This is an optimization exercise on Yosys and OpenROAD, whose aim is small area and a short achievable clock period, not a production implementation. Function was checked by simulation only, so behaviour that the tests miss may differ from the original. Some runs may be left out. An edit can pass the tests and still lose a function that they never use. Power and IR drop assume default switching activity.

Figure 1. Metal 1 (run 1).
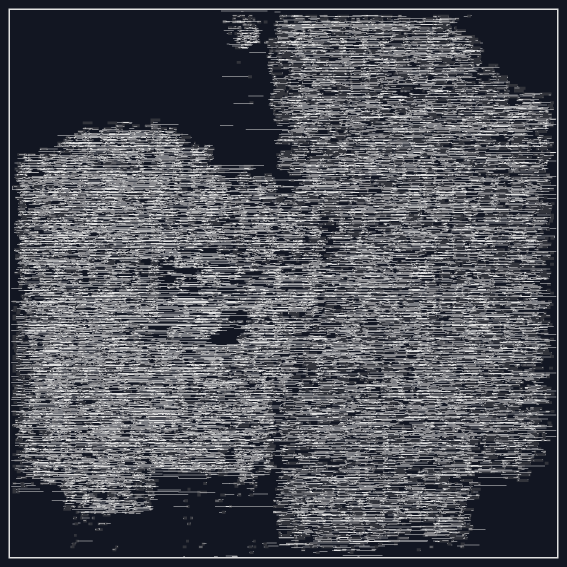
Figure 2. Met2 routing (run 1).
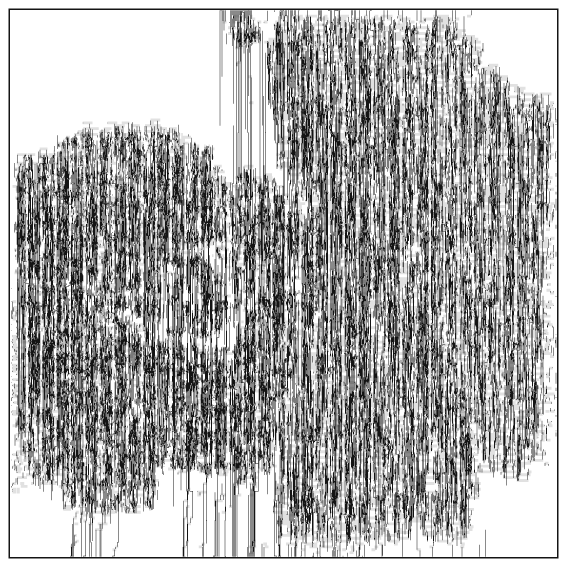
Figure 3. The metal 3 layer (run 1).
The bar under the picture is 200 um long.
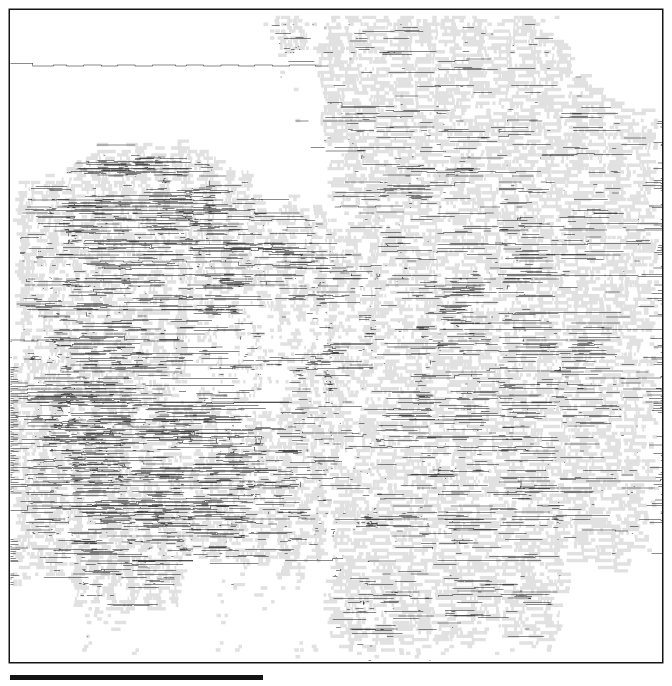
Figure 4. Met4 routing (run 1).
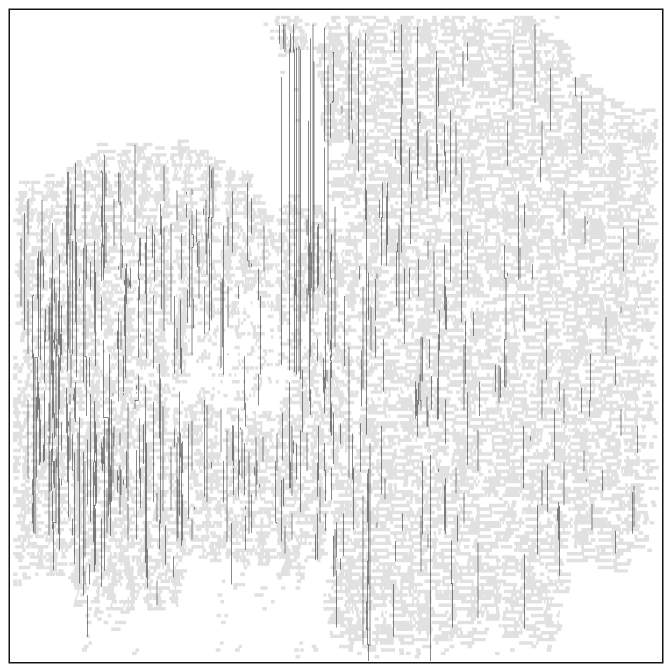
==> flow/design.v <==
package CORE_PKG;
parameter NUM_PREGS = 64;
parameter NUM_AREGS = 32;
parameter RS_ENTRIES = 16;
parameter NUM_FUS = 4;
typedef struct packed {
    logic [$clog2(NUM_PREGS)-1:0] dst_preg;
    logic [$clog2(NUM_PREGS)-1:0] src1_preg;
    logic [$clog2(NUM_PREGS)-1:0] src2_preg;
    logic [31:0] imm_val;
    logic instr_valid;
    logic [31:0] pc;
} disp_packet_t;
endpackage
module rotating_priority_arbiter #(
    parameter NUM_REQUESTS = 4
)(
    input logic     clk,
    input logic     rst,
    input logic     [(NUM_REQUESTS-1):0] req,
    output logic    [($clog2(NUM_REQUESTS)-1):0] gnt,
    output logic    gnt_valid
);
logic [(NUM_REQUESTS-1):0] mask;
logic [($clog2(NUM_REQUESTS)-1):0] curr_priority;
always_comb begin : MaskSelect
    mask = '1;
    mask = mask >> curr_priority;
end
logic [(NUM_REQUESTS-1):0] masked_req;
logic [(NUM_REQUESTS-1):0] curr_req;
logic flag;
always_comb begin
    flag = 1'b0;
    gnt = '0;
    gnt_valid = 1'b0;
    masked_req = req & mask;
    curr_req = masked_req == 0 ? req : masked_req;
    for(int i = NUM_REQUESTS-1; i >= 0; i--) begin
        if(curr_req[i] == 1'b1) begin
            flag = 1'b1;
            gnt = i;
            gnt_valid = 1'b1;
        end
    end 
end
always_ff @(posedge clk) begin
    if(rst) begin
        curr_priority <= '0;
    end else if(gnt_valid) begin
        curr_priority <= curr_priority + 1;
    end else begin
        curr_priority <= curr_priority;
    end
end
endmodule
import CORE_PKG::*;
module select
#()(
    input logic clk,
    input logic rst,
    input logic [RS_ENTRIES-1:0] reqs,                        
    output logic [$clog2(RS_ENTRIES)-1:0] grant,              
    output logic grant_valid                                 
);
rotating_priority_arbiter #(
    .NUM_REQUESTS(RS_ENTRIES)
) request_arbiter (
        .clk(clk),
        .rst(rst),
        .req(reqs),
        .gnt(grant),
        .gnt_valid(grant_valid)
);
endmodule
import CORE_PKG::*;
module wakeup
(
    input logic clk,
    input logic rst,
    input logic disp_valid,                                    
    input logic  [(RS_ENTRIES * NUM_FUS)-1:0] dependency_mask,  
    output logic [$clog2(RS_ENTRIES)-1:0] free_entry_out,      
    output logic full_out,                                     
    output logic [RS_ENTRIES-1:0] reqs,                        
    input logic [$clog2(RS_ENTRIES)-1:0] grant,                
    input logic grant_valid,                                   
    input logic [(RS_ENTRIES * NUM_FUS)-1:0] ready_mask,       
    input logic [$clog2(RS_ENTRIES)-1:0] retire_entry,         
    input logic retire_valid                                   
);
logic [RS_ENTRIES-1:0] entry_valid;
logic [RS_ENTRIES-1:0] entry_granted;
logic [$clog2(RS_ENTRIES)-1:0] free_entry;
logic full;
logic [(RS_ENTRIES*NUM_FUS)-1:0] dependency_matrix_row [RS_ENTRIES];  
always_ff @( posedge clk ) begin 
    if (rst) begin
        for(int i = 0; i < RS_ENTRIES; i++) begin
            entry_valid[i] <= 1'b0;
            entry_granted[i] <= 1'b0;
            for(int j =0; j < RS_ENTRIES * NUM_FUS; j++) begin
                dependency_matrix_row[i][j] <= 0;
            end
        end 
    end else begin
        for (int i = 0; i < RS_ENTRIES; i++) begin
            if (disp_valid && !full && i == free_entry) begin
                dependency_matrix_row[i] <= dependency_mask & ~ready_mask;
                entry_valid[i] <= 1'b1;
            end else begin
                dependency_matrix_row[i] <= dependency_matrix_row[i] & ~ready_mask;
            end
        end
        if(grant_valid) begin
            entry_granted[grant] <= 1'b1; 
        end
        if(retire_valid) begin
            entry_valid[retire_entry] <= 1'b0;
            entry_granted[retire_entry] <= 1'b0;
        end
    end     
end
always_comb begin
    for(int i = 0; i < RS_ENTRIES; i++) begin
        reqs[i] = (dependency_matrix_row[i] == '0) & entry_valid[i] & ~entry_granted[i];  
    end 
end
logic flag;  
always_comb begin
    free_entry = '0;
    full = 1'b1;
    flag = 1'b0;
    for (int i = 0; i < RS_ENTRIES; i++) begin
        if (!entry_valid[i] && !flag) begin
            free_entry = i;
            full = 1'b0;
            flag = 1'b1;
        end
    end
    free_entry_out = free_entry;
    full_out = full;
end
endmodule
import CORE_PKG::*;
module scheduler #(
    parameter PKT_W = 3*$clog2(NUM_PREGS) + 32 + 1 + 32    
)(
    input logic clk,
    input logic rst,
    output logic [RS_ENTRIES-1:0] local_ready_mask,
    input logic [(RS_ENTRIES * NUM_FUS)-1:0] global_ready_mask,
    input logic [PKT_W-1:0] disp_pkt,
    input logic disp_valid,
    input logic [(RS_ENTRIES * NUM_FUS)-1:0] dependency_mask,
    output logic [$clog2(RS_ENTRIES)-1:0] rs_entry_idx,
    output logic rs_full,
    input logic [($clog2(RS_ENTRIES))-1:0] retire_rs_entry,
    input logic retire_rs_valid,
    output logic [PKT_W-1:0] sched_pkt,
    output logic fire_valid,
    output logic [($clog2(RS_ENTRIES))-1:0] fire_entry
);
logic [(RS_ENTRIES)-1:0] reqs;
logic [($clog2(RS_ENTRIES))-1:0] grant;
logic grant_valid;
logic [$clog2(RS_ENTRIES)-1:0] free_entry;
logic full;
assign rs_entry_idx = free_entry;
assign rs_full = full;
wakeup wakeup (
    .clk(clk),
    .rst(rst),
    .disp_valid(disp_valid),                                 
    .dependency_mask(dependency_mask), 
    .free_entry_out(free_entry),
    .full_out(full),
    .reqs(reqs),
    .grant(grant),
    .grant_valid(grant_valid),
    .ready_mask(global_ready_mask),
    .retire_entry(retire_rs_entry),        
    .retire_valid(retire_rs_valid)        
);
always_comb begin : ClearDepedencies
    local_ready_mask = '0;
    if(retire_rs_valid) begin
        local_ready_mask[retire_rs_entry] = 1'b1;
    end
end
select select (
    .clk(clk),
    .rst(rst),
    .reqs(reqs),
    .grant(grant),
    .grant_valid(grant_valid) 
);
logic [PKT_W-1:0] payload_ram [RS_ENTRIES];
logic [PKT_W-1:0] payload_ram_out;
always_comb begin
    payload_ram_out = payload_ram[grant];
end
always_ff @(posedge clk) begin
    if(rst) begin
        for(int i = 0; i < RS_ENTRIES; i++) begin
            payload_ram[i] <= '0;
        end
    end else begin
        if(disp_valid && !full) begin
           payload_ram[free_entry] <= disp_pkt;
        end
    end
end
assign sched_pkt = payload_ram_out;
assign fire_valid = grant_valid; 
assign fire_entry = grant;
endmodule
==> flow/run.sh <==
#!/bin/bash
# synth_recipe.tcl (not shown) runs the flow's synth.tcl, then flattens the netlist and writes it again
# the make line also repeats each setting of config.mk as NAME=value (left out here)
make -C /OpenROAD-flow-scripts/flow DESIGN_CONFIG=/design/flow/config.mk WORK_HOME=/design/flow/orfs CLKGATE_MAP_FILE= SYNTH_SCRIPT=/design/flow/synth_recipe.tcl finish
==> flow/config.mk <==
export PLATFORM = sky130hd
export DESIGN_NAME = scheduler
export DESIGN_NICKNAME = scheduler
export VERILOG_FILES = /design/flow/design.v
export SDC_FILE = /design/flow/constraint.sdc
export NUM_CORES = 4
export LEC_CHECK = 0
export CAP_MARGIN = 20
export CORE_MARGIN = 2
export CORE_UTILIZATION = 40
export PLACE_DENSITY = 0.6
export SLEW_MARGIN = 20
==> flow/constraint.sdc <==
create_clock -name core_clock -period 11.0 [get_ports {clk}]
set_input_delay 2.2000 -clock core_clock [delete_from_list [all_inputs] [get_ports {clk}]]
set_output_delay 2.2000 -clock core_clock [all_outputs]
set_load 0.01 [all_outputs]
==> qor.csv, run 1 <==
metric;value;unit
die_w;516;um
critPathBufInv;3;
route.vias.total;83718;
synthArstFlopShare;0;%
dr.pass1.iters;8;
p_leak;44.2;nW
yosys_warnings;4;
ir_worst_vdd;164;uV
synth_fa_ha_area_share;0.143;%
cts-resized-gates;0;
path_max_fanout;73;
final_hold_viol_count;0;
synth_top_family_by_area;simple AND/OR/NAND/NOR gates;
wirelength;410;mm
cpLargestDelayFamily;compound AO/OA/AOI/OAI gates;
drive_above_1_share;7.89;%
synthCells;10294;
dieArea;0.266;mm2
grt_util_all_layers;29.8;%
worstPathRequired;8.80;ns
grt_antenna_before_repair;44;
synth_edf_count;1328;
cts.sinks;2388;
synthFlopType;edfxtp_1;
final_util;46.0;%
report.final.slew_viol_count;0;
fin_crit_sh;97.1;%
min_path_type;reg2reg;
cts_tree;done;
cts-buffers-inserted;282;
regArea;0.0611;mm2
p_total;20.3;mW
drt_drc_violations_left;0;
ys_seq_area_share;58.3;%
clk_latency;0.96;ns
viasPerCell;6.04;
grt_pass1_vias;79500;
finalClockSkew;0.107;ns
syn_to_final_growth;14.1;%
setup_viol;0;
power_density;170;mW/mm2
cts-root-buf;clkbuf_16;
cts_setup_buffers;0;
rsz0062_at_grt;false;
crit_slowest_cell;nor4_1;
status;complete, no violations;
avgSynthCellArea;10.2;um2
clkSlewWorstSetupHoldPaths;0.06;ns
critical_path_class;reg2out;
multi_input_area;0.0401;mm2
synth_xor_area_share;0.0418;%
final_common_cell;nand2_1;
fill_cells;23803;
clockBufferDepth;4;
slowest_delay;1.10;ns
fin_setup_tns;0;ns
grt_overflow_total;0;
die_h;516;um
io_pins;328;
fin_nets;10385;
mostFrequentLayoutCells;nand2_1 (1723), and2_1 (1346), edfxtp_1 (1328);
max_freq;93.6;MHz
wl_per_cell;29.6;um
critPathMostFrequentCell;nor4_1;
cap_violations;0;
place_congestion;0.969;
finalCriticalPeriod;10.68;ns
grt_start_max_net_pins;148;
holdBufCountCts;0;
worstPathCellList;nor4_1, nand4_1, nor4_1, nand3_1, o2111ai_1, nor3_1, buf_4, a31oi_1, a22oi_1, a311oi_2, o21a_4, nor3_4, buf_12, a221o_1, a21boi_1, o221ai_1, clkdlybuf4s50_1;
reg2reg_slack;3.87;ns
synth-seq-cells;2388;
synth.cell_area;0.105;mm2
post-dp-hpwl;240;mm
crit_path_start_kind;flip-flop;
synthMuxAreaShare;4.40;%
endpoint_kind;primary output;
ant_nets;0;
relSlewSlack;11.2;%
Back to the opening pictures, Figure 1:
nets with wire on the layer: 9881
wire length on this layer: 158 mm
longest straight run: 126 um
share of all routed wire: 38%
main direction: horizontal

Back to the opening pictures, Figure 2:
wire length on this layer: 187 mm
main direction: vertical
nets with wire on the layer: 8111
longest straight run: 220 um

Back to the opening pictures, Figure 3:
main direction: horizontal
wire length on this layer: 42.4 mm

Back to the opening pictures, Figure 4:
main direction: vertical
nets with wire on the layer: 318
share of all routed wire: 5.6%
longest straight run: 260 um

==> run 1: layer usage <==
layer	part of all wire [%]	up-vias	global-route usage, %	routed length (um)
met2	46	5073	47.3	187000
li1	-	36101	-	-
met5	0.047	-	0	194
met4	5.6	32	15.3	22900
met3	10	1139	5.84	42400
met1	38	41373	38.7	158000
==> run 1: state kept, by name, summed over array words and instances (netlist names) <==
name,flops
wakeup.dependency_matrix_row,1024
wakeup.entry_granted,16
payload_ram,1328
wakeup.entry_valid,16
select.request_arbiter.curr_priority,4
==> run 1: worst reg2reg max path, stage by stage, from the launching register on <==
cell       delay [ns]
dfxtp_1          0.32
nor4_1           1.10
nand4_1          0.32
nor4_1           0.96
nand3_1          0.38
o2111ai_1        0.24
nor4_1           0.13
nand3_1          0.27
a31oi_1          0.20
o21ai_0          0.31
a21oi_1          0.12
o21ai_0          0.45
and2_1           0.53
inv_1            0.14
ha_1             0.29
xnor2_1          0.60
nand2_1          0.11
a21oi_1          0.41
o21a_1           0.17
==> run 1: final timing paths <==
kind / from / cells after the start / end
worst max register to register: wakeup.dependency_matrix_row[13][13] / 18 / wakeup.entry_granted[10]
worst min register to register: wakeup.dependency_matrix_row[7][27] / 2 / wakeup.dependency_matrix_row[7][27]
worst min-delay path: wakeup.dependency_matrix_row[7][27] / 2 / wakeup.dependency_matrix_row[7][27]
worst max-delay path: wakeup.dependency_matrix_row[13][13] / 17 / sched_pkt[72]
==> run 1: metrics by stage <==
| step | instance area [um2] | hold WS [ns] | cells | setup WS [ns] |
|---|---|---|---|---|
| 5_1_grt | 120000 | 0.466 | 13853 | 0.468 |
| 6_report | 120000 | 0.451 | 13862 | 0.315 |
| 2_1_floorplan | 105000 | 0.431 | 10294 | 4.73 |
| 4_1_cts | 119000 | 0.452 | 13842 | 0.637 |
| 3_5_place_dp | 111000 | 0.444 | 13365 | 1.63 |
| 3_3_place_gp | 111000 | 0.436 | 13364 | 1.60 |
==> run 1: report_power, final <==
group,switching (mW),total (mW),internal (mW)
combinational,1.06,1.49,0.431
sequential,0.0792,9.74,9.66
clock,3.73,9.09,5.36
total,4.87,20.3,15.5
==> run 1: synthesized netlist by cell type (5+ instances only) <==
| cell | number | area share [%] |
|---|---|---|
| nor4_1 | 410 | 2.4 |
| and2_1 | 1347 | 8.0 |
| edfxtp_1 | 1328 | 38 |
| buf_6 | 14 | 0.15 |
| a211o_1 | 25 | 0.21 |
| and4_1 | 5 | 0.042 |
| nor4b_1 | 24 | 0.20 |
| clkbuf_1 | 713 | 2.6 |
| or4_1 | 20 | 0.14 |
| nor2_1 | 649 | 2.3 |
| a211oi_1 | 35 | 0.25 |
| inv_1 | 32 | 0.11 |
| nor3_1 | 50 | 0.24 |
| mux2i_1 | 381 | 3.6 |
| o21ai_0 | 51 | 0.24 |
| buf_4 | 30 | 0.21 |
| buf_1 | 114 | 0.41 |
| mux2_2 | 71 | 0.76 |
| ha_1 | 12 | 0.14 |
| o211ai_1 | 34 | 0.24 |
| nand4_1 | 105 | 0.63 |
| dfxtp_1 | 1060 | 20 |
| nand2b_1 | 14 | 0.084 |
| a22oi_1 | 517 | 3.7 |
| a31oi_1 | 138 | 0.82 |
| nor2b_1 | 6 | 0.036 |
| a21oi_1 | 541 | 2.6 |
| o21a_1 | 20 | 0.14 |
| o2111ai_1 | 23 | 0.19 |
| a221o_1 | 35 | 0.33 |
| o211a_1 | 20 | 0.19 |
| o221a_1 | 16 | 0.17 |
| buf_2 | 77 | 0.37 |
| o221ai_1 | 18 | 0.15 |
| a21boi_1 | 36 | 0.26 |
| or2_2 | 66 | 0.39 |
| nand2_1 | 1725 | 6.2 |
| and3_1 | 201 | 1.2 |
| nand3_1 | 254 | 1.2 |
==> run 1: layout make-up <==
class | count | share of cell area (%)
sequential | 2388 | 51.1
multi-input combinational | 6923 | 33.5
clock buffer | 367 | 6.48
timing repair buffer | 527 | 4.21
tap | 3496 | 3.66
clock inverter | 110 | 0.875
inverter | 32 | 0.134
antenna | 19 | 0.0398
==> run 1: cells by family (layout without fill, tap and decap cells) <==
group	count (synthesis)	in the layout
simple gates	4900	4900
compound gates	1554	1554
xor+xnor	5	5
mux	452	452
buf+inv	983	1036
fa+ha+maj	12	12
flops	2388	2388
other cells	0	19
==> run 1 -> run 2 <==
==> flow/design.v (replaced) <==
package CORE_PKG;
parameter NUM_PREGS = 64;
parameter NUM_AREGS = 32;
parameter RS_ENTRIES = 16;
parameter NUM_FUS = 4;
typedef struct packed {
    logic [$clog2(NUM_PREGS)-1:0] dst_preg;
    logic [$clog2(NUM_PREGS)-1:0] src1_preg;
    logic [$clog2(NUM_PREGS)-1:0] src2_preg;
    logic [31:0] imm_val;
    logic instr_valid;
    logic [31:0] pc;
} disp_packet_t;
endpackage
import CORE_PKG::*;
module scheduler #(
    parameter PKT_W = 3*$clog2(NUM_PREGS) + 32 + 1 + 32    
)(
    input logic clk,
    input logic rst,
    output logic [RS_ENTRIES-1:0] local_ready_mask,
    input logic [(RS_ENTRIES * NUM_FUS)-1:0] global_ready_mask,
    input logic [PKT_W-1:0] disp_pkt,
    input logic disp_valid,
    input logic [(RS_ENTRIES * NUM_FUS)-1:0] dependency_mask,
    output logic [$clog2(RS_ENTRIES)-1:0] rs_entry_idx,
    output logic rs_full,
    input logic [($clog2(RS_ENTRIES))-1:0] retire_rs_entry,
    input logic retire_rs_valid,
    output logic [PKT_W-1:0] sched_pkt,
    output logic fire_valid,
    output logic [($clog2(RS_ENTRIES))-1:0] fire_entry
);
localparam int N = RS_ENTRIES;
localparam int M = RS_ENTRIES * NUM_FUS;
localparam int IW = $clog2(RS_ENTRIES);
logic [N-1:0]     valid_q;
logic [N-1:0]     granted_q;
logic [M-1:0]     dep_q [N];
logic [PKT_W-1:0] payload_q [N];
logic [N-1:0]     free_oh_q;
logic [N-1:0]     gnt_oh_q;
logic             fire_valid_q;
logic [IW-1:0]    fire_entry_q;
logic             full_q;
logic [IW-1:0]    free_idx_q;
logic [N-1:0] retire_oh;
always_comb begin
    retire_oh = '0;
    if (retire_rs_valid) retire_oh[retire_rs_entry] = 1'b1;
end
assign local_ready_mask = retire_oh;
logic [M-1:0]  keep_col;      
logic [M-1:0]  new_col;       
logic [N-1:0]  disp_row;
logic [M-1:0]  dep_d [N];
logic [N-1:0]  valid_d, granted_d, req_d, gnt_oh_d, free_oh_d;
logic [IW-1:0] fire_entry_d, free_idx_d;
assign keep_col = ~(global_ready_mask | {M{rst}});
assign new_col  = dependency_mask & keep_col;
assign disp_row = {N{disp_valid}} & free_oh_q;
always_comb begin
    for (int i = 0; i < N; i++) begin
        dep_d[i]     = (dep_q[i] & keep_col) | (new_col & {M{disp_row[i]}});
        valid_d[i]   = ~rst & ~retire_oh[i] & (valid_q[i] | disp_row[i]);
        granted_d[i] = ~rst & ~retire_oh[i] & (granted_q[i] | gnt_oh_q[i]);
        req_d[i]     = valid_d[i] & ~granted_d[i] & ~(|dep_d[i]);
    end
end
always_comb begin
    logic seen_r, seen_f;
    seen_r = 1'b0;
    seen_f = 1'b0;
    fire_entry_d = '0;
    free_idx_d = '0;
    for (int i = 0; i < N; i++) begin
        gnt_oh_d[i]  = req_d[i] & ~seen_r;
        free_oh_d[i] = ~valid_d[i] & ~seen_f;
        if (gnt_oh_d[i])  fire_entry_d = i[IW-1:0];
        if (free_oh_d[i]) free_idx_d = i[IW-1:0];
        seen_r = seen_r | req_d[i];
        seen_f = seen_f | ~valid_d[i];
    end
end
always_ff @(posedge clk) begin
    valid_q      <= valid_d;
    granted_q    <= granted_d;
    gnt_oh_q     <= gnt_oh_d;
    fire_valid_q <= |req_d;
    fire_entry_q <= fire_entry_d;
    free_oh_q    <= free_oh_d;
    full_q       <= &valid_d;
    free_idx_q   <= free_idx_d;
    for (int i = 0; i < N; i++) dep_q[i] <= dep_d[i];
end
always_ff @(posedge clk) begin
    for (int i = 0; i < N; i++)
        if (free_oh_q[i]) payload_q[i] <= disp_pkt;
end
always_comb begin
    sched_pkt = '0;
    for (int i = 0; i < N; i++)
        sched_pkt = sched_pkt | (payload_q[i] & {PKT_W{gnt_oh_q[i]}});
end
assign fire_valid   = fire_valid_q;
assign fire_entry   = fire_entry_q;
assign rs_full      = full_q;
assign rs_entry_idx = free_idx_q;
endmodule
==> qor.csv, run 2 <==
metric;value;unit;change
dieArea;0.221;mm2;-17%
drive_above_1_share;8.28;%;+0.40 points
hold_path_depth;2;;unchanged
grt_pass1_vias;59009;;-26%
fin_nets;7031;;-32%
whs;0.450;ns;-0.000428 ns
path_max_fanout;10;;-86%
viasPerCell;6.39;;+5.8%
use_met1;36.4;%;-2.3 points
largest_reg_flops;1328;;unchanged
power.switching;4.06;mW;-17%
worst-path-stages;6;;-11
synth.cell_area;0.0870;mm2;-17%
clockPowerShare;43.3;%;-1.4 points
mostFrequentLayoutCells;edfxtp_1 (1328), nor2_1 (1088), dfxtp_1 (1066);;
yosysMostFrequentCell;edfxtp_1;;
avgSynthCellArea;12.8;um2;+26%
cts-buffers-inserted;228;;-19%
fin_crit_sh;66.9;%;-30 points
final_common_cell;edfxtp_1;;
critPathBufInv;3;;unchanged
crit_slowest_cell;clkdlybuf4s50_1;;
ant_nets;0;;unchanged
synthCells;6798;;-34%
final_hold_viol_count;0;;unchanged
p_leak;31.9;nW;-28%
cts.sinks;2426;;+1.6%
largestRegisters;payload_q (1328), dep_q (1024);;
clk_latency;0.91;ns;-0.05 ns
reg2reg_depth;10;;-8
post-dp-hpwl;167;mm;-30%
synth_commonest_cells;edfxtp_1 (1328), dfxtp_1 (1098), nor2_1 (1088), a31oi_1 (1020), clkbuf_1 (354);;
grt.busiest_layer;met2;;
synth-seq-cells;2426;;+1.6%
r2r-start;free_oh_q[12];;
relSlewSlack;17.3;%;+6.1 points
yosys_warnings;4;;unchanged
largest_register;payload_q;;
pre_cts_ws;3.67;ns;+2.04 ns
power_density;184;mW/mm2;+8.1%
swShare;22.2;%;-1.8 points
place_area;0.0921;mm2;-17%
grt_overflow_total;0;;unchanged
holdBufCountCts;0;;unchanged
min_path_type;reg2reg;;
io_pins;328;;unchanged
status;complete, no violations;;
die_w;470;um;-8.8%
ir_worst_vdd;181;uV;+11%
worstPathRequired;8.80;ns;about the same
ys_seq_area_share;71.1;%;+13 points
reg2reg_slack;6.28;ns;+2.41 ns
critPathLaunch;retire_rs_entry[0];;
clkSlewWorstSetupHoldPaths;0.06;ns;about the same
critical_path_class;in2out;;
synth_area_leader_cell;edfxtp_1;;
synthArstFlopShare;0;%;unchanged
grt_start_max_net_pins;210;;+42%
max_freq;136;MHz;+45%
cpLargestDelayFamily;buffers and inverters;;
cts_tree;done;;
cts-root-buf;clkbuf_16;;
dr.pass1.iters;8;;unchanged
slowest_delay;0.74;ns;-0.36 ns
synthTopCellsByArea;edfxtp_1 (46%), dfxtp_1 (25%), a31oi_1 (7.3%), nor2_1 (4.7%), a221oi_1 (3.3%);;
rr_endpoint;fire_entry_q[0];;
place_congestion;0.906;;-6.6%
synth_top_area_share;45.8;%;+7.8 points
cts-resized-gates;0;;unchanged
die_h;470;um;-8.8%
[run 2: layout make-up]
cell class | instances | area (um2)
Antenna cell | 13 | 32.5
Clock buffer | 324 | 6400
Tap cell | 2854 | 3570
Fill cell | 19046 | 117000
Inverter | 21 | 78.8
Sequential cell | 2426 | 62000
Timing Repair Buffer | 476 | 4470
Multi-Input combinational cell | 3655 | 21900
Clock inverter | 100 | 1150
[run 2: logic make-up (layout without fill, tap and decap cells)]
| group | count (synthesis) | count (layout) | synth area share, % |
|---|---|---|---|
| simple gates | 1565 | 1565 | 8.13 |
| buf+inv | 717 | 921 | 3.76 |
| flops | 2426 | 2426 | 71.1 |
| fa+ha+maj | 4 | 4 | 0.0575 |
| other cells | 0 | 13 | 0 |
| compound gates | 2086 | 2086 | 16.9 |
[run 2: worst min-delay path by stage]
stage                             start       endpoint  slack (ns)
after CTS                 dep_q[13][10]  dep_q[13][10]        0.45
after global routing       dep_q[3][18]   dep_q[3][18]        0.47
after detailed placement  dep_q[13][10]  dep_q[13][10]        0.44
after global placement     dep_q[0][21]   dep_q[0][21]        0.43
after floorplan           granted_q[14]  granted_q[14]        0.42
final                      dep_q[1][42]   dep_q[1][42]        0.45
[run 2: worst reg2reg max path, stage by stage, from the launching register on]
cell	delay, ns
dfxtp_4	0.63
buf_12	0.42
a31oi_1	0.53
o22ai_1	0.14
nor4_1	0.97
nand4_1	0.57
nor4_2	0.49
nor2b_1	0.13
nor4_1	0.28
nor2_1	0.10
o32a_1	0.33
[run 2: through the flow]
stage               util (%)  std cells
finish                  46.0       9869
global route            46.0       9865
CTS                     46.0       9856
detailed placement      42.5       9432
global placement        42.4       9430
floorplan                  -       6798
[run 2: per-layer routing]
metal	part of all wire [%]	vias to the layer above
met1	41	32210
met3	9.5	570
met2	45	3652
met4	4.3	16
met5	0.033	-
li1	-	26639
[run 2: power groups by stage]
stage | clock [mW] | sequential, mW | combinational [mW]
2_1_floorplan | 0 | 9.85 | 0.334
3_3_place_gp | 0 | 9.85 | 0.692
3_5_place_dp | 0 | 9.85 | 0.703
4_1_cts | 8.00 | 9.65 | 0.705
5_1_grt | 8.35 | 9.65 | 0.748
6_report | 7.94 | 9.65 | 0.724
Figure 5. The worst timing path (run 2).
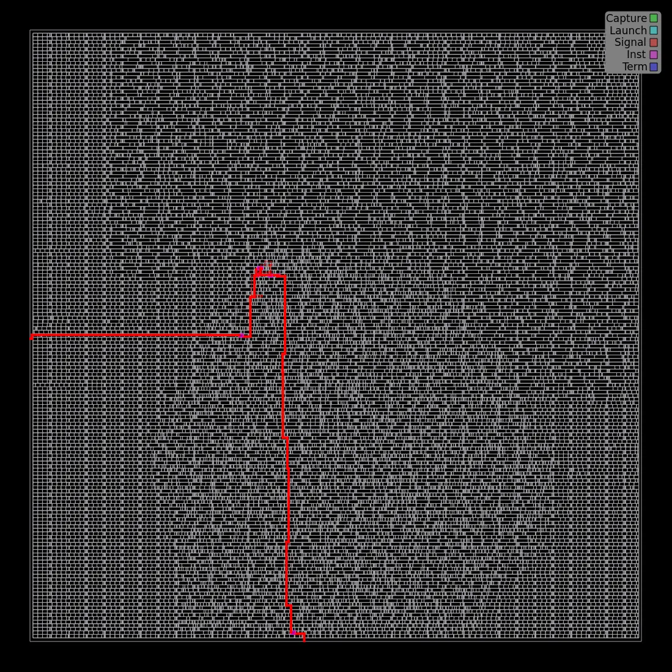
PnR worst setup slack: 3.64 ns
post-route setup TNS: 0 ns
Util after Layout: 46.0%
minimum clock period: 7.36 ns
final non-filler cell total: 9869

Figure 6. Placed standard cells (run 2).
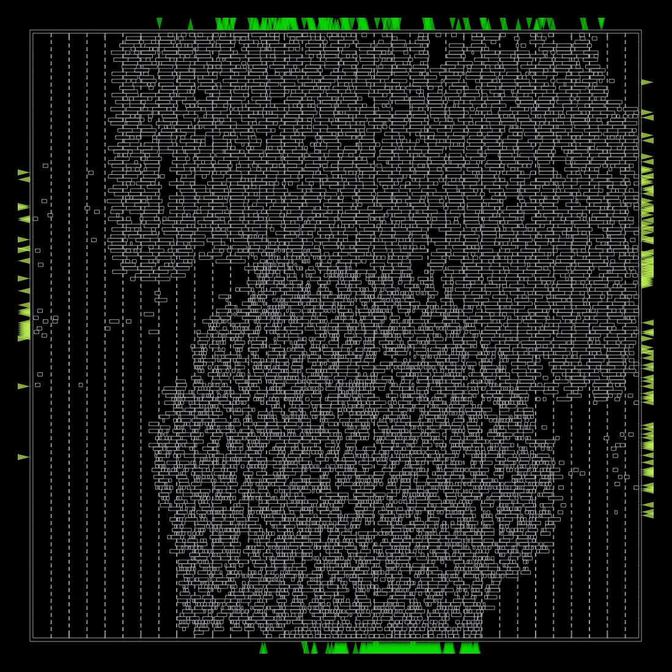
Seq/total area: 62.2%
Core Region: 0.217 mm2

Figure 7. Met4 routing (run 2).
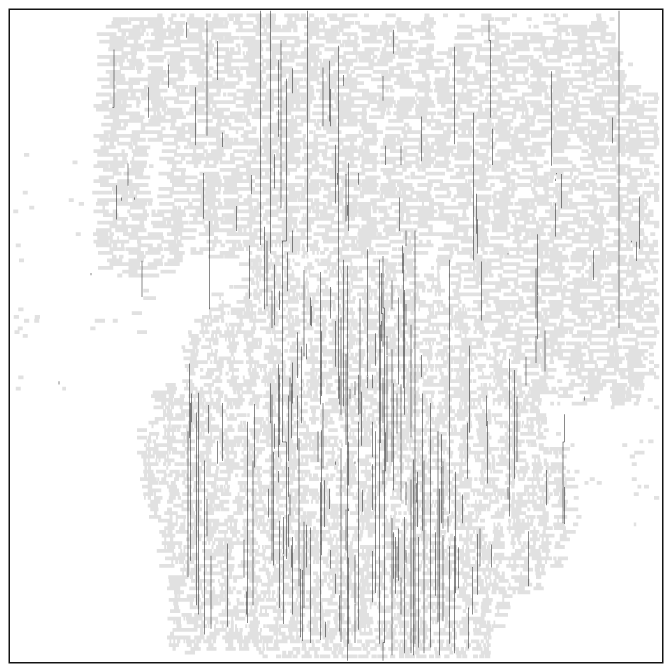
final WL: 301 mm
Vias: 63087

Figure 8. Met2 routing (run 2).
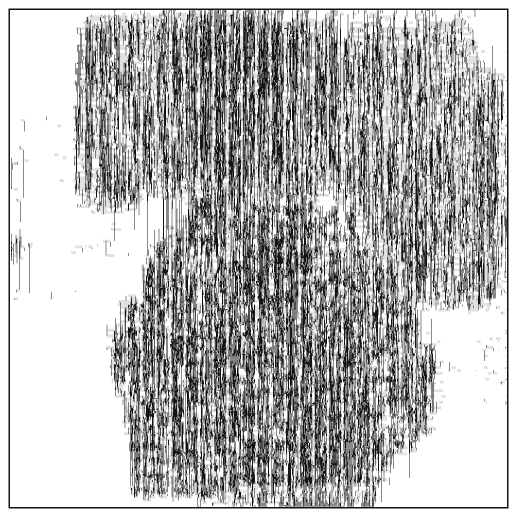
met2 Use GR: 40.5%

==> run 2 -> run 3 <==
--- a/flow/design.v
+++ b/flow/design.v
@@ -12,6 +12,63 @@
     logic [31:0] pc;
 } disp_packet_t;
 endpackage
+import CORE_PKG::*;
+module onehot_dec (
+    input  logic        v,
+    input  logic [3:0]  idx,
+    output logic [15:0] y
+);
+logic [3:0] lo, hi;
+for (genvar k = 0; k < 4; k++) begin : g_pre
+    assign lo[k] = v & (idx[1:0] == k);
+    assign hi[k] = (idx[3:2] == k);
+end
+for (genvar i = 0; i < 16; i++) begin : g_out
+    assign y[i] = hi[i/4] & lo[i%4];
+end
+endmodule
+import CORE_PKG::*;
+module aoi222 (
+    input  logic [2:0] a,
+    input  logic [2:0] b,
+    output logic       y
+);
+assign y = ~|(a & b);
+endmodule
+module nand6 (
+    input  logic [5:0] a,
+    output logic       y
+);
+assign y = ~&a;
+endmodule
+module pkt_bit_mux #(
+    parameter int N = RS_ENTRIES
+)(
+    input  logic [N-1:0] sel,
+    input  logic [N-1:0] data,
+    output logic         y
+);
+logic [5:0] t;
+for (genvar k = 0; k < 5; k++) begin : g_aoi
+    aoi222 u_aoi (.a(sel[3*k +: 3]), .b(data[3*k +: 3]), .y(t[k]));
+end
+assign t[5] = ~(sel[15] & data[15]);
+nand6 u_or (.a(t), .y(y));
+endmodule
+import CORE_PKG::*;
+module dep_row #(
+    parameter int M = RS_ENTRIES * NUM_FUS
+)(
+    input  logic [M-1:0] d,
+    input  logic [M-1:0] keep,
+    input  logic [M-1:0] newc,
+    input  logic         wr,
+    output logic [M-1:0] nxt,
+    output logic         zero
+);
+assign nxt  = (d & keep) | (newc & {M{wr}});
+assign zero = ~(|nxt);
+endmodule
 import CORE_PKG::*;
 module scheduler #(
     parameter PKT_W = 3*$clog2(NUM_PREGS) + 32 + 1 + 32    
@@ -45,11 +102,8 @@
 logic             full_q;
 logic [IW-1:0]    free_idx_q;
 logic [N-1:0] retire_oh;
-always_comb begin
-    retire_oh = '0;
-    if (retire_rs_valid) retire_oh[retire_rs_entry] = 1'b1;
-end
-assign local_ready_mask = retire_oh;
+onehot_dec u_lrm_dec (.v(retire_rs_valid), .idx(retire_rs_entry), .y(local_ready_mask));
+onehot_dec u_ret_dec (.v(retire_rs_valid), .idx(retire_rs_entry), .y(retire_oh));
 logic [M-1:0]  keep_col;      
 logic [M-1:0]  new_col;       
 logic [N-1:0]  disp_row;
@@ -59,12 +113,18 @@
 assign keep_col = ~(global_ready_mask | {M{rst}});
 assign new_col  = dependency_mask & keep_col;
 assign disp_row = {N{disp_valid}} & free_oh_q;
+logic [N-1:0] dep_zero;
+for (genvar i = 0; i < N; i++) begin : g_row
+    dep_row #(.M(M)) u_row (
+        .d(dep_q[i]), .keep(keep_col), .newc(new_col), .wr(disp_row[i]),
+        .nxt(dep_d[i]), .zero(dep_zero[i])
+    );
+end
 always_comb begin
     for (int i = 0; i < N; i++) begin
-        dep_d[i]     = (dep_q[i] & keep_col) | (new_col & {M{disp_row[i]}});
         valid_d[i]   = ~rst & ~retire_oh[i] & (valid_q[i] | disp_row[i]);
         granted_d[i] = ~rst & ~retire_oh[i] & (granted_q[i] | gnt_oh_q[i]);
-        req_d[i]     = valid_d[i] & ~granted_d[i] & ~(|dep_d[i]);
+        req_d[i]     = valid_d[i] & ~granted_d[i] & dep_zero[i];
     end
 end
 always_comb begin
@@ -97,10 +157,12 @@
     for (int i = 0; i < N; i++)
         if (free_oh_q[i]) payload_q[i] <= disp_pkt;
 end
-always_comb begin
-    sched_pkt = '0;
-    for (int i = 0; i < N; i++)
-        sched_pkt = sched_pkt | (payload_q[i] & {PKT_W{gnt_oh_q[i]}});
+for (genvar b = 0; b < PKT_W; b++) begin : g_rd
+    logic [N-1:0] col;
+    for (genvar i = 0; i < N; i++) begin : g_col
+        assign col[i] = payload_q[i][b];
+    end
+    pkt_bit_mux #(.N(N)) u_mux (.sel(gnt_oh_q), .data(col), .y(sched_pkt[b]));
 end
 assign fire_valid   = fire_valid_q;
 assign fire_entry   = fire_entry_q;
--- a/flow/config.mk
+++ b/flow/config.mk
@@ -9,4 +9,7 @@
 export CORE_MARGIN = 2
 export CORE_UTILIZATION = 40
 export PLACE_DENSITY = 0.6
+export SETUP_SLACK_MARGIN = 5
 export SLEW_MARGIN = 20
+export SYNTH_HIERARCHICAL = 1
+export SYNTH_MINIMUM_KEEP_SIZE = 0
==> qor.csv, run 3 <==
metric;value;unit;change
status;complete, no violations;;
cts-buffers-inserted;233;;+2.2%
ys_seq_area_share;75.2;%;+4.1 points
grt_overflow_total;0;;unchanged
cts-root-buf;clkbuf_16;;
power_density;188;mW/mm2;+2.4%
clkSlewWorstSetupHoldPaths;0.06;ns;about the same
portBuffers;327;;
largest_register;payload_q;;
worstPathCellList;clkdlybuf4s50_1, buf_4, and2_2, buf_4, a22o_1, nor4_1, nand4_1, nor4b_2, nand3_2, o31a_1, o221ai_2;;
wirelength;252;mm;-16%
crit_slowest_cell;nor4_1;;
io_pins;328;;unchanged
yosys_warnings;12;;+8
die_w;457;um;-2.7%
route.vias.total;52276;;-17%
drive_above_1_share;10.5;%;+2.2 points
largestRegisters;payload_q (1328), dep_q (1024);;
avgSynthCellArea;16.3;um2;+28%
ir_worst_vdd;174;uV;-4.2%
ant_nets;0;;unchanged
synth_top_area_share;48.5;%;+2.6 points
pre_cts_ws;3.61;ns;-0.0598 ns
min_path_type;reg2reg;;
fin_crit_sh;54.5;%;-12 points
synth.cell_area;0.0822;mm2;-5.5%
p_total;18.3;mW;
grt_start_max_net_pins;65;;-69%
synth-seq-cells;2426;;unchanged
grt_pass1_wl;360;mm;
drt_drc_violations_left;0;;
grt_pass1_vias;51128;;-13%
synthCells;5033;;-26%
synthArstFlopShare;0;%;unchanged
synth_commonest_cells;edfxtp_1 (1328), dfxtp_1 (1098), a22o_1 (1024), a222oi_1 (415), nor4_1 (257);;
synthTopCellsByArea;edfxtp_1 (48%), dfxtp_1 (27%), a22o_1 (11%), a222oi_1 (5.1%), nor4_1 (2.0%);;
dr.pass1.iters;9;;+1
largest_reg_flops;1328;;unchanged
post-dp-hpwl;139;mm;-17%
cts.sinks;2426;;unchanged
syn_to_final_growth;18.0;%;
cts_tree;done;;
worstPathRequired;11.77;ns;+2.97 ns
yosysMostFrequentCell;edfxtp_1;;
dp.cells;8052;;-15%
crit_path_start_kind;input port;;
core_area;0.205;mm2;-5.6%
path_max_fanout;33;;+23
holdBufCountCts;0;;unchanged
relSlewSlack;22.5;%;+5.2 points
endpoint_kind;flip-flop;;
place_congestion;0.822;;-9.2%
viasPerCell;6.16;;-3.7%
synth_area_leader_cell;edfxtp_1;;
slowest_delay;0.72;ns;-0.02 ns
p_leak;33.5;nW;+4.8%
rsz0062_at_grt;true;;
critical_path_class;in2reg;;
mostFrequentLayoutCells;edfxtp_1 (1328), dfxtp_1 (1066), a22o_1 (1024);;
die_h;457;um;-2.7%
clk_latency;0.88;ns;-0.03 ns
final_hold_viol_count;0;;unchanged
max_freq;167;MHz;+23%
final_common_cell;edfxtp_1;;
fin_setup_tns;0;ns;unchanged
dieArea;0.209;mm2;-5.4%
fin_nets;5820;;-17%
-- run 3: cell types whose count changed in the layout (fill, tap and decap cells not counted), sizes merged, moves of 82 or more --
cell | before | now
a222oi | 0 | 415
a221oi | 332 | 0
a31oi | 1020 | 0
nand2 | 14 | 192
o22ai | 327 | 0
a22o | 332 | 1024
and4 | 2 | 84
nor4 | 182 | 274
nor2 | 1090 | 131
nand4 | 119 | 24
-- run 3: per-layer routing --
| layer | share of wire [%] | vias up | global-route usage (%) |
|---|---|---|---|
| met4 | 3.9 | 30 | 9.22 |
| met5 | 0.070 | - | 0 |
| met2 | 47 | 2546 | 37.6 |
| met3 | 8.5 | 433 | 4.20 |
| met1 | 40 | 26684 | 31.0 |
| li1 | - | 22583 | - |
-- run 3: cells by family after synthesis --
family | synth area share, %
DFF | 75.2
buffers and inverters | 1.34
and+or+nand+nor | 7.07
AOI/OAI and AO/OA | 16.4
-- run 3: modules after synthesis, one instance, submodules excluded, excerpt --
module	cells	flops+latches	times used
aoi222	1	0	415
scheduler	2787	2426	1
onehot_dec	23	0	2
nand6	2	0	83
-- run 3: metrics by stage --
stage                     hold WS (ns)  cell area [um2]  utilization, %
after global routing             0.479            97000            47.4
after floorplan                  0.429            82200               -
after global placement           0.438            88900            43.5
after detailed placement         0.446            88900            43.5
final                            0.463            97000            47.4
after CTS                        0.461            96900            47.4
-- run 3: what timing repair did --
action,in CTS,in global routing
setup endpoints to repair,84,22
gates resized for setup,37,26
buffers inserted,2,0
pin swaps,0,1
-- run 3: final cells by class --
cell class                 count  area, um2
clock buffer                 321       6470
timing repair buffer         462       4400
fill                       17289     108000
inverter                      10       37.5
antenna                        5       12.5
multi-input combinational   2468      19400
tap                         2688       3360
sequential                  2426      62000
clock inverter               113       1350
-- run 3: path summary, 6_finish.rpt --
| kind | from | slack, ns | end | depth (start not counted) |
|---|---|---|---|---|
| worst min register to register | granted_q[0] | 0.46 | granted_q[0] | 1 |
| worst min-delay path | granted_q[0] | 0.46 | granted_q[0] | 1 |
| worst max-delay path | disp_valid | 5.00 | fire_entry_q[0] | 11 |
| worst max register to register | free_oh_q[15] | 6.24 | fire_entry_q[0] | 9 |
-- run 3: worst max-delay path, delay by kind of cell --
kind | cells | cell delay (ns)
buffers and inverters | 3 | 1.10
AO/OA/AOI/OAI | 3 | 0.74
AND/OR/NAND/NOR | 5 | 2.63
-- run 3: report_power, final --
| part | internal, mW | leakage [nW] | switching, mW |
|---|---|---|---|
| combinational | 0.166 | 8.73 | 0.352 |
| sequential | 9.62 | 20.9 | 0.0444 |
| clock | 4.64 | 3.79 | 3.46 |
| total | 14.4 | 33.5 | 3.85 |
Figure 9. Met2 routing (run 3).
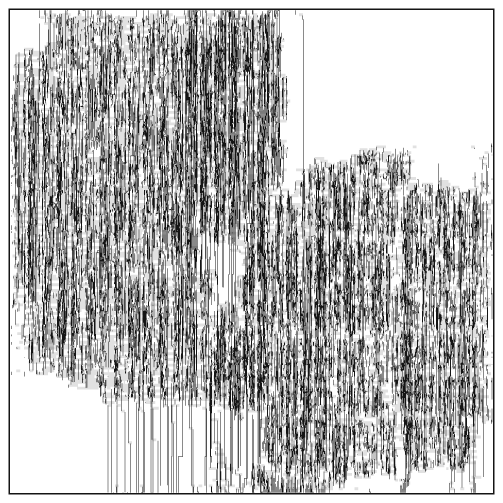
wire length on this layer: 119 mm
share of all routed wire: 47%
nets with wire on the layer: 5105
longest straight run: 205 um

Figure 10. Metal 1 (run 3).
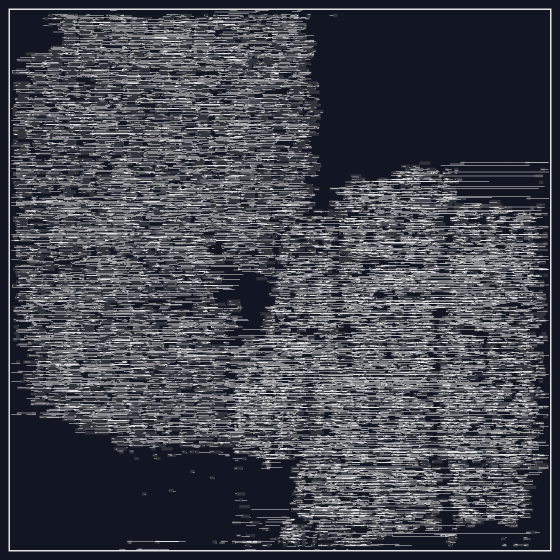
nets with wire on the layer: 5573
wire length on this layer: 102 mm
share of all routed wire: 40%
main direction: horizontal

Figure 11. The worst timing path (run 3).
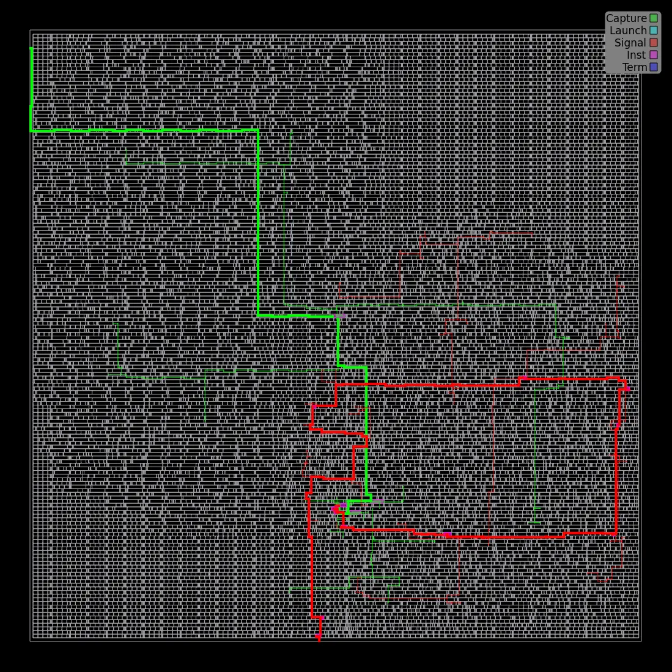
Util after Layout: 47.4%
PnR worst setup slack: 5.00 ns
final non-filler cell total: 8493
minimum clock period: 6.00 ns

Figure 12. Placed standard cells (run 3).
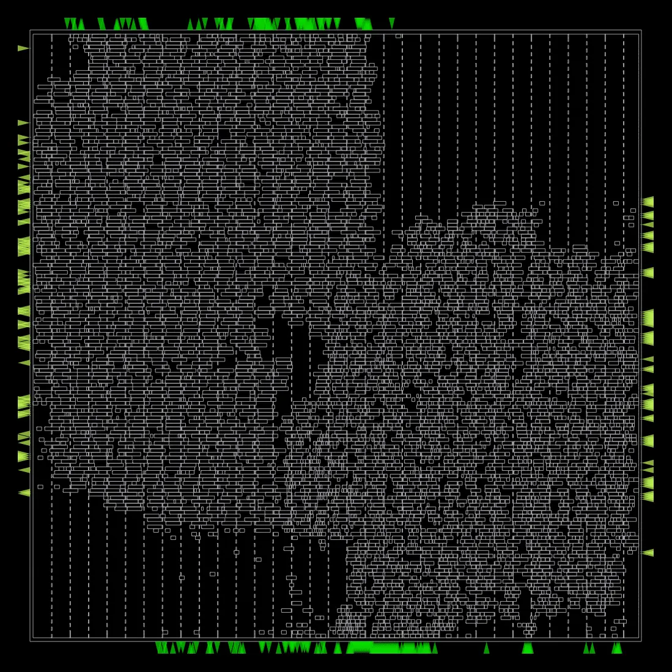
Seq/total area: 63.9%
row count: 166

==> run 3 -> run 4 <==
--- a/flow/design.v
+++ b/flow/design.v
@@ -98,7 +98,6 @@
 logic [N-1:0]     free_oh_q;
 logic [N-1:0]     gnt_oh_q;
 logic             fire_valid_q;
-logic [IW-1:0]    fire_entry_q;
 logic             full_q;
 logic [IW-1:0]    free_idx_q;
 logic [N-1:0] retire_oh;
@@ -109,14 +108,14 @@
 logic [N-1:0]  disp_row;
 logic [M-1:0]  dep_d [N];
 logic [N-1:0]  valid_d, granted_d, req_d, gnt_oh_d, free_oh_d;
-logic [IW-1:0] fire_entry_d, free_idx_d;
+logic [IW-1:0] free_idx_d;
 assign keep_col = ~(global_ready_mask | {M{rst}});
-assign new_col  = dependency_mask & keep_col;
+assign new_col  = dependency_mask & keep_col & {M{disp_valid}};
 assign disp_row = {N{disp_valid}} & free_oh_q;
 logic [N-1:0] dep_zero;
 for (genvar i = 0; i < N; i++) begin : g_row
     dep_row #(.M(M)) u_row (
-        .d(dep_q[i]), .keep(keep_col), .newc(new_col), .wr(disp_row[i]),
+        .d(dep_q[i]), .keep(keep_col), .newc(new_col), .wr(free_oh_q[i]),
         .nxt(dep_d[i]), .zero(dep_zero[i])
     );
 end
@@ -131,12 +130,10 @@
     logic seen_r, seen_f;
     seen_r = 1'b0;
     seen_f = 1'b0;
-    fire_entry_d = '0;
     free_idx_d = '0;
     for (int i = 0; i < N; i++) begin
         gnt_oh_d[i]  = req_d[i] & ~seen_r;
         free_oh_d[i] = ~valid_d[i] & ~seen_f;
-        if (gnt_oh_d[i])  fire_entry_d = i[IW-1:0];
         if (free_oh_d[i]) free_idx_d = i[IW-1:0];
         seen_r = seen_r | req_d[i];
         seen_f = seen_f | ~valid_d[i];
@@ -147,7 +144,6 @@
     granted_q    <= granted_d;
     gnt_oh_q     <= gnt_oh_d;
     fire_valid_q <= |req_d;
-    fire_entry_q <= fire_entry_d;
     free_oh_q    <= free_oh_d;
     full_q       <= &valid_d;
     free_idx_q   <= free_idx_d;
@@ -165,7 +161,11 @@
     pkt_bit_mux #(.N(N)) u_mux (.sel(gnt_oh_q), .data(col), .y(sched_pkt[b]));
 end
 assign fire_valid   = fire_valid_q;
-assign fire_entry   = fire_entry_q;
+always_comb begin
+    fire_entry = '0;
+    for (int i = 0; i < N; i++)
+        if (gnt_oh_q[i]) fire_entry = fire_entry | IW'(i);
+end
 assign rs_full      = full_q;
 assign rs_entry_idx = free_idx_q;
 endmodule
==> flow/flow/run.sh (new file) <==
#!/bin/bash
# Standard layout, with two changes to how it is made:
#  - port buffers are plain buf_2 cells (buffer_ports otherwise picks a slow
#    delay buffer, since nothing is critical at the design's period);
#  - timing repair aims for a setup margin well above zero, so the resizer
#    works on the paths that set the achieved period.
# Each step's full output is in orfs/logs/; make's own output is in
# flow_make.log here.
set -euo pipefail
export BUFFER_PORTS_ARGS="-buffer_cell sky130_fd_sc_hd__buf_2"
export SETUP_SLACK_MARGIN=6.0
bash standard.sh > flow_make.log 2>&1
==> flow/standard.sh (new file) <==
#!/bin/bash
# synth_recipe.tcl (not shown) runs the flow's synth.tcl, then flattens the netlist and writes it again
# the make line also repeats each setting of config.mk as NAME=value (left out here)
make -C /OpenROAD-flow-scripts/flow DESIGN_CONFIG=/design/flow/config.mk WORK_HOME=/design/flow/orfs CLKGATE_MAP_FILE= SYNTH_SCRIPT=/design/flow/synth_recipe.tcl "${@:-finish}"
--- a/flow/config.mk
+++ b/flow/config.mk
@@ -7,9 +7,11 @@
 export LEC_CHECK = 0
 export CAP_MARGIN = 20
 export CORE_MARGIN = 2
-export CORE_UTILIZATION = 40
-export PLACE_DENSITY = 0.6
-export SETUP_SLACK_MARGIN = 5
+export CORE_UTILIZATION = 55
+export CTS_BUF_LIST = sky130_fd_sc_hd__clkbuf_16
+export CTS_CLUSTER_DIAMETER = 50
+export CTS_CLUSTER_SIZE = 18
+export PLACE_DENSITY = 0.65
 export SLEW_MARGIN = 20
 export SYNTH_HIERARCHICAL = 1
 export SYNTH_MINIMUM_KEEP_SIZE = 0
removed: flow/run.sh
==> qor.csv, run 4 <==
metric;value;unit;change
slowest_delay;0.43;ns;-0.29 ns
grt_start_max_net_pins;120;;+85%
drive_above_1_share;16.8;%;+6.3 points
place_congestion;0.879;;+6.9%
ys_seq_area_share;75.4;%;+0.21 points
wl_met2;110;mm;-7.0%
synth_commonest_cells;edfxtp_1 (1328), dfxtp_1 (1094), a22o_1 (1024), a222oi_1 (415), nor4_1 (260);;
status;complete, no violations;;
synth-seq-cells;2422;;-0.16%
route.vias.total;52199;;-0.15%
clk_latency;0.83;ns;-0.05 ns
grt_pass1_vias;50176;;-1.9%
fin_nets;5686;;-2.3%
avgSynthCellArea;16.3;um2;about the same
endpoint_kind;primary output;;
largest_reg_flops;1328;;unchanged
worstPathRequired;8.80;ns;-2.97 ns
fin_setup_tns;0;ns;unchanged
path_max_fanout;2;;-94%
drt_drc_violations_left;0;;unchanged
synth_xor_area_share;0;%;unchanged
power_density;180;mW/mm2;-4.5%
yosys.area_share.simple;6.92;%;-0.15 points
synthArstFlopShare;0;%;unchanged
pre_cts_ws;3.93;ns;+0.320 ns
yosys_warnings;12;;unchanged
hold_path_depth;1;;unchanged
io_pins;328;;unchanged
highest_layer;met5;;
worstPathCellList;buf_12, or3b_4, nor3_4, buf_2;;
drt-met1-wl;96.0;mm;-5.5%
worstHoldStart;dep_q[3][25];;
relSlewSlack;23.6;%;+1.1 points
cts-root-buf;clkbuf_16;;
synthCells;5013;;-0.40%
yosysMostFrequentCell;edfxtp_1;;
rsz0062_at_grt;true;;
wl_met3;25.7;mm;+20%
largestRegisters;payload_q (1328), dep_q (1024);;
grt_overflow_total;0;;unchanged
critPathLaunch;retire_rs_entry[1];;
reg2reg_depth;11;;+2
final_common_cell;edfxtp_1;;
dr.pass1.iters;9;;unchanged
grt_pass1_wl;346;mm;-4.0%
synth.cell_area;0.0819;mm2;-0.40%
viasPerCell;6.93;;+13%
wirelength;242;mm;-4.0%
synth-compound-area-share;16.3;%;-0.068 points
synthMuxAreaShare;0;%;unchanged
core_area;0.148;mm2;-28%
r2r-start;free_oh_q[4];;
min_path_type;reg2reg;;
ant_nets;0;;unchanged
synthTopCellsByArea;edfxtp_1 (49%), dfxtp_1 (27%), a22o_1 (11%), a222oi_1 (5.1%), nor4_1 (2.0%);;
critical_path_class;in2out;;
cts.sinks;2422;;-0.16%
synth_fa_ha_area_share;0;%;unchanged
-- run 4: final timing paths --
path                              end  slack (ns)
setup / recovery  local_ready_mask[0]        5.54
hold / removal           dep_q[3][25]        0.49
setup reg to reg         fire_valid_q        7.01
hold reg to reg          dep_q[3][25]        0.49
-- run 4: power by group --
group          switching, mW  leakage [nW]  internal, mW
logic                  0.348          9.04         0.113
clock network           3.22          2.90          3.46
registers             0.0364          20.9          9.59
-- run 4: modules after synthesis (local to each module, per instance), excerpt --
module | copies in the design | cell area (um2) | cells inside
scheduler | 1 | 63600 | 2767
onehot_dec | 2 | 118 | 23
nand6 | 83 | 13.8 | 2
aoi222 | 415 | 10.0 | 1
-- run 4: critical path, delay by kind of cell --
family,cells,cell delay [ns]
AND/OR/NAND/NOR,2,0.74
buffers and inverters,2,0.31
-- run 4: through the flow --
step | std cells | hold WS (ns) | instance area [um2] | util, % | power [mW]
final | 7536 | 0.486 | 93200 | 63.1 | 16.8
after global routing | 7531 | 0.496 | 93200 | 63.0 | 17.2
after CTS | 7522 | 0.488 | 92900 | 62.9 | 16.8
after detailed placement | 7188 | 0.469 | 86000 | 58.2 | 10.3
after global placement | 7188 | 0.466 | 86000 | 58.2 | 10.3
after floorplan | 5013 | 0.456 | 82500 | - | 10.0
-- run 4: layout make-up --
class | count | area, um2
Multi-Input combinational cell | 2446 | 20000
Sequential cell | 2422 | 61900
Timing Repair Buffer | 410 | 3010
Tap cell | 1930 | 2410
Fill cell | 10730 | 54600
Clock buffer | 188 | 4700
Antenna cell | 8 | 20.0
Clock inverter | 125 | 1180
Inverter | 7 | 26.3
-- run 4: what timing repair did --
action | CTS | global route
setup endpoints to repair | 120 | 30
pin swaps | 5 | 8
gates resized for setup | 114 | 27
cloned | 4 | 1
setup buffers | 17 | 5
hold buffers | 0 | 0
-- run 4: cell families (layout without fill, tap and decap cells) --
| logic type | after synthesis | after routing |
|---|---|---|
| flops | 2422 | 2422 |
| compound gates | 1471 | 1471 |
| simple gates | 975 | 975 |
| buf+inv | 145 | 730 |
| other cells | 0 | 8 |
-- run 4: layer usage --
layer,GRT usage [%],vias to the layer above
met5,0,-
met1,43.2,26501
li1,-,22309
met4,11.8,28
met2,48.2,2900
met3,6.59,461
Figure 13. The worst timing path (run 4).
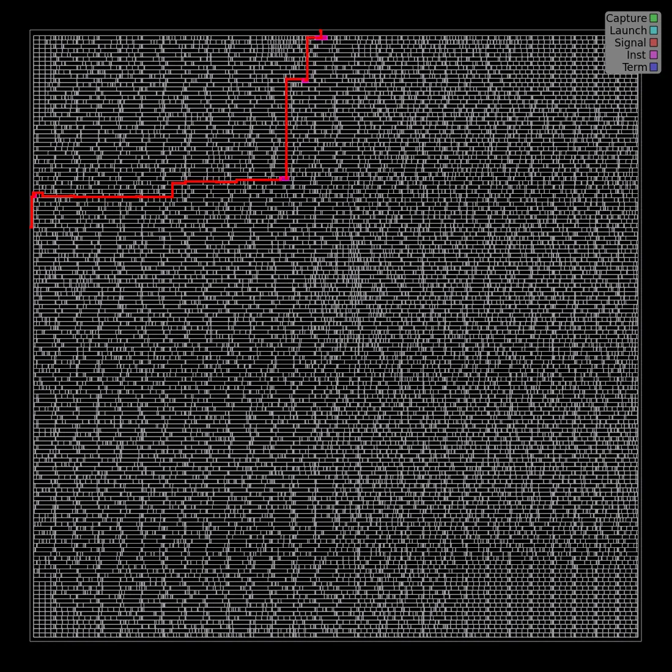
PnR worst setup slack: 5.54 ns
Util after Layout: 63.1%
final non-filler cell total: 7536
minimum clock period: 5.46 ns

Figure 14. Met4 routing (run 4).
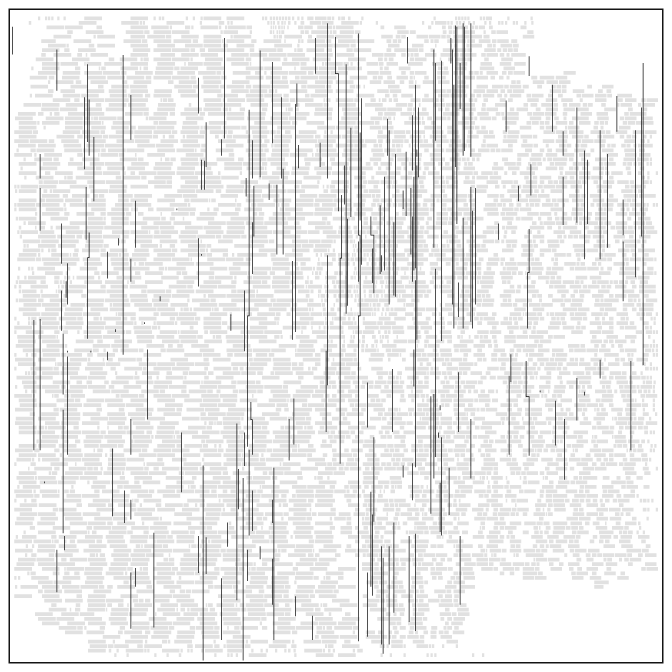
share of all routed wire: 3.8%
wire length on this layer: 9240 um
main direction: vertical

Figure 15. Metal 1 (run 4).
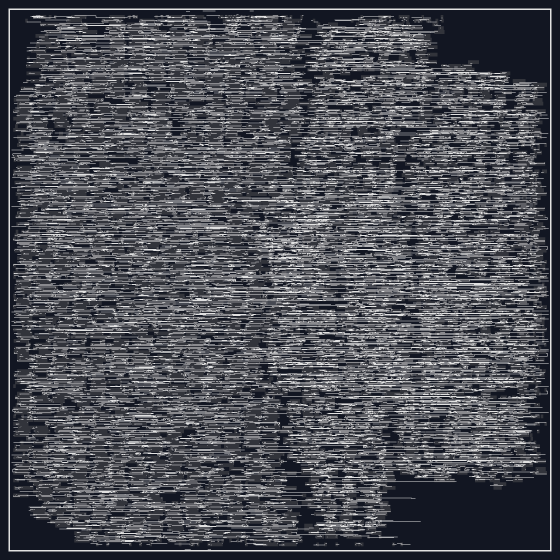
share of all routed wire: 40%
nets with wire on the layer: 5419
longest straight run: 120 um
wire length on this layer: 96.0 mm
main direction: horizontal

Figure 16. Placed standard cells (run 4).
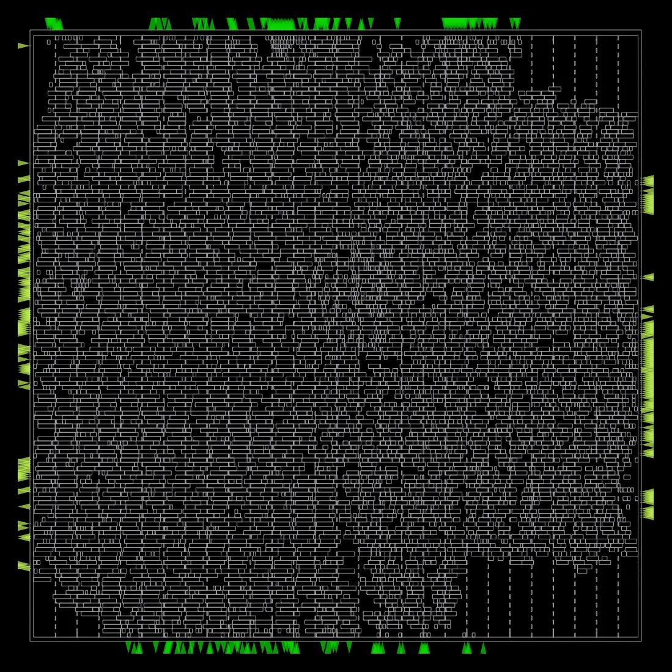
Seq/total area: 66.4%
sequential cells: 2422
filler cell count: 10730

==> run 4 -> run 5 <==
==> flow/config.mk (replaced) <==
export PLATFORM = sky130hd
export DESIGN_NAME = scheduler
export DESIGN_NICKNAME = scheduler
export VERILOG_FILES = /design/flow/design.v
export SDC_FILE = /design/flow/constraint.sdc
export NUM_CORES = 4
export LEC_CHECK = 0
export CAP_MARGIN = 20
export CORE_MARGIN = 2
export CORE_UTILIZATION = 65
export PLACE_DENSITY = 0.72
export SLEW_MARGIN = 20
export SYNTH_HIERARCHICAL = 1
export SYNTH_MINIMUM_KEEP_SIZE = 0
==> qor.csv, run 5 <==
metric;value;unit;change
status;complete, no violations;;
grt_pass1_vias;51893;;+3.4%
cts-root-buf;clkbuf_16;;
whs;0.483;ns;-0.00321 ns
final_common_cell;edfxtp_1;;
power_density;188;mW/mm2;+4.7%
cts.sinks;2422;;unchanged
yosys.area_share.simple;6.92;%;unchanged
pre_cts_ws;4.05;ns;+0.124 ns
fin_setup_tns;0;ns;unchanged
crit_path_start_kind;input port;;
synthArstFlopShare;0;%;unchanged
relSlewSlack;24.7;%;+1.1 points
clk_latency;0.85;ns;+0.02 ns
drt_drc_violations_left;0;;unchanged
yosys_warnings;12;;unchanged
yosysMostFrequentCell;edfxtp_1;;
avgSynthCellArea;16.3;um2;unchanged
endpoint_kind;primary output;;
viasPerCell;7.26;;+4.8%
grt_overflow_total;0;;unchanged
synthCells;5013;;unchanged
core_area;0.125;mm2;-15%
rsz0062_at_grt;true;;
synth-seq-cells;2422;;unchanged
synth_xor_area_share;0;%;unchanged
synth-compound-area-share;16.3;%;unchanged
ant_nets;0;;unchanged
synth.cell_area;0.0819;mm2;unchanged
synthTopCellsByArea;edfxtp_1 (49%), dfxtp_1 (27%), a22o_1 (11%), a222oi_1 (5.1%), nor4_1 (2.0%);;
largest_reg_flops;1328;;unchanged
synth_fa_ha_area_share;0;%;unchanged
synth_commonest_cells;edfxtp_1 (1328), dfxtp_1 (1094), a22o_1 (1024), a222oi_1 (415), nor4_1 (260);;
layoutNonFillerInstCount;7393;;-1.9%
min_path_type;reg2reg;;
place_congestion;0.882;;+0.30%
synthMuxAreaShare;0;%;unchanged
critical_path_class;in2out;;
p_leak;33.7;nW;
path_max_fanout;4;;+2
holdBufCountCts;0;;unchanged
finalCriticalPeriod;5.19;ns;-0.267 ns
largestRegisters;payload_q (1328), dep_q (1024);;
fin_nets;5755;;+1.2%
grt_pass1_wl;346;mm;+0.20%
dp.cells;6919;;-3.7%
drive_above_1_share;17.8;%;+1.0 points
==> run 5: what timing repair did <==
item | 4_1_cts | 5_1_grt
pin swaps | 4 | 10
endpoints found under the hold margin | 0 | 0
gates resized for setup | 104 | 31
setup endpoints to repair | 120 | 44
setup buffers | 19 | 16
gates cloned | 4 | 4
==> run 5: worst paths after layout <==
| path | startpoint | slack [ns] | endpoint | cells past startpoint |
|---|---|---|---|---|
| worst max register to register | free_oh_q[7] | 7.00 | fire_valid_q | 11 |
| worst max-delay path | retire_rs_entry[0] | 5.81 | local_ready_mask[0] | 4 |
| worst min register to register | dep_q[1][15] | 0.48 | dep_q[1][15] | 1 |
| worst min-delay path | dep_q[1][15] | 0.48 | dep_q[1][15] | 1 |
==> run 5: Yosys stat by module (local to each module, per instance), a selection <==
| module | cells | flip-flops and latches | cell area [um2] | times used |
|---|---|---|---|---|
| scheduler | 2767 | 2422 | 63600 | 1 |
| onehot_dec | 23 | 0 | 118 | 2 |
| nand6 | 2 | 0 | 13.8 | 83 |
| aoi222 | 1 | 0 | 10.0 | 415 |
==> run 5: logic make-up (layout without fill, tap and decap cells) <==
family,Yosys count,in the layout
other,0,14
and+or+nand+nor,975,975
AOI/OAI and AO/OA,1471,1471
DFF,2422,2422
buffers and inverters,145,861
==> run 5: critical path, stage by stage <==
cell and delay, ns:
buf_12 0.10, or3b_4 0.41, nor3_2 0.12, buf_2 0.15
==> run 5: where the power goes <==
part           total (mW)  internal [mW]  switching, mW
Combinational       0.461          0.112          0.348
Clock                7.70           4.40           3.30
Sequential           9.64           9.60         0.0382
Total                17.8           14.1           3.68
==> run 5: layout make-up <==
class	count	area, um2
fill	7589	30900
clock inverter	112	1030
antenna	14	35.0
multi-input combinational	2446	19900
inverter	7	26.3
timing repair buffer	437	3270
clock buffer	305	6280
sequential	2422	61900
tap	1650	2060
==> run 5: layer usage <==
layer	vias to the layer above	part of all wire, %	track usage (%)	wire length (um)
met4	22	4.8	18.0	11700
met5	-	0.062	0	151
met3	617	13	8.71	30900
li1	22499	-	-	-
met1	26711	37	49.9	89900
met2	3815	45	55.2	110000
==> run 5: metrics by stage <==
| step | total power, mW | cell area, um2 |
|---|---|---|
| after floorplan | 10.0 | 82500 |
| after global placement | 10.2 | 85700 |
| after detailed placement | 10.3 | 85700 |
| after CTS | 17.8 | 94000 |
| after global routing | 18.2 | 94500 |
| final | 17.8 | 94500 |
Figure 17. Placed standard cells (run 5).
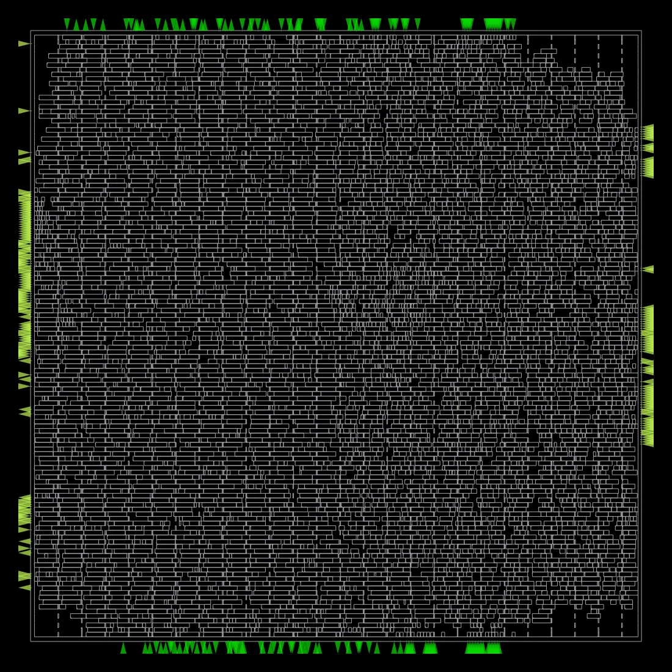
Well Taps: 1650
Util after Layout: 75.3%

Figure 18. Met4 routing (run 5).
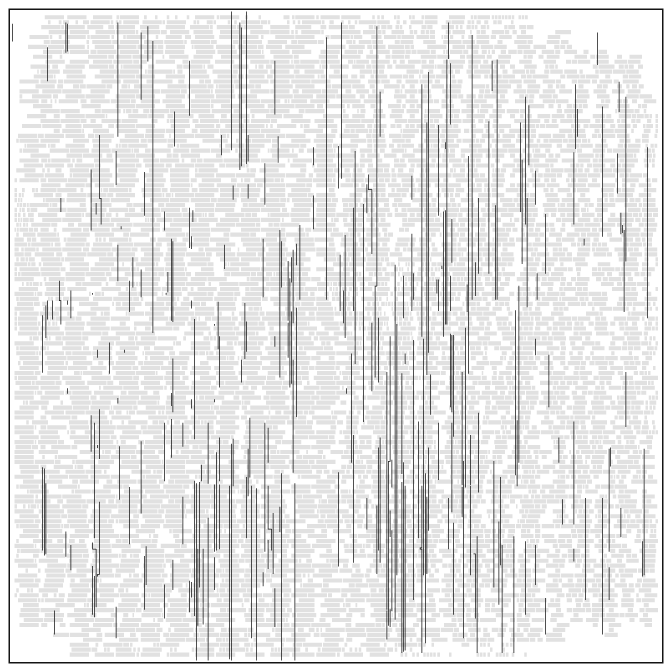
final WL: 242 mm
Vias: 53664

Figure 19. Metal 1 (run 5).
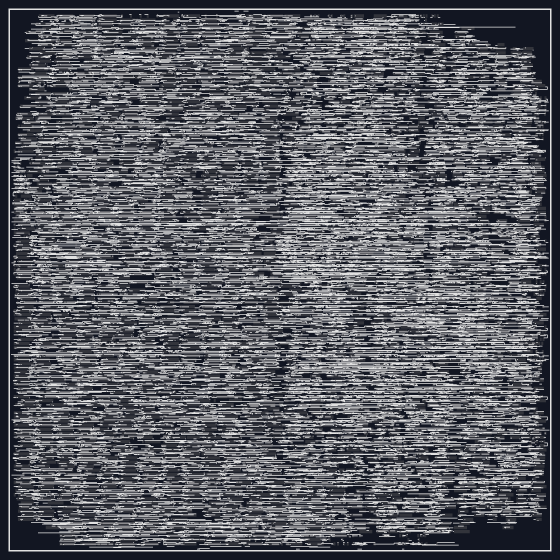
met1 usage: 49.9%

Figure 20. The metal 3 layer (run 5).
The bar under the picture is 100 um long.
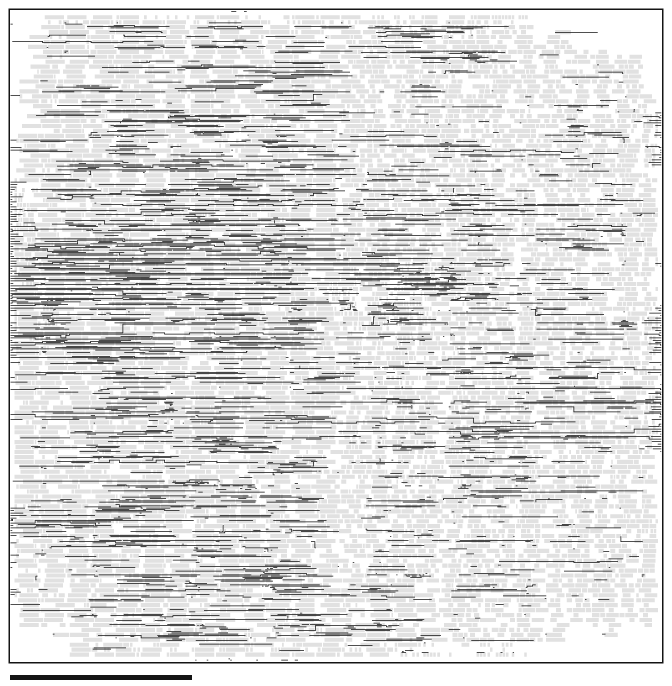
main direction: horizontal
share of all routed wire: 13%
wire length on this layer: 30.9 mm
nets with wire on the layer: 782
longest straight run: 173 um

==> run 5 -> run 6 <==
--- a/flow/design.v
+++ b/flow/design.v
@@ -13,18 +13,30 @@
 } disp_packet_t;
 endpackage
 import CORE_PKG::*;
+module g_inv  (input logic a, output logic y); assign y = ~a; endmodule
+module g_nand2 (input logic a, b, output logic y); assign y = ~(a & b); endmodule
+module g_nand3 (input logic a, b, c, output logic y); assign y = ~(a & b & c); endmodule
+module g_nor2 (input logic a, b, output logic y); assign y = ~(a | b); endmodule
 module onehot_dec (
     input  logic        v,
     input  logic [3:0]  idx,
     output logic [15:0] y
 );
-logic [3:0] lo, hi;
+logic [3:0] idx_n, lo_n, hi_n;
+for (genvar j = 0; j < 4; j++) begin : g_in
+    g_inv u_inv (.a(idx[j]), .y(idx_n[j]));
+end
 for (genvar k = 0; k < 4; k++) begin : g_pre
-    assign lo[k] = v & (idx[1:0] == k);
-    assign hi[k] = (idx[3:2] == k);
+    g_nand3 u_lo (.a(v),
+                  .b(k[1] ? idx[1] : idx_n[1]),
+                  .c(k[0] ? idx[0] : idx_n[0]),
+                  .y(lo_n[k]));
+    g_nand2 u_hi (.a(k[1] ? idx[3] : idx_n[3]),
+                  .b(k[0] ? idx[2] : idx_n[2]),
+                  .y(hi_n[k]));
 end
 for (genvar i = 0; i < 16; i++) begin : g_out
-    assign y[i] = hi[i/4] & lo[i%4];
+    g_nor2 u_y (.a(lo_n[i%4]), .b(hi_n[i/4]), .y(y[i]));
 end
 endmodule
 import CORE_PKG::*;
@@ -69,6 +81,17 @@
 assign nxt  = (d & keep) | (newc & {M{wr}});
 assign zero = ~(|nxt);
 endmodule
+module dep_col (
+    input  logic dm,
+    input  logic ready,
+    input  logic rst,
+    input  logic dv,
+    output logic keep,
+    output logic newc
+);
+assign keep = ~(ready | rst);
+assign newc = dm & dv & ~ready & ~rst;
+endmodule
 import CORE_PKG::*;
 module scheduler #(
     parameter PKT_W = 3*$clog2(NUM_PREGS) + 32 + 1 + 32    
@@ -109,8 +132,10 @@
 logic [M-1:0]  dep_d [N];
 logic [N-1:0]  valid_d, granted_d, req_d, gnt_oh_d, free_oh_d;
 logic [IW-1:0] free_idx_d;
-assign keep_col = ~(global_ready_mask | {M{rst}});
-assign new_col  = dependency_mask & keep_col & {M{disp_valid}};
+for (genvar j = 0; j < M; j++) begin : g_colsig
+    dep_col u_col (.dm(dependency_mask[j]), .ready(global_ready_mask[j]), .rst(rst),
+                   .dv(disp_valid), .keep(keep_col[j]), .newc(new_col[j]));
+end
 assign disp_row = {N{disp_valid}} & free_oh_q;
 logic [N-1:0] dep_zero;
 for (genvar i = 0; i < N; i++) begin : g_row
==> flow/flow/run.sh (replaced) <==
#!/bin/bash
# Standard layout, with three changes to how it is made:
#  - port buffers are plain buf_2 cells (buffer_ports otherwise picks a slow
#    delay buffer, since nothing is critical at the design's period);
#  - timing repair aims for a setup margin well above zero, so the resizer
#    works on the paths that set the achieved period;
#  - the retire pins and the local_ready_mask pins are placed together.
# Each step's full output is in orfs/logs/; make's own output is in
# flow_make.log here.
set -euo pipefail
export BUFFER_PORTS_ARGS="-buffer_cell sky130_fd_sc_hd__buf_2"
export SETUP_SLACK_MARGIN=6.0
export PRE_IO_PLACEMENT_TCL="$(pwd)/flow/io.tcl"
bash standard.sh > flow_make.log 2>&1
==> flow/flow/io.tcl (new file) <==
# Keep the retire inputs and the local_ready_mask outputs they drive
# (a purely combinational path) next to each other on one edge.
set lrm_lo {}
set lrm_hi {}
for {set i 0} {$i < 8} {incr i} { lappend lrm_lo "local_ready_mask\[$i\]" }
for {set i 8} {$i < 16} {incr i} { lappend lrm_hi "local_ready_mask\[$i\]" }
set ret {retire_rs_valid retire_rs_entry[0] retire_rs_entry[1] retire_rs_entry[2] retire_rs_entry[3]}
set names [concat $lrm_lo $ret $lrm_hi]
set pins {}
foreach n $names { lappend pins [get_ports $n] }
set_io_pin_constraint -group -order -pin_names $pins -region top:*
--- a/flow/config.mk
+++ b/flow/config.mk
@@ -7,8 +7,11 @@
 export LEC_CHECK = 0
 export CAP_MARGIN = 20
 export CORE_MARGIN = 2
-export CORE_UTILIZATION = 65
-export PLACE_DENSITY = 0.72
+export CORE_UTILIZATION = 60
+export CTS_BUF_LIST = sky130_fd_sc_hd__clkbuf_16
+export CTS_CLUSTER_DIAMETER = 60
+export CTS_CLUSTER_SIZE = 24
+export PLACE_DENSITY = 0.68
 export SLEW_MARGIN = 20
 export SYNTH_HIERARCHICAL = 1
 export SYNTH_MINIMUM_KEEP_SIZE = 0
==> qor.csv, run 6 <==
metric;value;unit;change
status;complete, no violations;;
drt_iter0_drc;7697;;
portBuffers;327;;
report.final.slew_viol_count;0;;
finalClockSkew;0.0221;ns;
setup_viol;0;;
syn-num-nets;5235;;
holdBufCountCts;0;;unchanged
viasPerCell;7.11;;-2.0%
die_h;374;um;
start_util;60.6;%;
grt_antenna_before_repair;27;;
crit_path_start_kind;flip-flop;;
yosys.area_share.simple;7.38;%;+0.46 points
clockBufferDepth;3;;
synth_xor_area_share;0;%;unchanged
synthMuxAreaShare;0;%;unchanged
power_density;172;mW/mm2;-8.6%
synth_fa_ha_area_share;0;%;unchanged
synthTopCellsByArea;edfxtp_1 (48%), dfxtp_1 (27%), a22o_1 (11%), a222oi_1 (5.0%), nor4_1 (2.0%);;
grt_start_max_net_pins;89;;
largest_register;payload_q;;
largestRegisters;payload_q (1328), dep_q (1024);;
cts-buffers-inserted;140;;
synth-compound-area-share;16.2;%;-0.064 points
synthCells;5016;;+0.060%
synth_edf_count;1328;;
drive_above_1_share;15.5;%;-2.3 points
dieArea;0.140;mm2;
grt_pass1_vias;50428;;-2.8%
synth-seq-cells;2422;;unchanged
synthArstFlopShare;0;%;unchanged
mostFrequentLayoutCells;edfxtp_1 (1328), dfxtp_1 (1062), a22o_1 (1024);;
dr.pass1.iters;9;;
grt_pass1_wl;341;mm;-1.7%
synth.cell_area;0.0823;mm2;+0.48%
grt_overflow_total;0;;unchanged
htree_levels;4;;
fin_nets;5724;;-0.54%
row_count;135;;
grt_util_all_layers;32.7;%;
relSlewSlack;25.0;%;+0.30 points
place_congestion;0.865;;-1.9%
cts-root-buf;clkbuf_16;;
clkSlewWorstSetupHoldPaths;0.09;ns;
yosys_warnings;12;;unchanged
largest_reg_flops;1328;;unchanged
finalCriticalPeriod;4.98;ns;-0.211 ns
post-dp-hpwl;127;mm;
final_common_cell;edfxtp_1;;
p_total;15.8;mW;-11%
max_freq;201;MHz;
yosysUniqueCellTypes;53;;
arrival;2.78;ns;
worstPathRequired;8.80;ns;
critical_path_class;reg2out;;
synth_area_leader_cell;edfxtp_1;;
die_w;374;um;
synth_commonest_cells;edfxtp_1 (1328), dfxtp_1 (1094), a22o_1 (1024), a222oi_1 (415), nor4_1 (261);;
cts_tree;done;;
synth_top_family_by_area;compound AO/OA/AOI/OAI gates;;
fin_setup_tns;0;ns;unchanged
clk_latency;0.81;ns;-0.04 ns
worst_pin_slew;1.12;ns;
ant_nets;0;;unchanged
cap_violations;0;;
ys_seq_area_share;75.1;%;
fin_crit_sh;45.3;%;
cts.sinks;2422;;unchanged
ir_worst_vdd;147;uV;
syn_to_final_growth;11.6;%;
path_max_fanout;61;;+57
avgSynthCellArea;16.4;um2;+0.42%
yosysMostFrequentCell;edfxtp_1;;
p_leak;32.4;nW;-3.8%
core_area;0.136;mm2;+8.3%
wl_per_cell;32.1;um;
io_pins;328;;
synthFlopType;edfxtp_1;;
drt_drc_violations_left;0;;unchanged
synth_top_area_share;48.5;%;
min_path_type;reg2reg;;
final_hold_viol_count;0;;
rsz0062_at_grt;true;;
endpoint_kind;primary output;;
==> run 6: cell count changes in the layout (fill, tap and decap cells not counted), moves of 19 or more <==
cell | previous run | this run
and4bb_2 | 0 | 46
nor2_4 | 47 | 0
clkinv_1 | 33 | 14
and3_2 | 49 | 0
clkbuf_16 | 233 | 155
nor2_1 | 69 | 136
clkinv_2 | 45 | 10
clkbuf_8 | 26 | 0
buf_4 | 62 | 108
clkbuf_1 | 49 | 0
==> run 6: final timing paths <==
path                 start             to  slack (ns)  cells past startpoint
max           gnt_oh_q[10]  sched_pkt[18]        6.02                      5
min          granted_q[15]  granted_q[15]        0.48                      2
max reg2reg   free_oh_q[1]   fire_valid_q        6.44                     11
min reg2reg  granted_q[15]  granted_q[15]        0.48                      2
==> run 6: per-module statistics from Yosys, one instance, submodules excluded, a selection <==
| module | flip-flops and latches | times used |
|---|---|---|
| nand6 | 0 | 83 |
| aoi222 | 0 | 415 |
| g_nand3 | 0 | 8 |
| g_nor2 | 0 | 32 |
| dep_col | 0 | 64 |
| g_nand2 | 0 | 8 |
| g_inv | 0 | 8 |
| scheduler | 2422 | 1 |
==> run 6: where the power goes <==
part / total [mW] / leakage [nW] / internal, mW / switching (mW)
logic: 0.459 / 9.16 / 0.119 / 0.341
clock network: 5.73 / 2.30 / 2.68 / 3.05
registers: 9.62 / 20.9 / 9.58 / 0.0342
total: 15.8 / 32.4 / 12.4 / 3.42
==> run 6: kinds of logic (layout without fill, tap and decap cells) <==
family / Yosys count / after routing
and+or+nand+nor: 983 / 983
buffers and inverters: 140 / 736
AOI/OAI and AO/OA: 1471 / 1471
DFF: 2422 / 2422
other: 0 / 9
==> run 6: layout make-up <==
class | instances | area [um2]
clock buffer | 151 | 3780
inverter | 17 | 68.8
fill | 9324 | 44000
multi-input combinational | 2454 | 19700
tap | 1781 | 2230
sequential | 2422 | 61900
timing repair buffer | 470 | 3280
clock inverter | 98 | 860
antenna | 9 | 22.5
==> run 6: through the flow <==
| stage | setup slack [ns] | cells | area (um2) | hold slack [ns] | utilization (%) |
|---|---|---|---|---|---|
| after detailed placement | 3.99 | 7123 | 86200 | 0.454 | 63.5 |
| after global routing | 5.98 | 7397 | 91800 | 0.499 | 67.6 |
| after floorplan | 6.25 | 5016 | 82300 | 0.420 | - |
| final | 6.02 | 7402 | 91800 | 0.479 | 67.6 |
| after global placement | 4.09 | 7123 | 86200 | 0.454 | 63.5 |
| after CTS | 6.00 | 7382 | 91400 | 0.478 | 67.3 |
==> run 6: critical path, cell delays in order, from the launching register on <==
cell,delay (ns)
dfxtp_4,0.67
buf_12,0.46
a222oi_1,0.13
and4_1,0.22
nand3_1,0.25
buf_2,0.20
==> run 6: metal layers <==
layer	part of all wire, %	track usage [%]	vias up	wire, um
met3	11	6.16	383	25800
met1	40	46.8	26789	94200
li1	-	-	22406	-
met5	0.040	0	-	96
met2	47	51.3	3052	111000
met4	2.7	9.83	18	6480
==> run 6: timing repair <==
action	4_1_cts	5_1_grt
pin swaps	0	5
buffers inserted	8	8
resized for setup	71	52
setup endpoints to repair	106	36
hold endpoints to repair	0	0
cloned	2	3
Figure 21. Met4 routing (run 6).
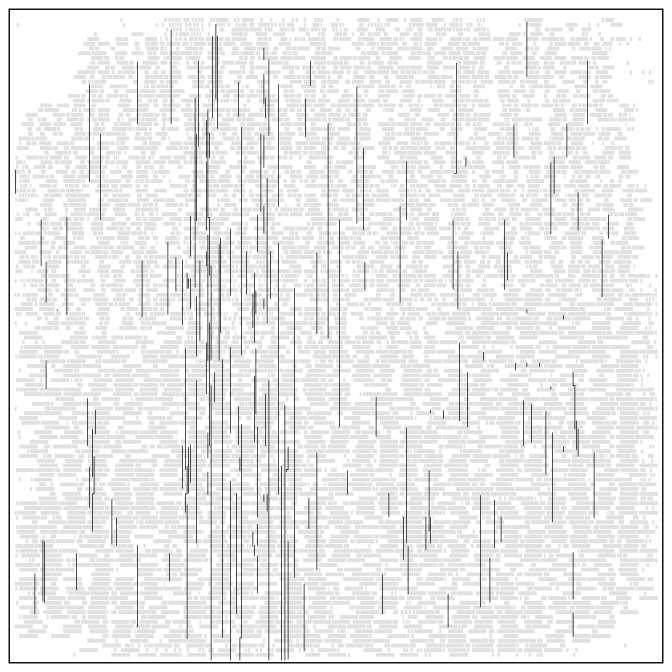
wire length on this layer: 6480 um
nets with wire on the layer: 113
share of all routed wire: 2.7%

Figure 22. The metal 3 layer (run 6).
The bar under the picture is 100 um long.
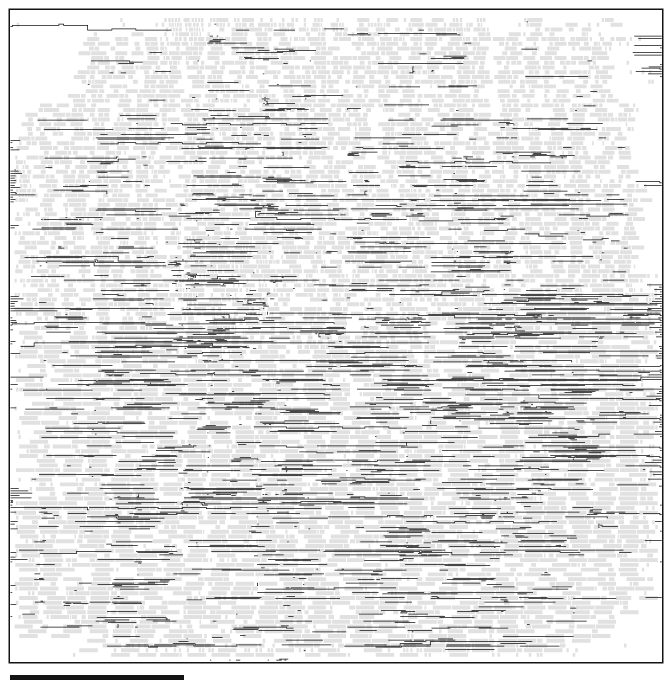
final WL: 238 mm
met3 Use GR: 6.16%

Figure 23. Met2 routing (run 6).
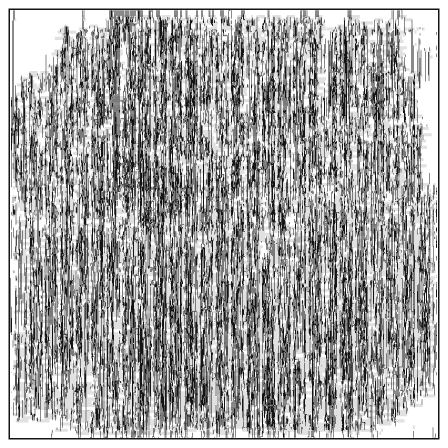
Vias: 52648
met2 Use GR: 51.3%

Figure 24. Metal 1 (run 6).
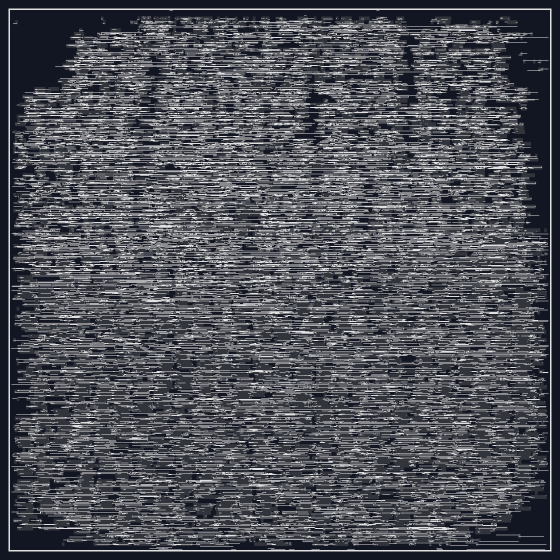
share of all routed wire: 40%
wire length on this layer: 94.2 mm
nets with wire on the layer: 5508
longest straight run: 117 um

==> run 6 -> run 7 <==
--- a/flow/config.mk
+++ b/flow/config.mk
@@ -7,11 +7,11 @@
 export LEC_CHECK = 0
 export CAP_MARGIN = 20
 export CORE_MARGIN = 2
-export CORE_UTILIZATION = 60
+export CORE_UTILIZATION = 70
 export CTS_BUF_LIST = sky130_fd_sc_hd__clkbuf_16
 export CTS_CLUSTER_DIAMETER = 60
 export CTS_CLUSTER_SIZE = 24
-export PLACE_DENSITY = 0.68
+export PLACE_DENSITY = 0.76
 export SLEW_MARGIN = 20
 export SYNTH_HIERARCHICAL = 1
 export SYNTH_MINIMUM_KEEP_SIZE = 0
==> qor.csv, run 7 <==
metric;value;unit;change
core_area;0.116;mm2;-14%
drive_above_1_share;15.4;%;-0.13 points
dr.pass1.iters;10;;+1
die_h;347;um;-7.3%
cts-buffers-inserted;139;;-0.71%
r2r-start;free_oh_q[8];;
worstHoldStart;granted_q[15];;
grt_util_all_layers;37.6;%;+4.9 points
endpoint_kind;primary output;;
row_count;125;;-7.4%
synth-seq-cells;2422;;unchanged
reg2reg_depth;10;;-1
grt_antenna_before_repair;26;;-3.7%
largest_register;payload_q;;
ir_worst_vdd;175;uV;+19%
portBuffers;327;;unchanged
syn-num-nets;5235;;unchanged
place_congestion;0.891;;+3.0%
status;complete, no violations;;
cts.sinks;2422;;unchanged
grt_pass1_vias;51295;;+1.7%
regArea;0.0619;mm2;unchanged
viasPerCell;7.45;;+4.8%
largestRegisters;payload_q (1328), dep_q (1024);;
clkSlewWorstSetupHoldPaths;0.09;ns;about the same
ys_seq_area_share;75.1;%;unchanged
setup_viol;0;;unchanged
synthCells;5016;;unchanged
fill_cells;6602;;-29%
drt_iter0_drc;8728;;+13%
dp.cells;6854;;-3.8%
finalClockSkew;0.0209;ns;-0.00112 ns
max_freq;198;MHz;-1.1%
synth_top_area_share;48.5;%;unchanged
slowest_delay;0.16;ns;-0.51 ns
worst_pin_slew;1.15;ns;+0.0225 ns
mostFrequentLayoutCells;edfxtp_1 (1328), dfxtp_1 (1062), a22o_1 (1024);;
die_w;347;um;-7.3%
layoutNonFillerInstCount;7129;;-3.7%
synth_edf_count;1328;;unchanged
arrival;2.84;ns;+0.06 ns
crit_slowest_cell;nor2_4;;
grt_pass1_wl;335;mm;-1.5%
wl_met2;106;mm;-4.1%
post-dp-hpwl;122;mm;-3.5%
clk_latency;0.79;ns;-0.02 ns
wl_met3;31.4;mm;+22%
hold_path_depth;2;;unchanged
fin_crit_sh;45.8;%;+0.52 points
syn_to_final_growth;11.4;%;
path_max_fanout;6;;-90%
cap_violations;0;;unchanged
synth_commonest_cells;edfxtp_1 (1328), dfxtp_1 (1094), a22o_1 (1024), a222oi_1 (415), nor4_1 (261);;
cts-root-buf;clkbuf_16;;
worstPathCellList;buf_6, inv_4, nand3_4, nor2_4, buf_2;;
cpLargestDelayFamily;buffers and inverters;;
final_hold_viol_count;0;;unchanged
power_density;174;mW/mm2;+1.1%
synth.cell_area;0.0823;mm2;unchanged
largest_reg_flops;1328;;unchanged
synthTopCellsByArea;edfxtp_1 (48%), dfxtp_1 (27%), a22o_1 (11%), a222oi_1 (5.0%), nor4_1 (2.0%);;
fin_nets;5707;;-0.30%
highest_layer;met5;;
fin_setup_tns;0;ns;unchanged
hold_end;granted_q[15];;
cts_tree;done;;
relSlewSlack;23.5;%;-1.5 points
yosys_warnings;12;;unchanged
yosysUniqueCellTypes;53;;unchanged
io_pins;328;;unchanged
grt_start_max_net_pins;129;;+45%
yosysMostFrequentCell;edfxtp_1;;
final_common_cell;edfxtp_1;;
final_area;0.0916;mm2;-0.23%
place_area;0.0858;mm2;-0.43%
multi_input_area;0.0198;mm2;+0.66%
synth_area_leader_cell;edfxtp_1;;
wl_per_cell;32.5;um;+1.1%
synthArstFlopShare;0;%;unchanged
dieArea;0.120;mm2;-14%
critical_path_class;in2out;;
drt-met1-wl;84.9;mm;-9.9%
p_leak;32.3;nW;-0.18%
htree_levels;4;;unchanged
start_util;70.7;%;+10 points
crit_path_start_kind;input port;;
worstPathRequired;8.80;ns;about the same
==> run 7: cell counts after synthesis <==
Identical to the previous run, type by type.
==> run 7: modules after synthesis, one instance, submodules excluded, excerpt <==
module     cells inside  flip-flops and latches  area (um2)
scheduler          2632                    2422       63000
aoi222                1                       0        10.0
g_nand2               1                       0        3.75
g_nor2                1                       0        3.75
dep_col               2                       0        16.3
g_inv                 1                       0        3.75
g_nand3               1                       0        5.00
nand6                 2                       0        13.8
==> run 7: worst reg2reg max path: stages (launching register included) <==
cell and delay (ns):
dfxtp_4 1.11, buf_4 0.76, a22o_1 0.27, nor4_1 0.09
nand2_1 0.25, nor4_4 0.12, nor4b_2 0.18, and4b_1 0.21
nor4_2 0.30, nand4_2 0.25, or4b_1 0.58
==> run 7: cell type report <==
cell class,instances,area share [%]
Clock inverter,94,1.11
Timing Repair Buffer,454,3.35
Antenna cell,12,0.0328
Inverter,17,0.0778
Clock buffer,152,4.15
Sequential cell,2422,67.5
Tap cell,1524,2.08
Multi-Input combinational cell,2454,21.6
==> run 7: kinds of logic (layout without fill, tap and decap cells) <==
group	Yosys count	in the layout	synth area share, %
compound gates	1471	1471	16.2
buf+inv	140	717	1.32
flops	2422	2422	75.1
other cells	0	12	0
simple gates	983	983	7.38
==> run 7: through the flow <==
stage | power [mW] | util, % | hold slack [ns] | setup WS (ns)
global placement | 10.2 | 73.7 | 0.452 | 4.29
finish | 15.9 | 78.8 | 0.468 | 5.96
floorplan | 10.0 | - | 0.420 | 6.25
CTS | 15.9 | 78.3 | 0.466 | 5.97
detailed placement | 10.3 | 73.7 | 0.442 | 4.14
global route | 16.3 | 78.7 | 0.497 | 5.94
==> run 7: worst max-delay path by stage <==
stage	start	endpoint	slack (ns)	depth (start not counted)
3_5_place_dp	rst	gnt_oh_q[15]	4.14	12
3_3_place_gp	rst	gnt_oh_q[15]	4.29	12
6_report	retire_rs_entry[1]	local_ready_mask[13]	5.96	5
2_1_floorplan	retire_rs_entry[0]	local_ready_mask[0]	6.25	3
4_1_cts	retire_rs_entry[0]	local_ready_mask[8]	5.97	5
5_1_grt	retire_rs_entry[3]	local_ready_mask[6]	5.94	5
==> run 7: metal layers <==
layer  vias up  global-route usage (%)
met5         -                       0
li1      22374                       -
met1     26533                    53.1
met2      3670                    57.8
met3       516                    8.74
met4        26                    13.7
==> run 7: repair_timing <==
| action | CTS | global route |
|---|---|---|
| cloned | 0 | 0 |
| pin swaps | 1 | 8 |
| hold buffers | 0 | 0 |
| setup endpoints to repair | 119 | 38 |
| resized for setup | 65 | 79 |
| buffers inserted | 13 | 4 |
==> run 7: power by group <==
group          internal, mW  leakage [nW]  switching (mW)
Clock                  2.88          2.35            2.98
Sequential             9.58          20.9          0.0436
Combinational         0.122          9.06           0.332
Figure 25. Met4 routing (run 7).
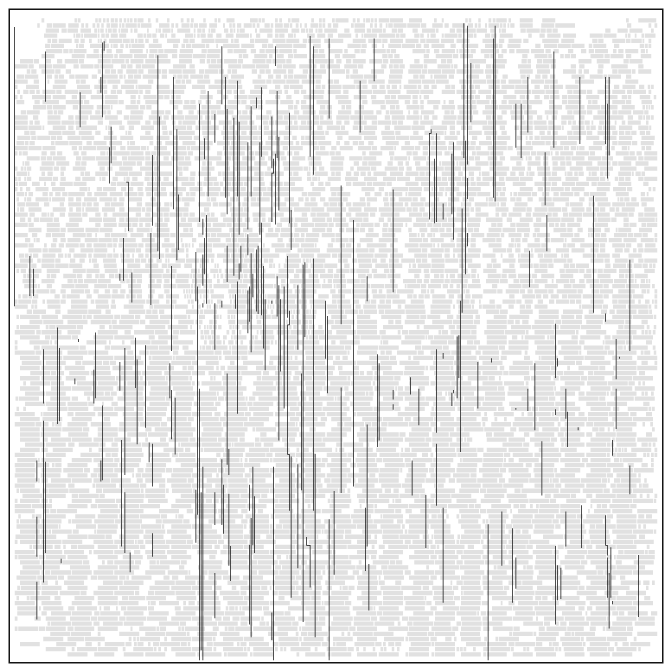
main direction: vertical
longest straight run: 190 um
nets with wire on the layer: 146

Figure 26. Metal 1 (run 7).
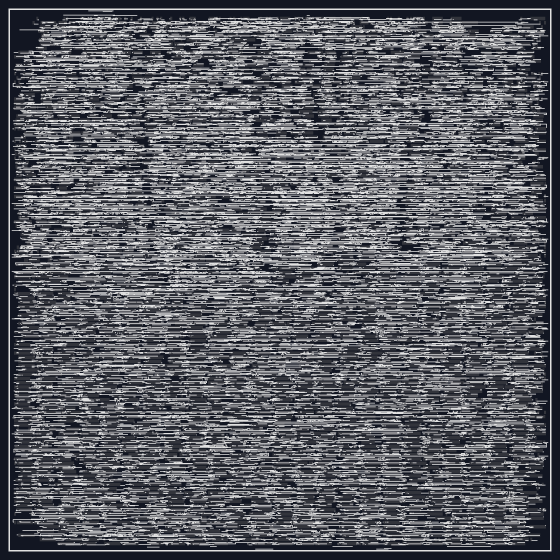
nets with wire on the layer: 5486
longest straight run: 104 um
share of all routed wire: 37%
main direction: horizontal
wire length on this layer: 84.9 mm

Figure 27. The worst timing path (run 7).
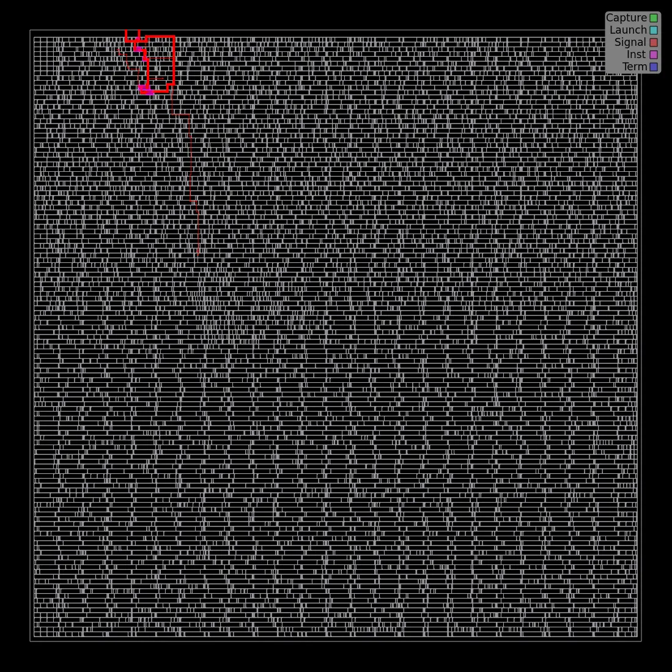
PnR worst setup slack: 5.96 ns
Util after Layout: 78.8%
minimum clock period: 5.04 ns

Figure 28. Met2 routing (run 7).
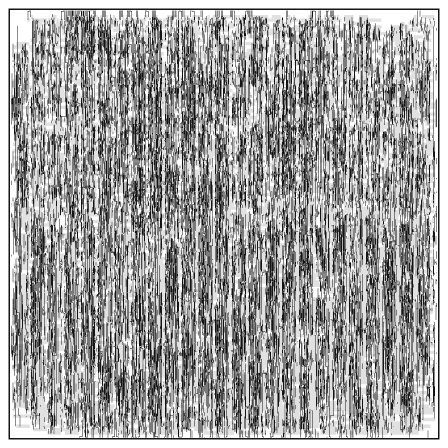
Vias: 53119
met2 Use GR: 57.8%
final WL: 231 mm

==> run 7 -> run 8 <==
--- a/flow/design.v
+++ b/flow/design.v
@@ -84,13 +84,13 @@
 module dep_col (
     input  logic dm,
     input  logic ready,
-    input  logic rst,
+    input  logic rst_q,
     input  logic dv,
     output logic keep,
     output logic newc
 );
-assign keep = ~(ready | rst);
-assign newc = dm & dv & ~ready & ~rst;
+assign keep = ~(ready | rst_q);
+assign newc = dm & dv & ~ready;
 endmodule
 import CORE_PKG::*;
 module scheduler #(
@@ -121,6 +121,7 @@
 logic [N-1:0]     free_oh_q;
 logic [N-1:0]     gnt_oh_q;
 logic             fire_valid_q;
+logic             rst_q;
 logic             full_q;
 logic [IW-1:0]    free_idx_q;
 logic [N-1:0] retire_oh;
@@ -133,7 +134,7 @@
 logic [N-1:0]  valid_d, granted_d, req_d, gnt_oh_d, free_oh_d;
 logic [IW-1:0] free_idx_d;
 for (genvar j = 0; j < M; j++) begin : g_colsig
-    dep_col u_col (.dm(dependency_mask[j]), .ready(global_ready_mask[j]), .rst(rst),
+    dep_col u_col (.dm(dependency_mask[j]), .ready(global_ready_mask[j]), .rst_q(rst_q),
                    .dv(disp_valid), .keep(keep_col[j]), .newc(new_col[j]));
 end
 assign disp_row = {N{disp_valid}} & free_oh_q;
@@ -165,6 +166,7 @@
     end
 end
 always_ff @(posedge clk) begin
+    rst_q        <= rst;
     valid_q      <= valid_d;
     granted_q    <= granted_d;
     gnt_oh_q     <= gnt_oh_d;
--- a/flow/flow/run.sh
+++ b/flow/flow/run.sh
@@ -9,6 +9,6 @@
 # flow_make.log here.
 set -euo pipefail
 export BUFFER_PORTS_ARGS="-buffer_cell sky130_fd_sc_hd__buf_2"
-export SETUP_SLACK_MARGIN=6.0
+export SETUP_SLACK_MARGIN=6.3
 export PRE_IO_PLACEMENT_TCL="$(pwd)/flow/io.tcl"
 bash standard.sh > flow_make.log 2>&1
--- a/flow/config.mk
+++ b/flow/config.mk
@@ -7,11 +7,11 @@
 export LEC_CHECK = 0
 export CAP_MARGIN = 20
 export CORE_MARGIN = 2
-export CORE_UTILIZATION = 70
+export CORE_UTILIZATION = 60
 export CTS_BUF_LIST = sky130_fd_sc_hd__clkbuf_16
 export CTS_CLUSTER_DIAMETER = 60
 export CTS_CLUSTER_SIZE = 24
-export PLACE_DENSITY = 0.76
+export PLACE_DENSITY = 0.68
 export SLEW_MARGIN = 20
 export SYNTH_HIERARCHICAL = 1
 export SYNTH_MINIMUM_KEEP_SIZE = 0
==> qor.csv, run 8 <==
metric;value;unit;change
finalCriticalPeriod;4.94;ns;-0.0991 ns
power.switching;3.47;mW;+3.6%
slowest_delay;0.14;ns;-0.02 ns
mostFrequentLayoutCells;edfxtp_1 (1328), dfxtp_1 (1062), a22o_1 (1024);;
yosysMostFrequentCell;edfxtp_1;;
min_path_type;reg2reg;;
grt_util_all_layers;33.8;%;-3.8 points
cts-buffers-inserted;141;;+1.4%
clockBufferDepth;3;;
synthArstFlopShare;0;%;unchanged
ys_seq_area_share;75.3;%;+0.23 points
hold_end;granted_q[15];;
cts_tree;done;;
largest_register;payload_q;;
max_freq;202;MHz;+2.0%
avgSynthCellArea;16.4;um2;
cap_violations;0;;unchanged
internal-power;12.6;mW;+0.23%
largestRegisters;payload_q (1328), dep_q (1024);;
final_hold_viol_count;0;;unchanged
grt_pass1_vias;50410;;-1.7%
yosys_warnings;12;;unchanged
p_leak;33.7;nW;+4.4%
place_congestion;0.869;;-2.5%
fin_setup_tns;0;ns;unchanged
synthCells;5017;;+0.020%
cts.sinks;2423;;+0.041%
cts-root-buf;clkbuf_16;;
drt_iter0_drc;9450;;+8.3%
io_pins;328;;unchanged
ant_nets;0;;
htree_levels;4;;unchanged
pre_cts_ws;4.55;ns;+0.412 ns
fin_nets;5801;;+1.6%
status;complete, no violations;;
reg2reg_depth;10;;unchanged
arrival;2.74;ns;-0.10 ns
die_w;374;um;+7.8%
critical_path_class;in2out;;
holdBufCountCts;0;;unchanged
portBuffers;327;;unchanged
worstPathRequired;8.80;ns;about the same
crit_path_start_kind;input port;;
worstPathCellList;buf_12, clkinv_8, nand3_4, nor2_2, buf_2;;
post-dp-hpwl;124;mm;+1.9%
route.vias.total;53432;;+0.59%
critPathBufInv;3;;
start_util;60.5;%;-10 points
synth_area_leader_cell;edfxtp_1;;
synth_top_area_share;48.6;%;+0.13 points
die_h;374;um;+7.8%
hold_path_depth;2;;unchanged
swShare;21.6;%;+0.55 points
drive_above_1_share;17.7;%;+2.2 points
combinationalPowerShare;3.0;%;+0.2 points
cpLargestDelayFamily;buffers and inverters;;
largest_reg_flops;1328;;unchanged
clk_latency;0.81;ns;+0.02 ns
r2r-start;free_oh_q[1];;
core_area;0.136;mm2;+17%
setup_viol;0;;unchanged
dr.pass1.iters;10;;unchanged
finalClockSkew;0.0242;ns;+0.00324 ns
grt_pass1_wl;347;mm;+3.6%
synth.cell_area;0.0821;mm2;-0.27%
fin_crit_sh;44.9;%;-0.90 points
clockPowerShare;37.1;%;+0.3 points
worstHoldStart;granted_q[15];;
rr_endpoint;fire_valid_q;;
wl_per_cell;33.3;um;+2.6%
drt_drc_violations_left;0;;
path_max_fanout;4;;-2
syn-num-nets;5236;;+0.019%
synthFlopType;edfxtp_1;;
synthTopCellsByArea;edfxtp_1 (49%), dfxtp_1 (27%), a22o_1 (11%), a222oi_1 (5.1%), nor4_1 (2.0%);;
wirelength;250;mm;+7.8%
syn_to_final_growth;14.8;%;
ir_worst_vdd;145;uV;-17%
clkSlewWorstSetupHoldPaths;0.08;ns;about the same
row_count;135;;+8.0%
synth-seq-cells;2423;;+0.041%
synth_edf_count;1328;;unchanged
power_density;171;mW/mm2;-1.8%
yosysUniqueCellTypes;53;;unchanged
seq_power_share;59.9;%;-0.5 points
relSlewSlack;20.3;%;-3.2 points
reg2reg_slack;6.74;ns;
report.final.slew_viol_count;0;;
worst_pin_slew;1.19;ns;+0.0389 ns
grt_antenna_before_repair;29;;+12%
final_common_cell;edfxtp_1;;
dieArea;0.140;mm2;+16%
crit_slowest_cell;buf_2;;
synth_commonest_cells;edfxtp_1 (1328), dfxtp_1 (1095), a22o_1 (1024), a222oi_1 (415), nor4_1 (261);;
endpoint_kind;primary output;;
viasPerCell;7.13;;-4.3%
grt_start_max_net_pins;100;;-22%
grt_overflow_total;0;;
rsz0062_at_grt;true;;
-- run 8: repair_timing --
item	in CTS	in global routing
buffers inserted	51	14
gates cloned	9	25
resized for setup	243	111
hold endpoints to repair	0	0
pin swaps	56	164
setup endpoints to repair	120	97
-- run 8: kinds of logic (layout without fill, tap and decap cells) --
kind of cell	count (synthesis)	count (layout)	share of synthesized area [%]
AO/OA/AOI/OAI	1471	1471	16.3
other	0	17	0
flip-flops	2423	2423	75.3
AND/OR/NAND/NOR	983	984	7.11
buffers and inverters	140	816	1.33
-- run 8: final cells by class --
| cell class | count | area (um2) |
|---|---|---|
| Antenna cell | 17 | 42.5 |
| Clock buffer | 154 | 3850 |
| Clock inverter | 101 | 1060 |
| Fill cell | 9054 | 41400 |
| Inverter | 17 | 114 |
| Multi-Input combinational cell | 2455 | 20000 |
| Sequential cell | 2423 | 61900 |
| Tap cell | 1781 | 2230 |
| Timing Repair Buffer | 544 | 4930 |
-- run 8: how the worst max path moves through the flow --
stage / from / endpoint / cells past startpoint
3_3_place_gp: disp_valid / gnt_oh_q[15] / 11
6_report: retire_rs_entry[0] / local_ready_mask[4] / 5
4_1_cts: retire_rs_entry[0] / local_ready_mask[6] / 5
5_1_grt: retire_rs_entry[0] / local_ready_mask[4] / 5
3_5_place_dp: disp_valid / gnt_oh_q[14] / 11
2_1_floorplan: retire_rs_entry[0] / local_ready_mask[0] / 3
-- run 8: stage by stage --
| step | utilization [%] | area, um2 | hold WS, ns | power, mW | cells |
|---|---|---|---|---|---|
| detailed placement | 63.4 | 86000 | 0.443 | 10.3 | 7121 |
| floorplan | - | 82100 | 0.420 | 10.0 | 5017 |
| global placement | 63.4 | 86000 | 0.435 | 10.3 | 7120 |
| CTS | 68.5 | 92900 | 0.483 | 16.1 | 7436 |
| finish | 69.4 | 94200 | 0.486 | 16.1 | 7492 |
| global route | 69.4 | 94200 | 0.499 | 16.5 | 7483 |
-- run 8: worst min-delay path, cell delays in order, from the launching register on --
cell	delay, ns
dfxtp_1	0.31
o21bai_1	0.09
inv_1	0.06
-- run 8: Yosys stat by module (local to each module, per instance), a selection --
module | cells inside | cell area [um2] | flip-flops and latches | copies in the design
g_nor2 | 1 | 3.75 | 0 | 32
scheduler | 2633 | 63000 | 2423 | 1
dep_col | 2 | 12.5 | 0 | 64
g_nand2 | 1 | 3.75 | 0 | 8
aoi222 | 1 | 10.0 | 0 | 415
nand6 | 2 | 13.8 | 0 | 83
-- run 8: power by group through the flow --
stage | Combinational (mW) | Sequential, mW | Clock (mW)
global placement | 0.423 | 9.84 | 0
CTS | 0.454 | 9.64 | 6.01
detailed placement | 0.431 | 9.85 | 0
global route | 0.498 | 9.65 | 6.32
floorplan | 0.171 | 9.85 | 0
finish | 0.476 | 9.64 | 5.97
-- run 8: routing by layer --
| metal | GRT usage (%) | vias to the layer above | part of all wire (%) |
|---|---|---|---|
| met5 | 0 | - | 0.053 |
| met4 | 11.5 | 22 | 3.5 |
| li1 | - | 22509 | - |
| met1 | 48.5 | 27114 | 39 |
| met2 | 51.4 | 3327 | 45 |
| met3 | 7.45 | 460 | 12 |
Figure 29. Met4 routing (run 8).
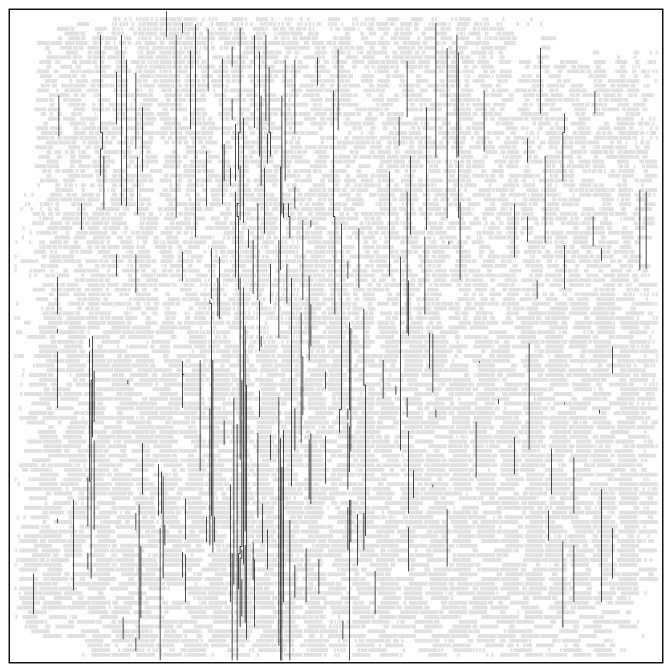
share of all routed wire: 3.5%
wire length on this layer: 8800 um
main direction: vertical
nets with wire on the layer: 146

Figure 30. The worst timing path (run 8).
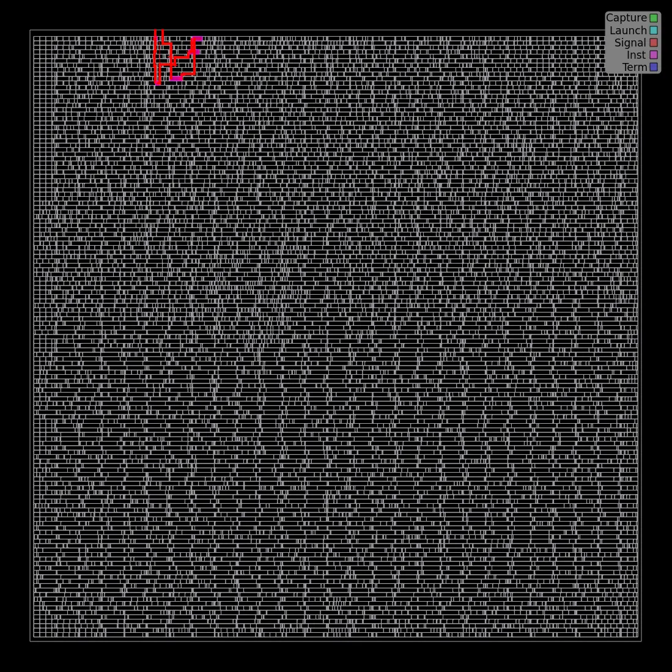
PnR worst setup slack: 6.06 ns
Util after Layout: 69.4%

Figure 31. Metal 1 (run 8).
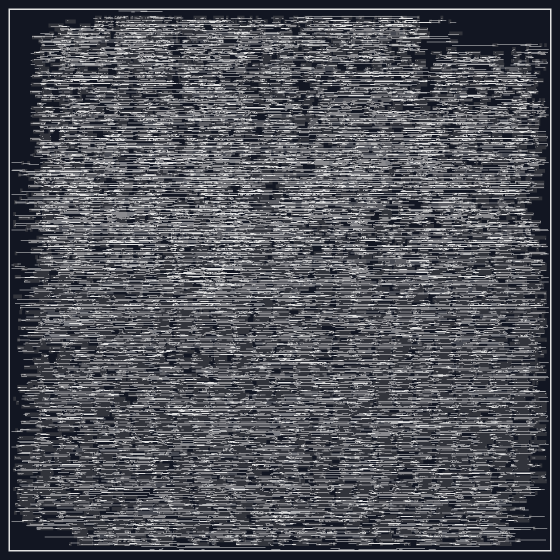
share of all routed wire: 39%
nets with wire on the layer: 5566
main direction: horizontal
wire length on this layer: 97.4 mm

Figure 32. Met2 routing (run 8).
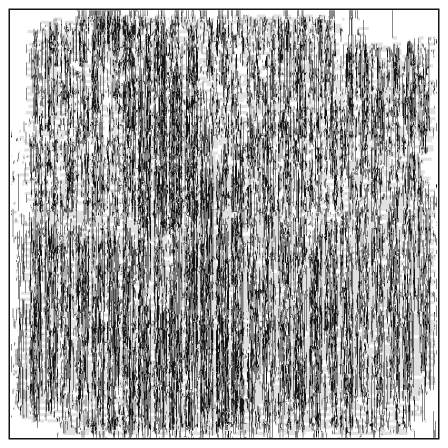
main direction: vertical
share of all routed wire: 45%
nets with wire on the layer: 5153
wire length on this layer: 112 mm
longest straight run: 124 um

==> run 8 -> run 9 <==
==> flow/flow/run.sh (replaced) <==
#!/bin/bash
# Standard layout, with three changes to how it is made:
#  - port buffers are plain buf_1 cells (buffer_ports otherwise picks a slow
#    delay buffer, since nothing is critical at the design's period);
#  - timing repair aims for a setup margin well above zero, so the resizer
#    works on the paths that set the achieved period;
#  - the retire pins and the local_ready_mask pins are placed together.
# Each step's full output is in orfs/logs/; make's own output is in
# flow_make.log here.
set -euo pipefail
export BUFFER_PORTS_ARGS="-buffer_cell sky130_fd_sc_hd__buf_1"
export SETUP_SLACK_MARGIN=6.15
export PRE_IO_PLACEMENT_TCL="$(pwd)/flow/io.tcl"
bash standard.sh > flow_make.log 2>&1
--- a/flow/config.mk
+++ b/flow/config.mk
@@ -7,11 +7,11 @@
 export LEC_CHECK = 0
 export CAP_MARGIN = 20
 export CORE_MARGIN = 2
-export CORE_UTILIZATION = 60
+export CORE_UTILIZATION = 62
 export CTS_BUF_LIST = sky130_fd_sc_hd__clkbuf_16
 export CTS_CLUSTER_DIAMETER = 60
-export CTS_CLUSTER_SIZE = 24
-export PLACE_DENSITY = 0.68
+export CTS_CLUSTER_SIZE = 27
+export PLACE_DENSITY = 0.7
 export SLEW_MARGIN = 20
 export SYNTH_HIERARCHICAL = 1
 export SYNTH_MINIMUM_KEEP_SIZE = 0
==> qor.csv, run 9 <==
metric;value;unit;change
seq_power_share;60.2;%;+0.3 points
drive_above_1_share;11.0;%;-6.6 points
avgSynthCellArea;16.4;um2;unchanged
setup_slack;6.01;ns;-0.0445 ns
grt_overflow_total;0;;unchanged
place_congestion;0.875;;+0.69%
fin_crit_sh;45.3;%;+0.40 points
path_max_fanout;4;;unchanged
ant_nets;0;;unchanged
cts_tree;done;;
ir_worst_vdd;137;uV;-5.2%
swShare;21.9;%;+0.32 points
report.final.slew_viol_count;0;;unchanged
clockPowerShare;37.0;%;about the same
final_hold_viol_count;0;;unchanged
start_util;62.4;%;+1.9 points
synth-seq-cells;2423;;unchanged
syn_to_final_growth;12.1;%;
synthFlopType;edfxtp_1;;
hold_end;granted_q[15];;
post-dp-hpwl;124;mm;-0.49%
power_density;174;mW/mm2;+1.9%
dp.cells;7099;;-0.31%
synth_top_area_share;48.6;%;unchanged
io_pins;328;;unchanged
max_freq;201;MHz;-0.89%
status;complete, no violations;;
grt_start_max_net_pins;127;;+27%
cap_violations;0;;unchanged
fin_nets;5749;;-0.90%
p_total;16.0;mW;-0.48%
core_area;0.131;mm2;-3.1%
cts-root-buf;clkbuf_16;;
power.switching;3.51;mW;+0.99%
reg2reg_depth;11;;+1
relSlewSlack;26.8;%;+6.4 points
crit_path_start_kind;input port;;
drt_iter0_drc;8518;;-9.9%
worst_pin_slew;1.10;ns;-0.0873 ns
place_area;0.0856;mm2;-0.50%
largest_register;payload_q;;
mostFrequentLayoutCells;edfxtp_1 (1328), dfxtp_1 (1062), a22o_1 (1024);;
combinationalPowerShare;2.8;%;-0.2 points
wl_per_cell;32.0;um;-3.9%
whs;0.469;ns;-0.0167 ns
drt_drc_violations_left;0;;unchanged
clk_latency;0.80;ns;about the same
largestRegisters;payload_q (1328), dep_q (1024);;
worstHoldStart;granted_q[15];;
rsz0062_at_grt;true;;
synthTopCellsByArea;edfxtp_1 (49%), dfxtp_1 (27%), a22o_1 (11%), a222oi_1 (5.1%), nor4_1 (2.0%);;
synth.cell_area;0.0821;mm2;unchanged
htree_levels;4;;unchanged
cts-buffers-inserted;142;;+0.71%
portBuffers;327;;unchanged
min_path_type;reg2reg;;
grt_pass1_vias;50418;;+0.016%
hold_path_depth;2;;unchanged
rr_endpoint;fire_valid_q;;
worstPathRequired;8.80;ns;about the same
grt_pass1_wl;338;mm;-2.6%
holdBufCountCts;0;;unchanged
syn-num-nets;5236;;unchanged
internal-power;12.5;mW;-0.88%
reg2reg_slack;6.61;ns;-0.13 ns
grt_antenna_before_repair;20;;-31%
largest_reg_flops;1328;;unchanged
arrival;2.79;ns;+0.05 ns
final_area;0.0920;mm2;-2.3%
dieArea;0.135;mm2;-3.2%
synthArstFlopShare;0;%;unchanged
cts.sinks;2423;;unchanged
clkSlewWorstSetupHoldPaths;0.09;ns;about the same
finalClockSkew;0.0368;ns;+0.0127 ns
dr.pass1.iters;10;;unchanged
yosysMostFrequentCell;edfxtp_1;;
pre_cts_ws;4.39;ns;-0.159 ns
yosys_warnings;12;;unchanged
r2r-start;free_oh_q[8];;
grt_util_all_layers;34.0;%;+0.17 points
clockBufferDepth;3;;unchanged
setup_viol;0;;unchanged
synthCells;5017;;unchanged
row_count;133;;-1.5%
final_common_cell;edfxtp_1;;
fin_setup_tns;0;ns;unchanged
critical_path_class;in2out;;
p_leak;31.9;nW;-5.4%
synth_area_leader_cell;edfxtp_1;;
viasPerCell;7.15;;+0.22%
finalCriticalPeriod;4.99;ns;+0.0445 ns
yosysUniqueCellTypes;53;;unchanged
synth_commonest_cells;edfxtp_1 (1328), dfxtp_1 (1095), a22o_1 (1024), a222oi_1 (415), nor4_1 (261);;
synth_edf_count;1328;;unchanged
die_w;368;um;-1.6%
endpoint_kind;primary output;;
die_h;368;um;-1.6%
ys_seq_area_share;75.3;%;unchanged
run 9: cell types whose count changed in the layout (fill, tap and decap cells not counted), sizes merged:
cell      before  now
and3b         65   64
diode         17   10
clkbuf       177  148
buf          519  487
inv           62   68
clkinvlp       7    8
run 9: metal layers:
metal / part of all wire [%] / track usage (%) / vias to the layer above
li1: - / - / 22412
met1: 39 / 49.1 / 26819
met2: 46 / 51.7 / 3238
met3: 12 / 6.79 / 435
met4: 3.5 / 12.0 / 16
met5: 0.036 / 0 / -
run 9: worst max-delay path by stage:
stage                  startpoint                    to  cells past startpoint
2_1_floorplan  retire_rs_entry[0]   local_ready_mask[0]                      3
3_3_place_gp           disp_valid          gnt_oh_q[13]                     11
3_5_place_dp           disp_valid          gnt_oh_q[15]                     10
4_1_cts        retire_rs_entry[1]   local_ready_mask[4]                      5
5_1_grt        retire_rs_entry[1]  local_ready_mask[13]                      5
6_report       retire_rs_entry[1]  local_ready_mask[13]                      5
run 9: what timing repair did:
action                                  CTS  global route
endpoints found under the setup margin  120            40
pin swaps                                 8            14
gates resized for setup                 185            70
setup buffers                            28            11
gates cloned                              2             1
run 9: area by class of cell:
class | instances | area [um2] | area share, %
sequential | 2423 | 61900 | 67.3
tap | 1755 | 2200 | 2.39
timing repair buffer | 492 | 3250 | 3.53
inverter | 17 | 104 | 0.113
multi-input combinational | 2454 | 19700 | 21.4
clock inverter | 108 | 1210 | 1.32
antenna | 10 | 25.0 | 0.0272
clock buffer | 145 | 3630 | 3.94
run 9: cell families after synthesis:
family,Yosys count,synth area share [%]
AO/OA/AOI/OAI,1471,16.3
flip-flops,2423,75.3
buffers and inverters,140,1.33
AND/OR/NAND/NOR,983,7.11
run 9: worst max-delay path: stages:
cell and delay, ns:
buf_12 0.12, inv_8 0.06, nand3_4 0.10, nor2_2 0.14, buf_2 0.15
run 9: modules after synthesis (local to each module, per instance), excerpt:
module,cells,copies in the design
aoi222,1,415
dep_col,2,64
g_inv,1,8
g_nand2,1,8
g_nand3,1,8
g_nor2,1,32
nand6,2,83
scheduler,2633,1
run 9: power groups by stage:
stage / combinational (mW) / sequential, mW / clock (mW)
after global placement: 0.408 / 9.85 / 0
after floorplan: 0.170 / 9.85 / 0
after detailed placement: 0.416 / 9.85 / 0
after global routing: 0.467 / 9.65 / 6.29
after CTS: 0.427 / 9.64 / 5.96
final: 0.448 / 9.64 / 5.92
Figure 33. The metal 3 layer (run 9).
The bar under the picture is 100 um long.
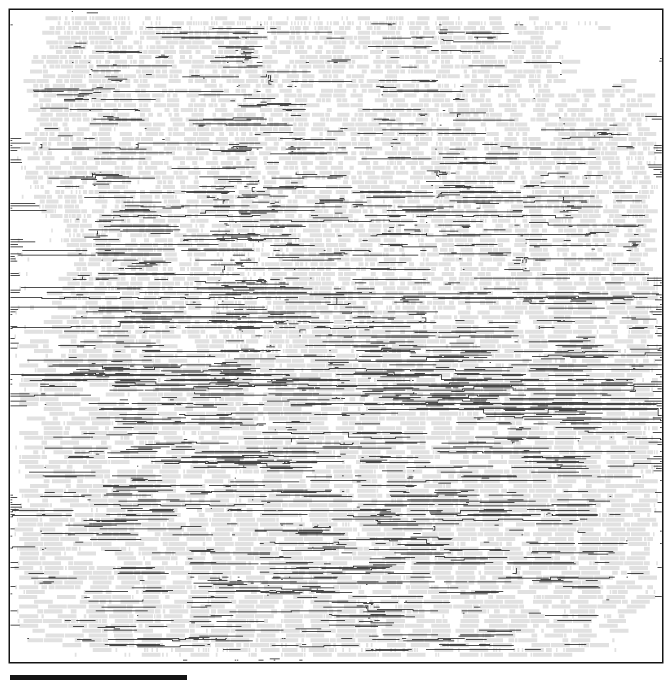
Vias: 52920
final WL: 237 mm

Figure 34. Met2 routing (run 9).
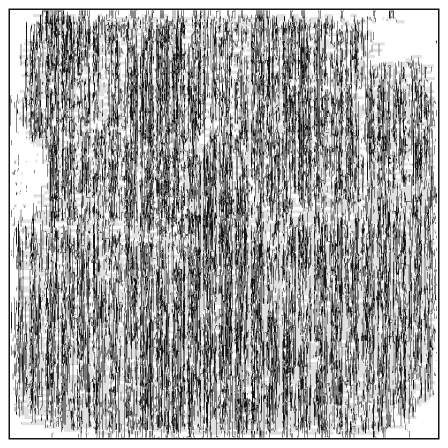
wire length on this layer: 108 mm
nets with wire on the layer: 5125
longest straight run: 134 um

Figure 35. Placed standard cells (run 9).
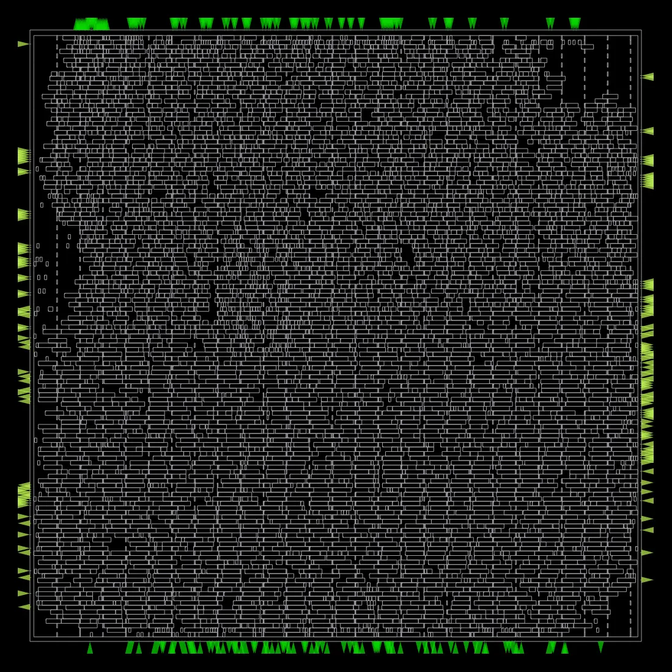
final non-filler cell total: 7404
filler cell count: 8791
Util after Layout: 70.0%

Figure 36. Metal 1 (run 9).
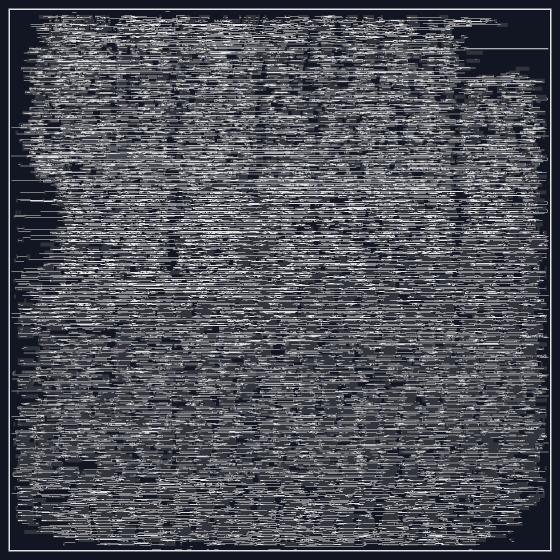
wire length on this layer: 92.7 mm
main direction: horizontal
longest straight run: 124 um
share of all routed wire: 39%


==> notes/layouts.md <==
Pictures saved along the way, in no particular order.

The metal 3 layer.
The bar under the picture is 100 um long.
Plate I
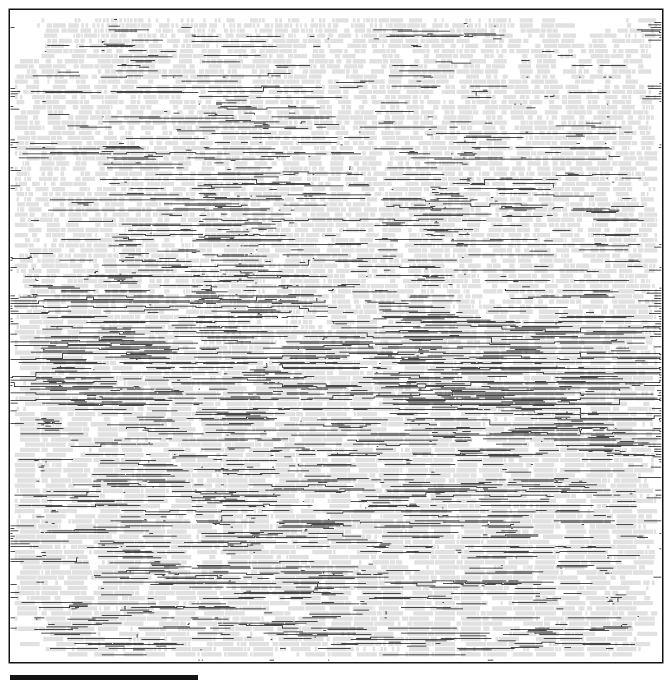
Plate II
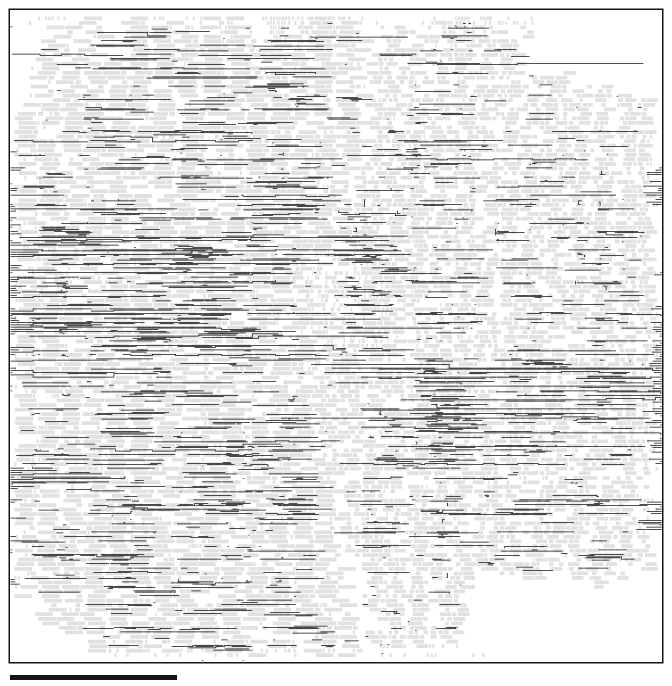
Plate III
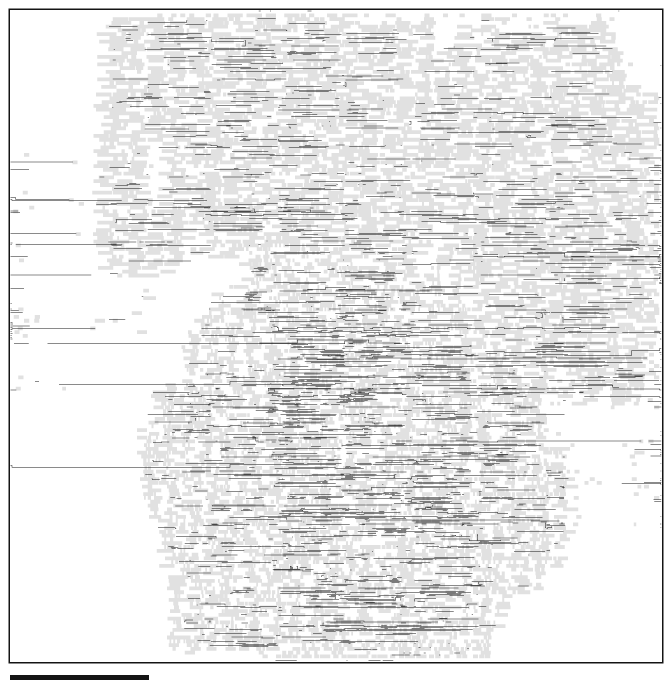
| picture | from |
|---|---|
| Plate III | run 2 |
| Plate II | run 4 |
| Plate I | run 7 |
Of these, largest die: Plate III
Of these, smallest die: Plate I

Key to Plate I:
nets with wire on the layer: 723
main direction: horizontal
wire length on this layer: 31.4 mm


==> gallery <==
Placed standard cells.
picture 1
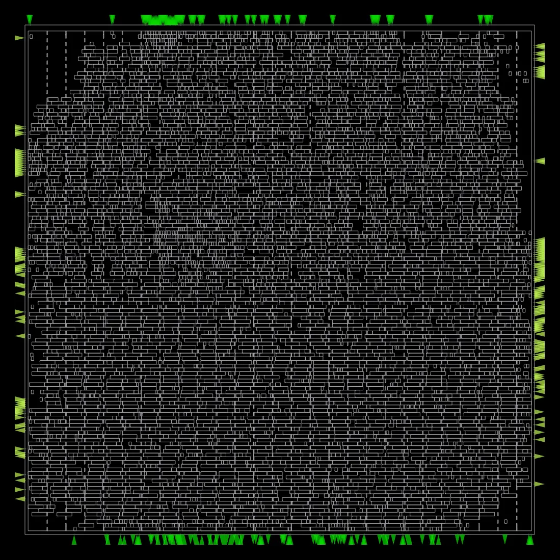
picture 2
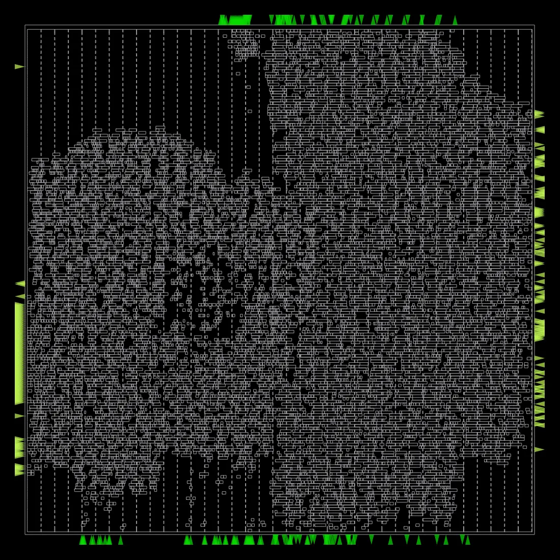
The one with the highest utilization is picture 1.
The one with the most cells is picture 2.
- run 1 = picture 2
- run 6 = picture 1

## separate check: timing with driven ports
No port has a modelled driver above. Below, the same layouts with a new extraction and two added sets of constraints. Step 1 sets driving cells, clkbuf_16 on the clock port and buf_2 on the other inputs (assumed; they add their load-dependent delay and slew). Step 2 moves the port delays by t, midway between the first and last clock arrival at a register: inputs arrive t later, outputs are due t later. That takes back most of the time a late clock gives input paths. a / b / c = ideal ports / drivers / drivers and shift; a / b = the first two.
| run | t (ns) | setup slack, ns | worst hold slack (ns) |
|---|---|---|---|
| run 1 | 1.002 | 0.315 / 0.223 / 1.225 | 0.451 / 0.451 / 0.451 |
| run 2 | 0.972 | 3.637 / 3.519 / 3.519 | 0.450 / 0.450 / 0.450 |
| run 3 | 0.942 | 5.004 / 5.028 / 4.135 | 0.463 / 0.463 / 0.463 |
| run 4 | 0.907 | 5.538 / 5.480 / 4.927 | 0.486 / 0.486 / 0.486 |
| run 5 | 0.918 | 5.805 / 5.753 / 4.917 | 0.483 / 0.483 / 0.483 |
| run 6 | 0.882 | 6.017 / 5.930 / 5.178 | 0.479 / 0.479 / 0.479 |
| run 7 | 0.861 | 5.960 / 5.902 / 5.228 | 0.468 / 0.468 / 0.468 |
| run 8 | 0.881 | 6.059 / 5.997 / 5.465 | 0.486 / 0.486 / 0.486 |
| run 9 | 0.856 | 6.014 / 5.965 / 5.216 | 0.469 / 0.469 / 0.469 |
After both steps every run listed still meets setup and hold. For run 5, which loses most, drivers alone change the setup slack by -0.052 ns; drivers and shift together by -0.888 ns.
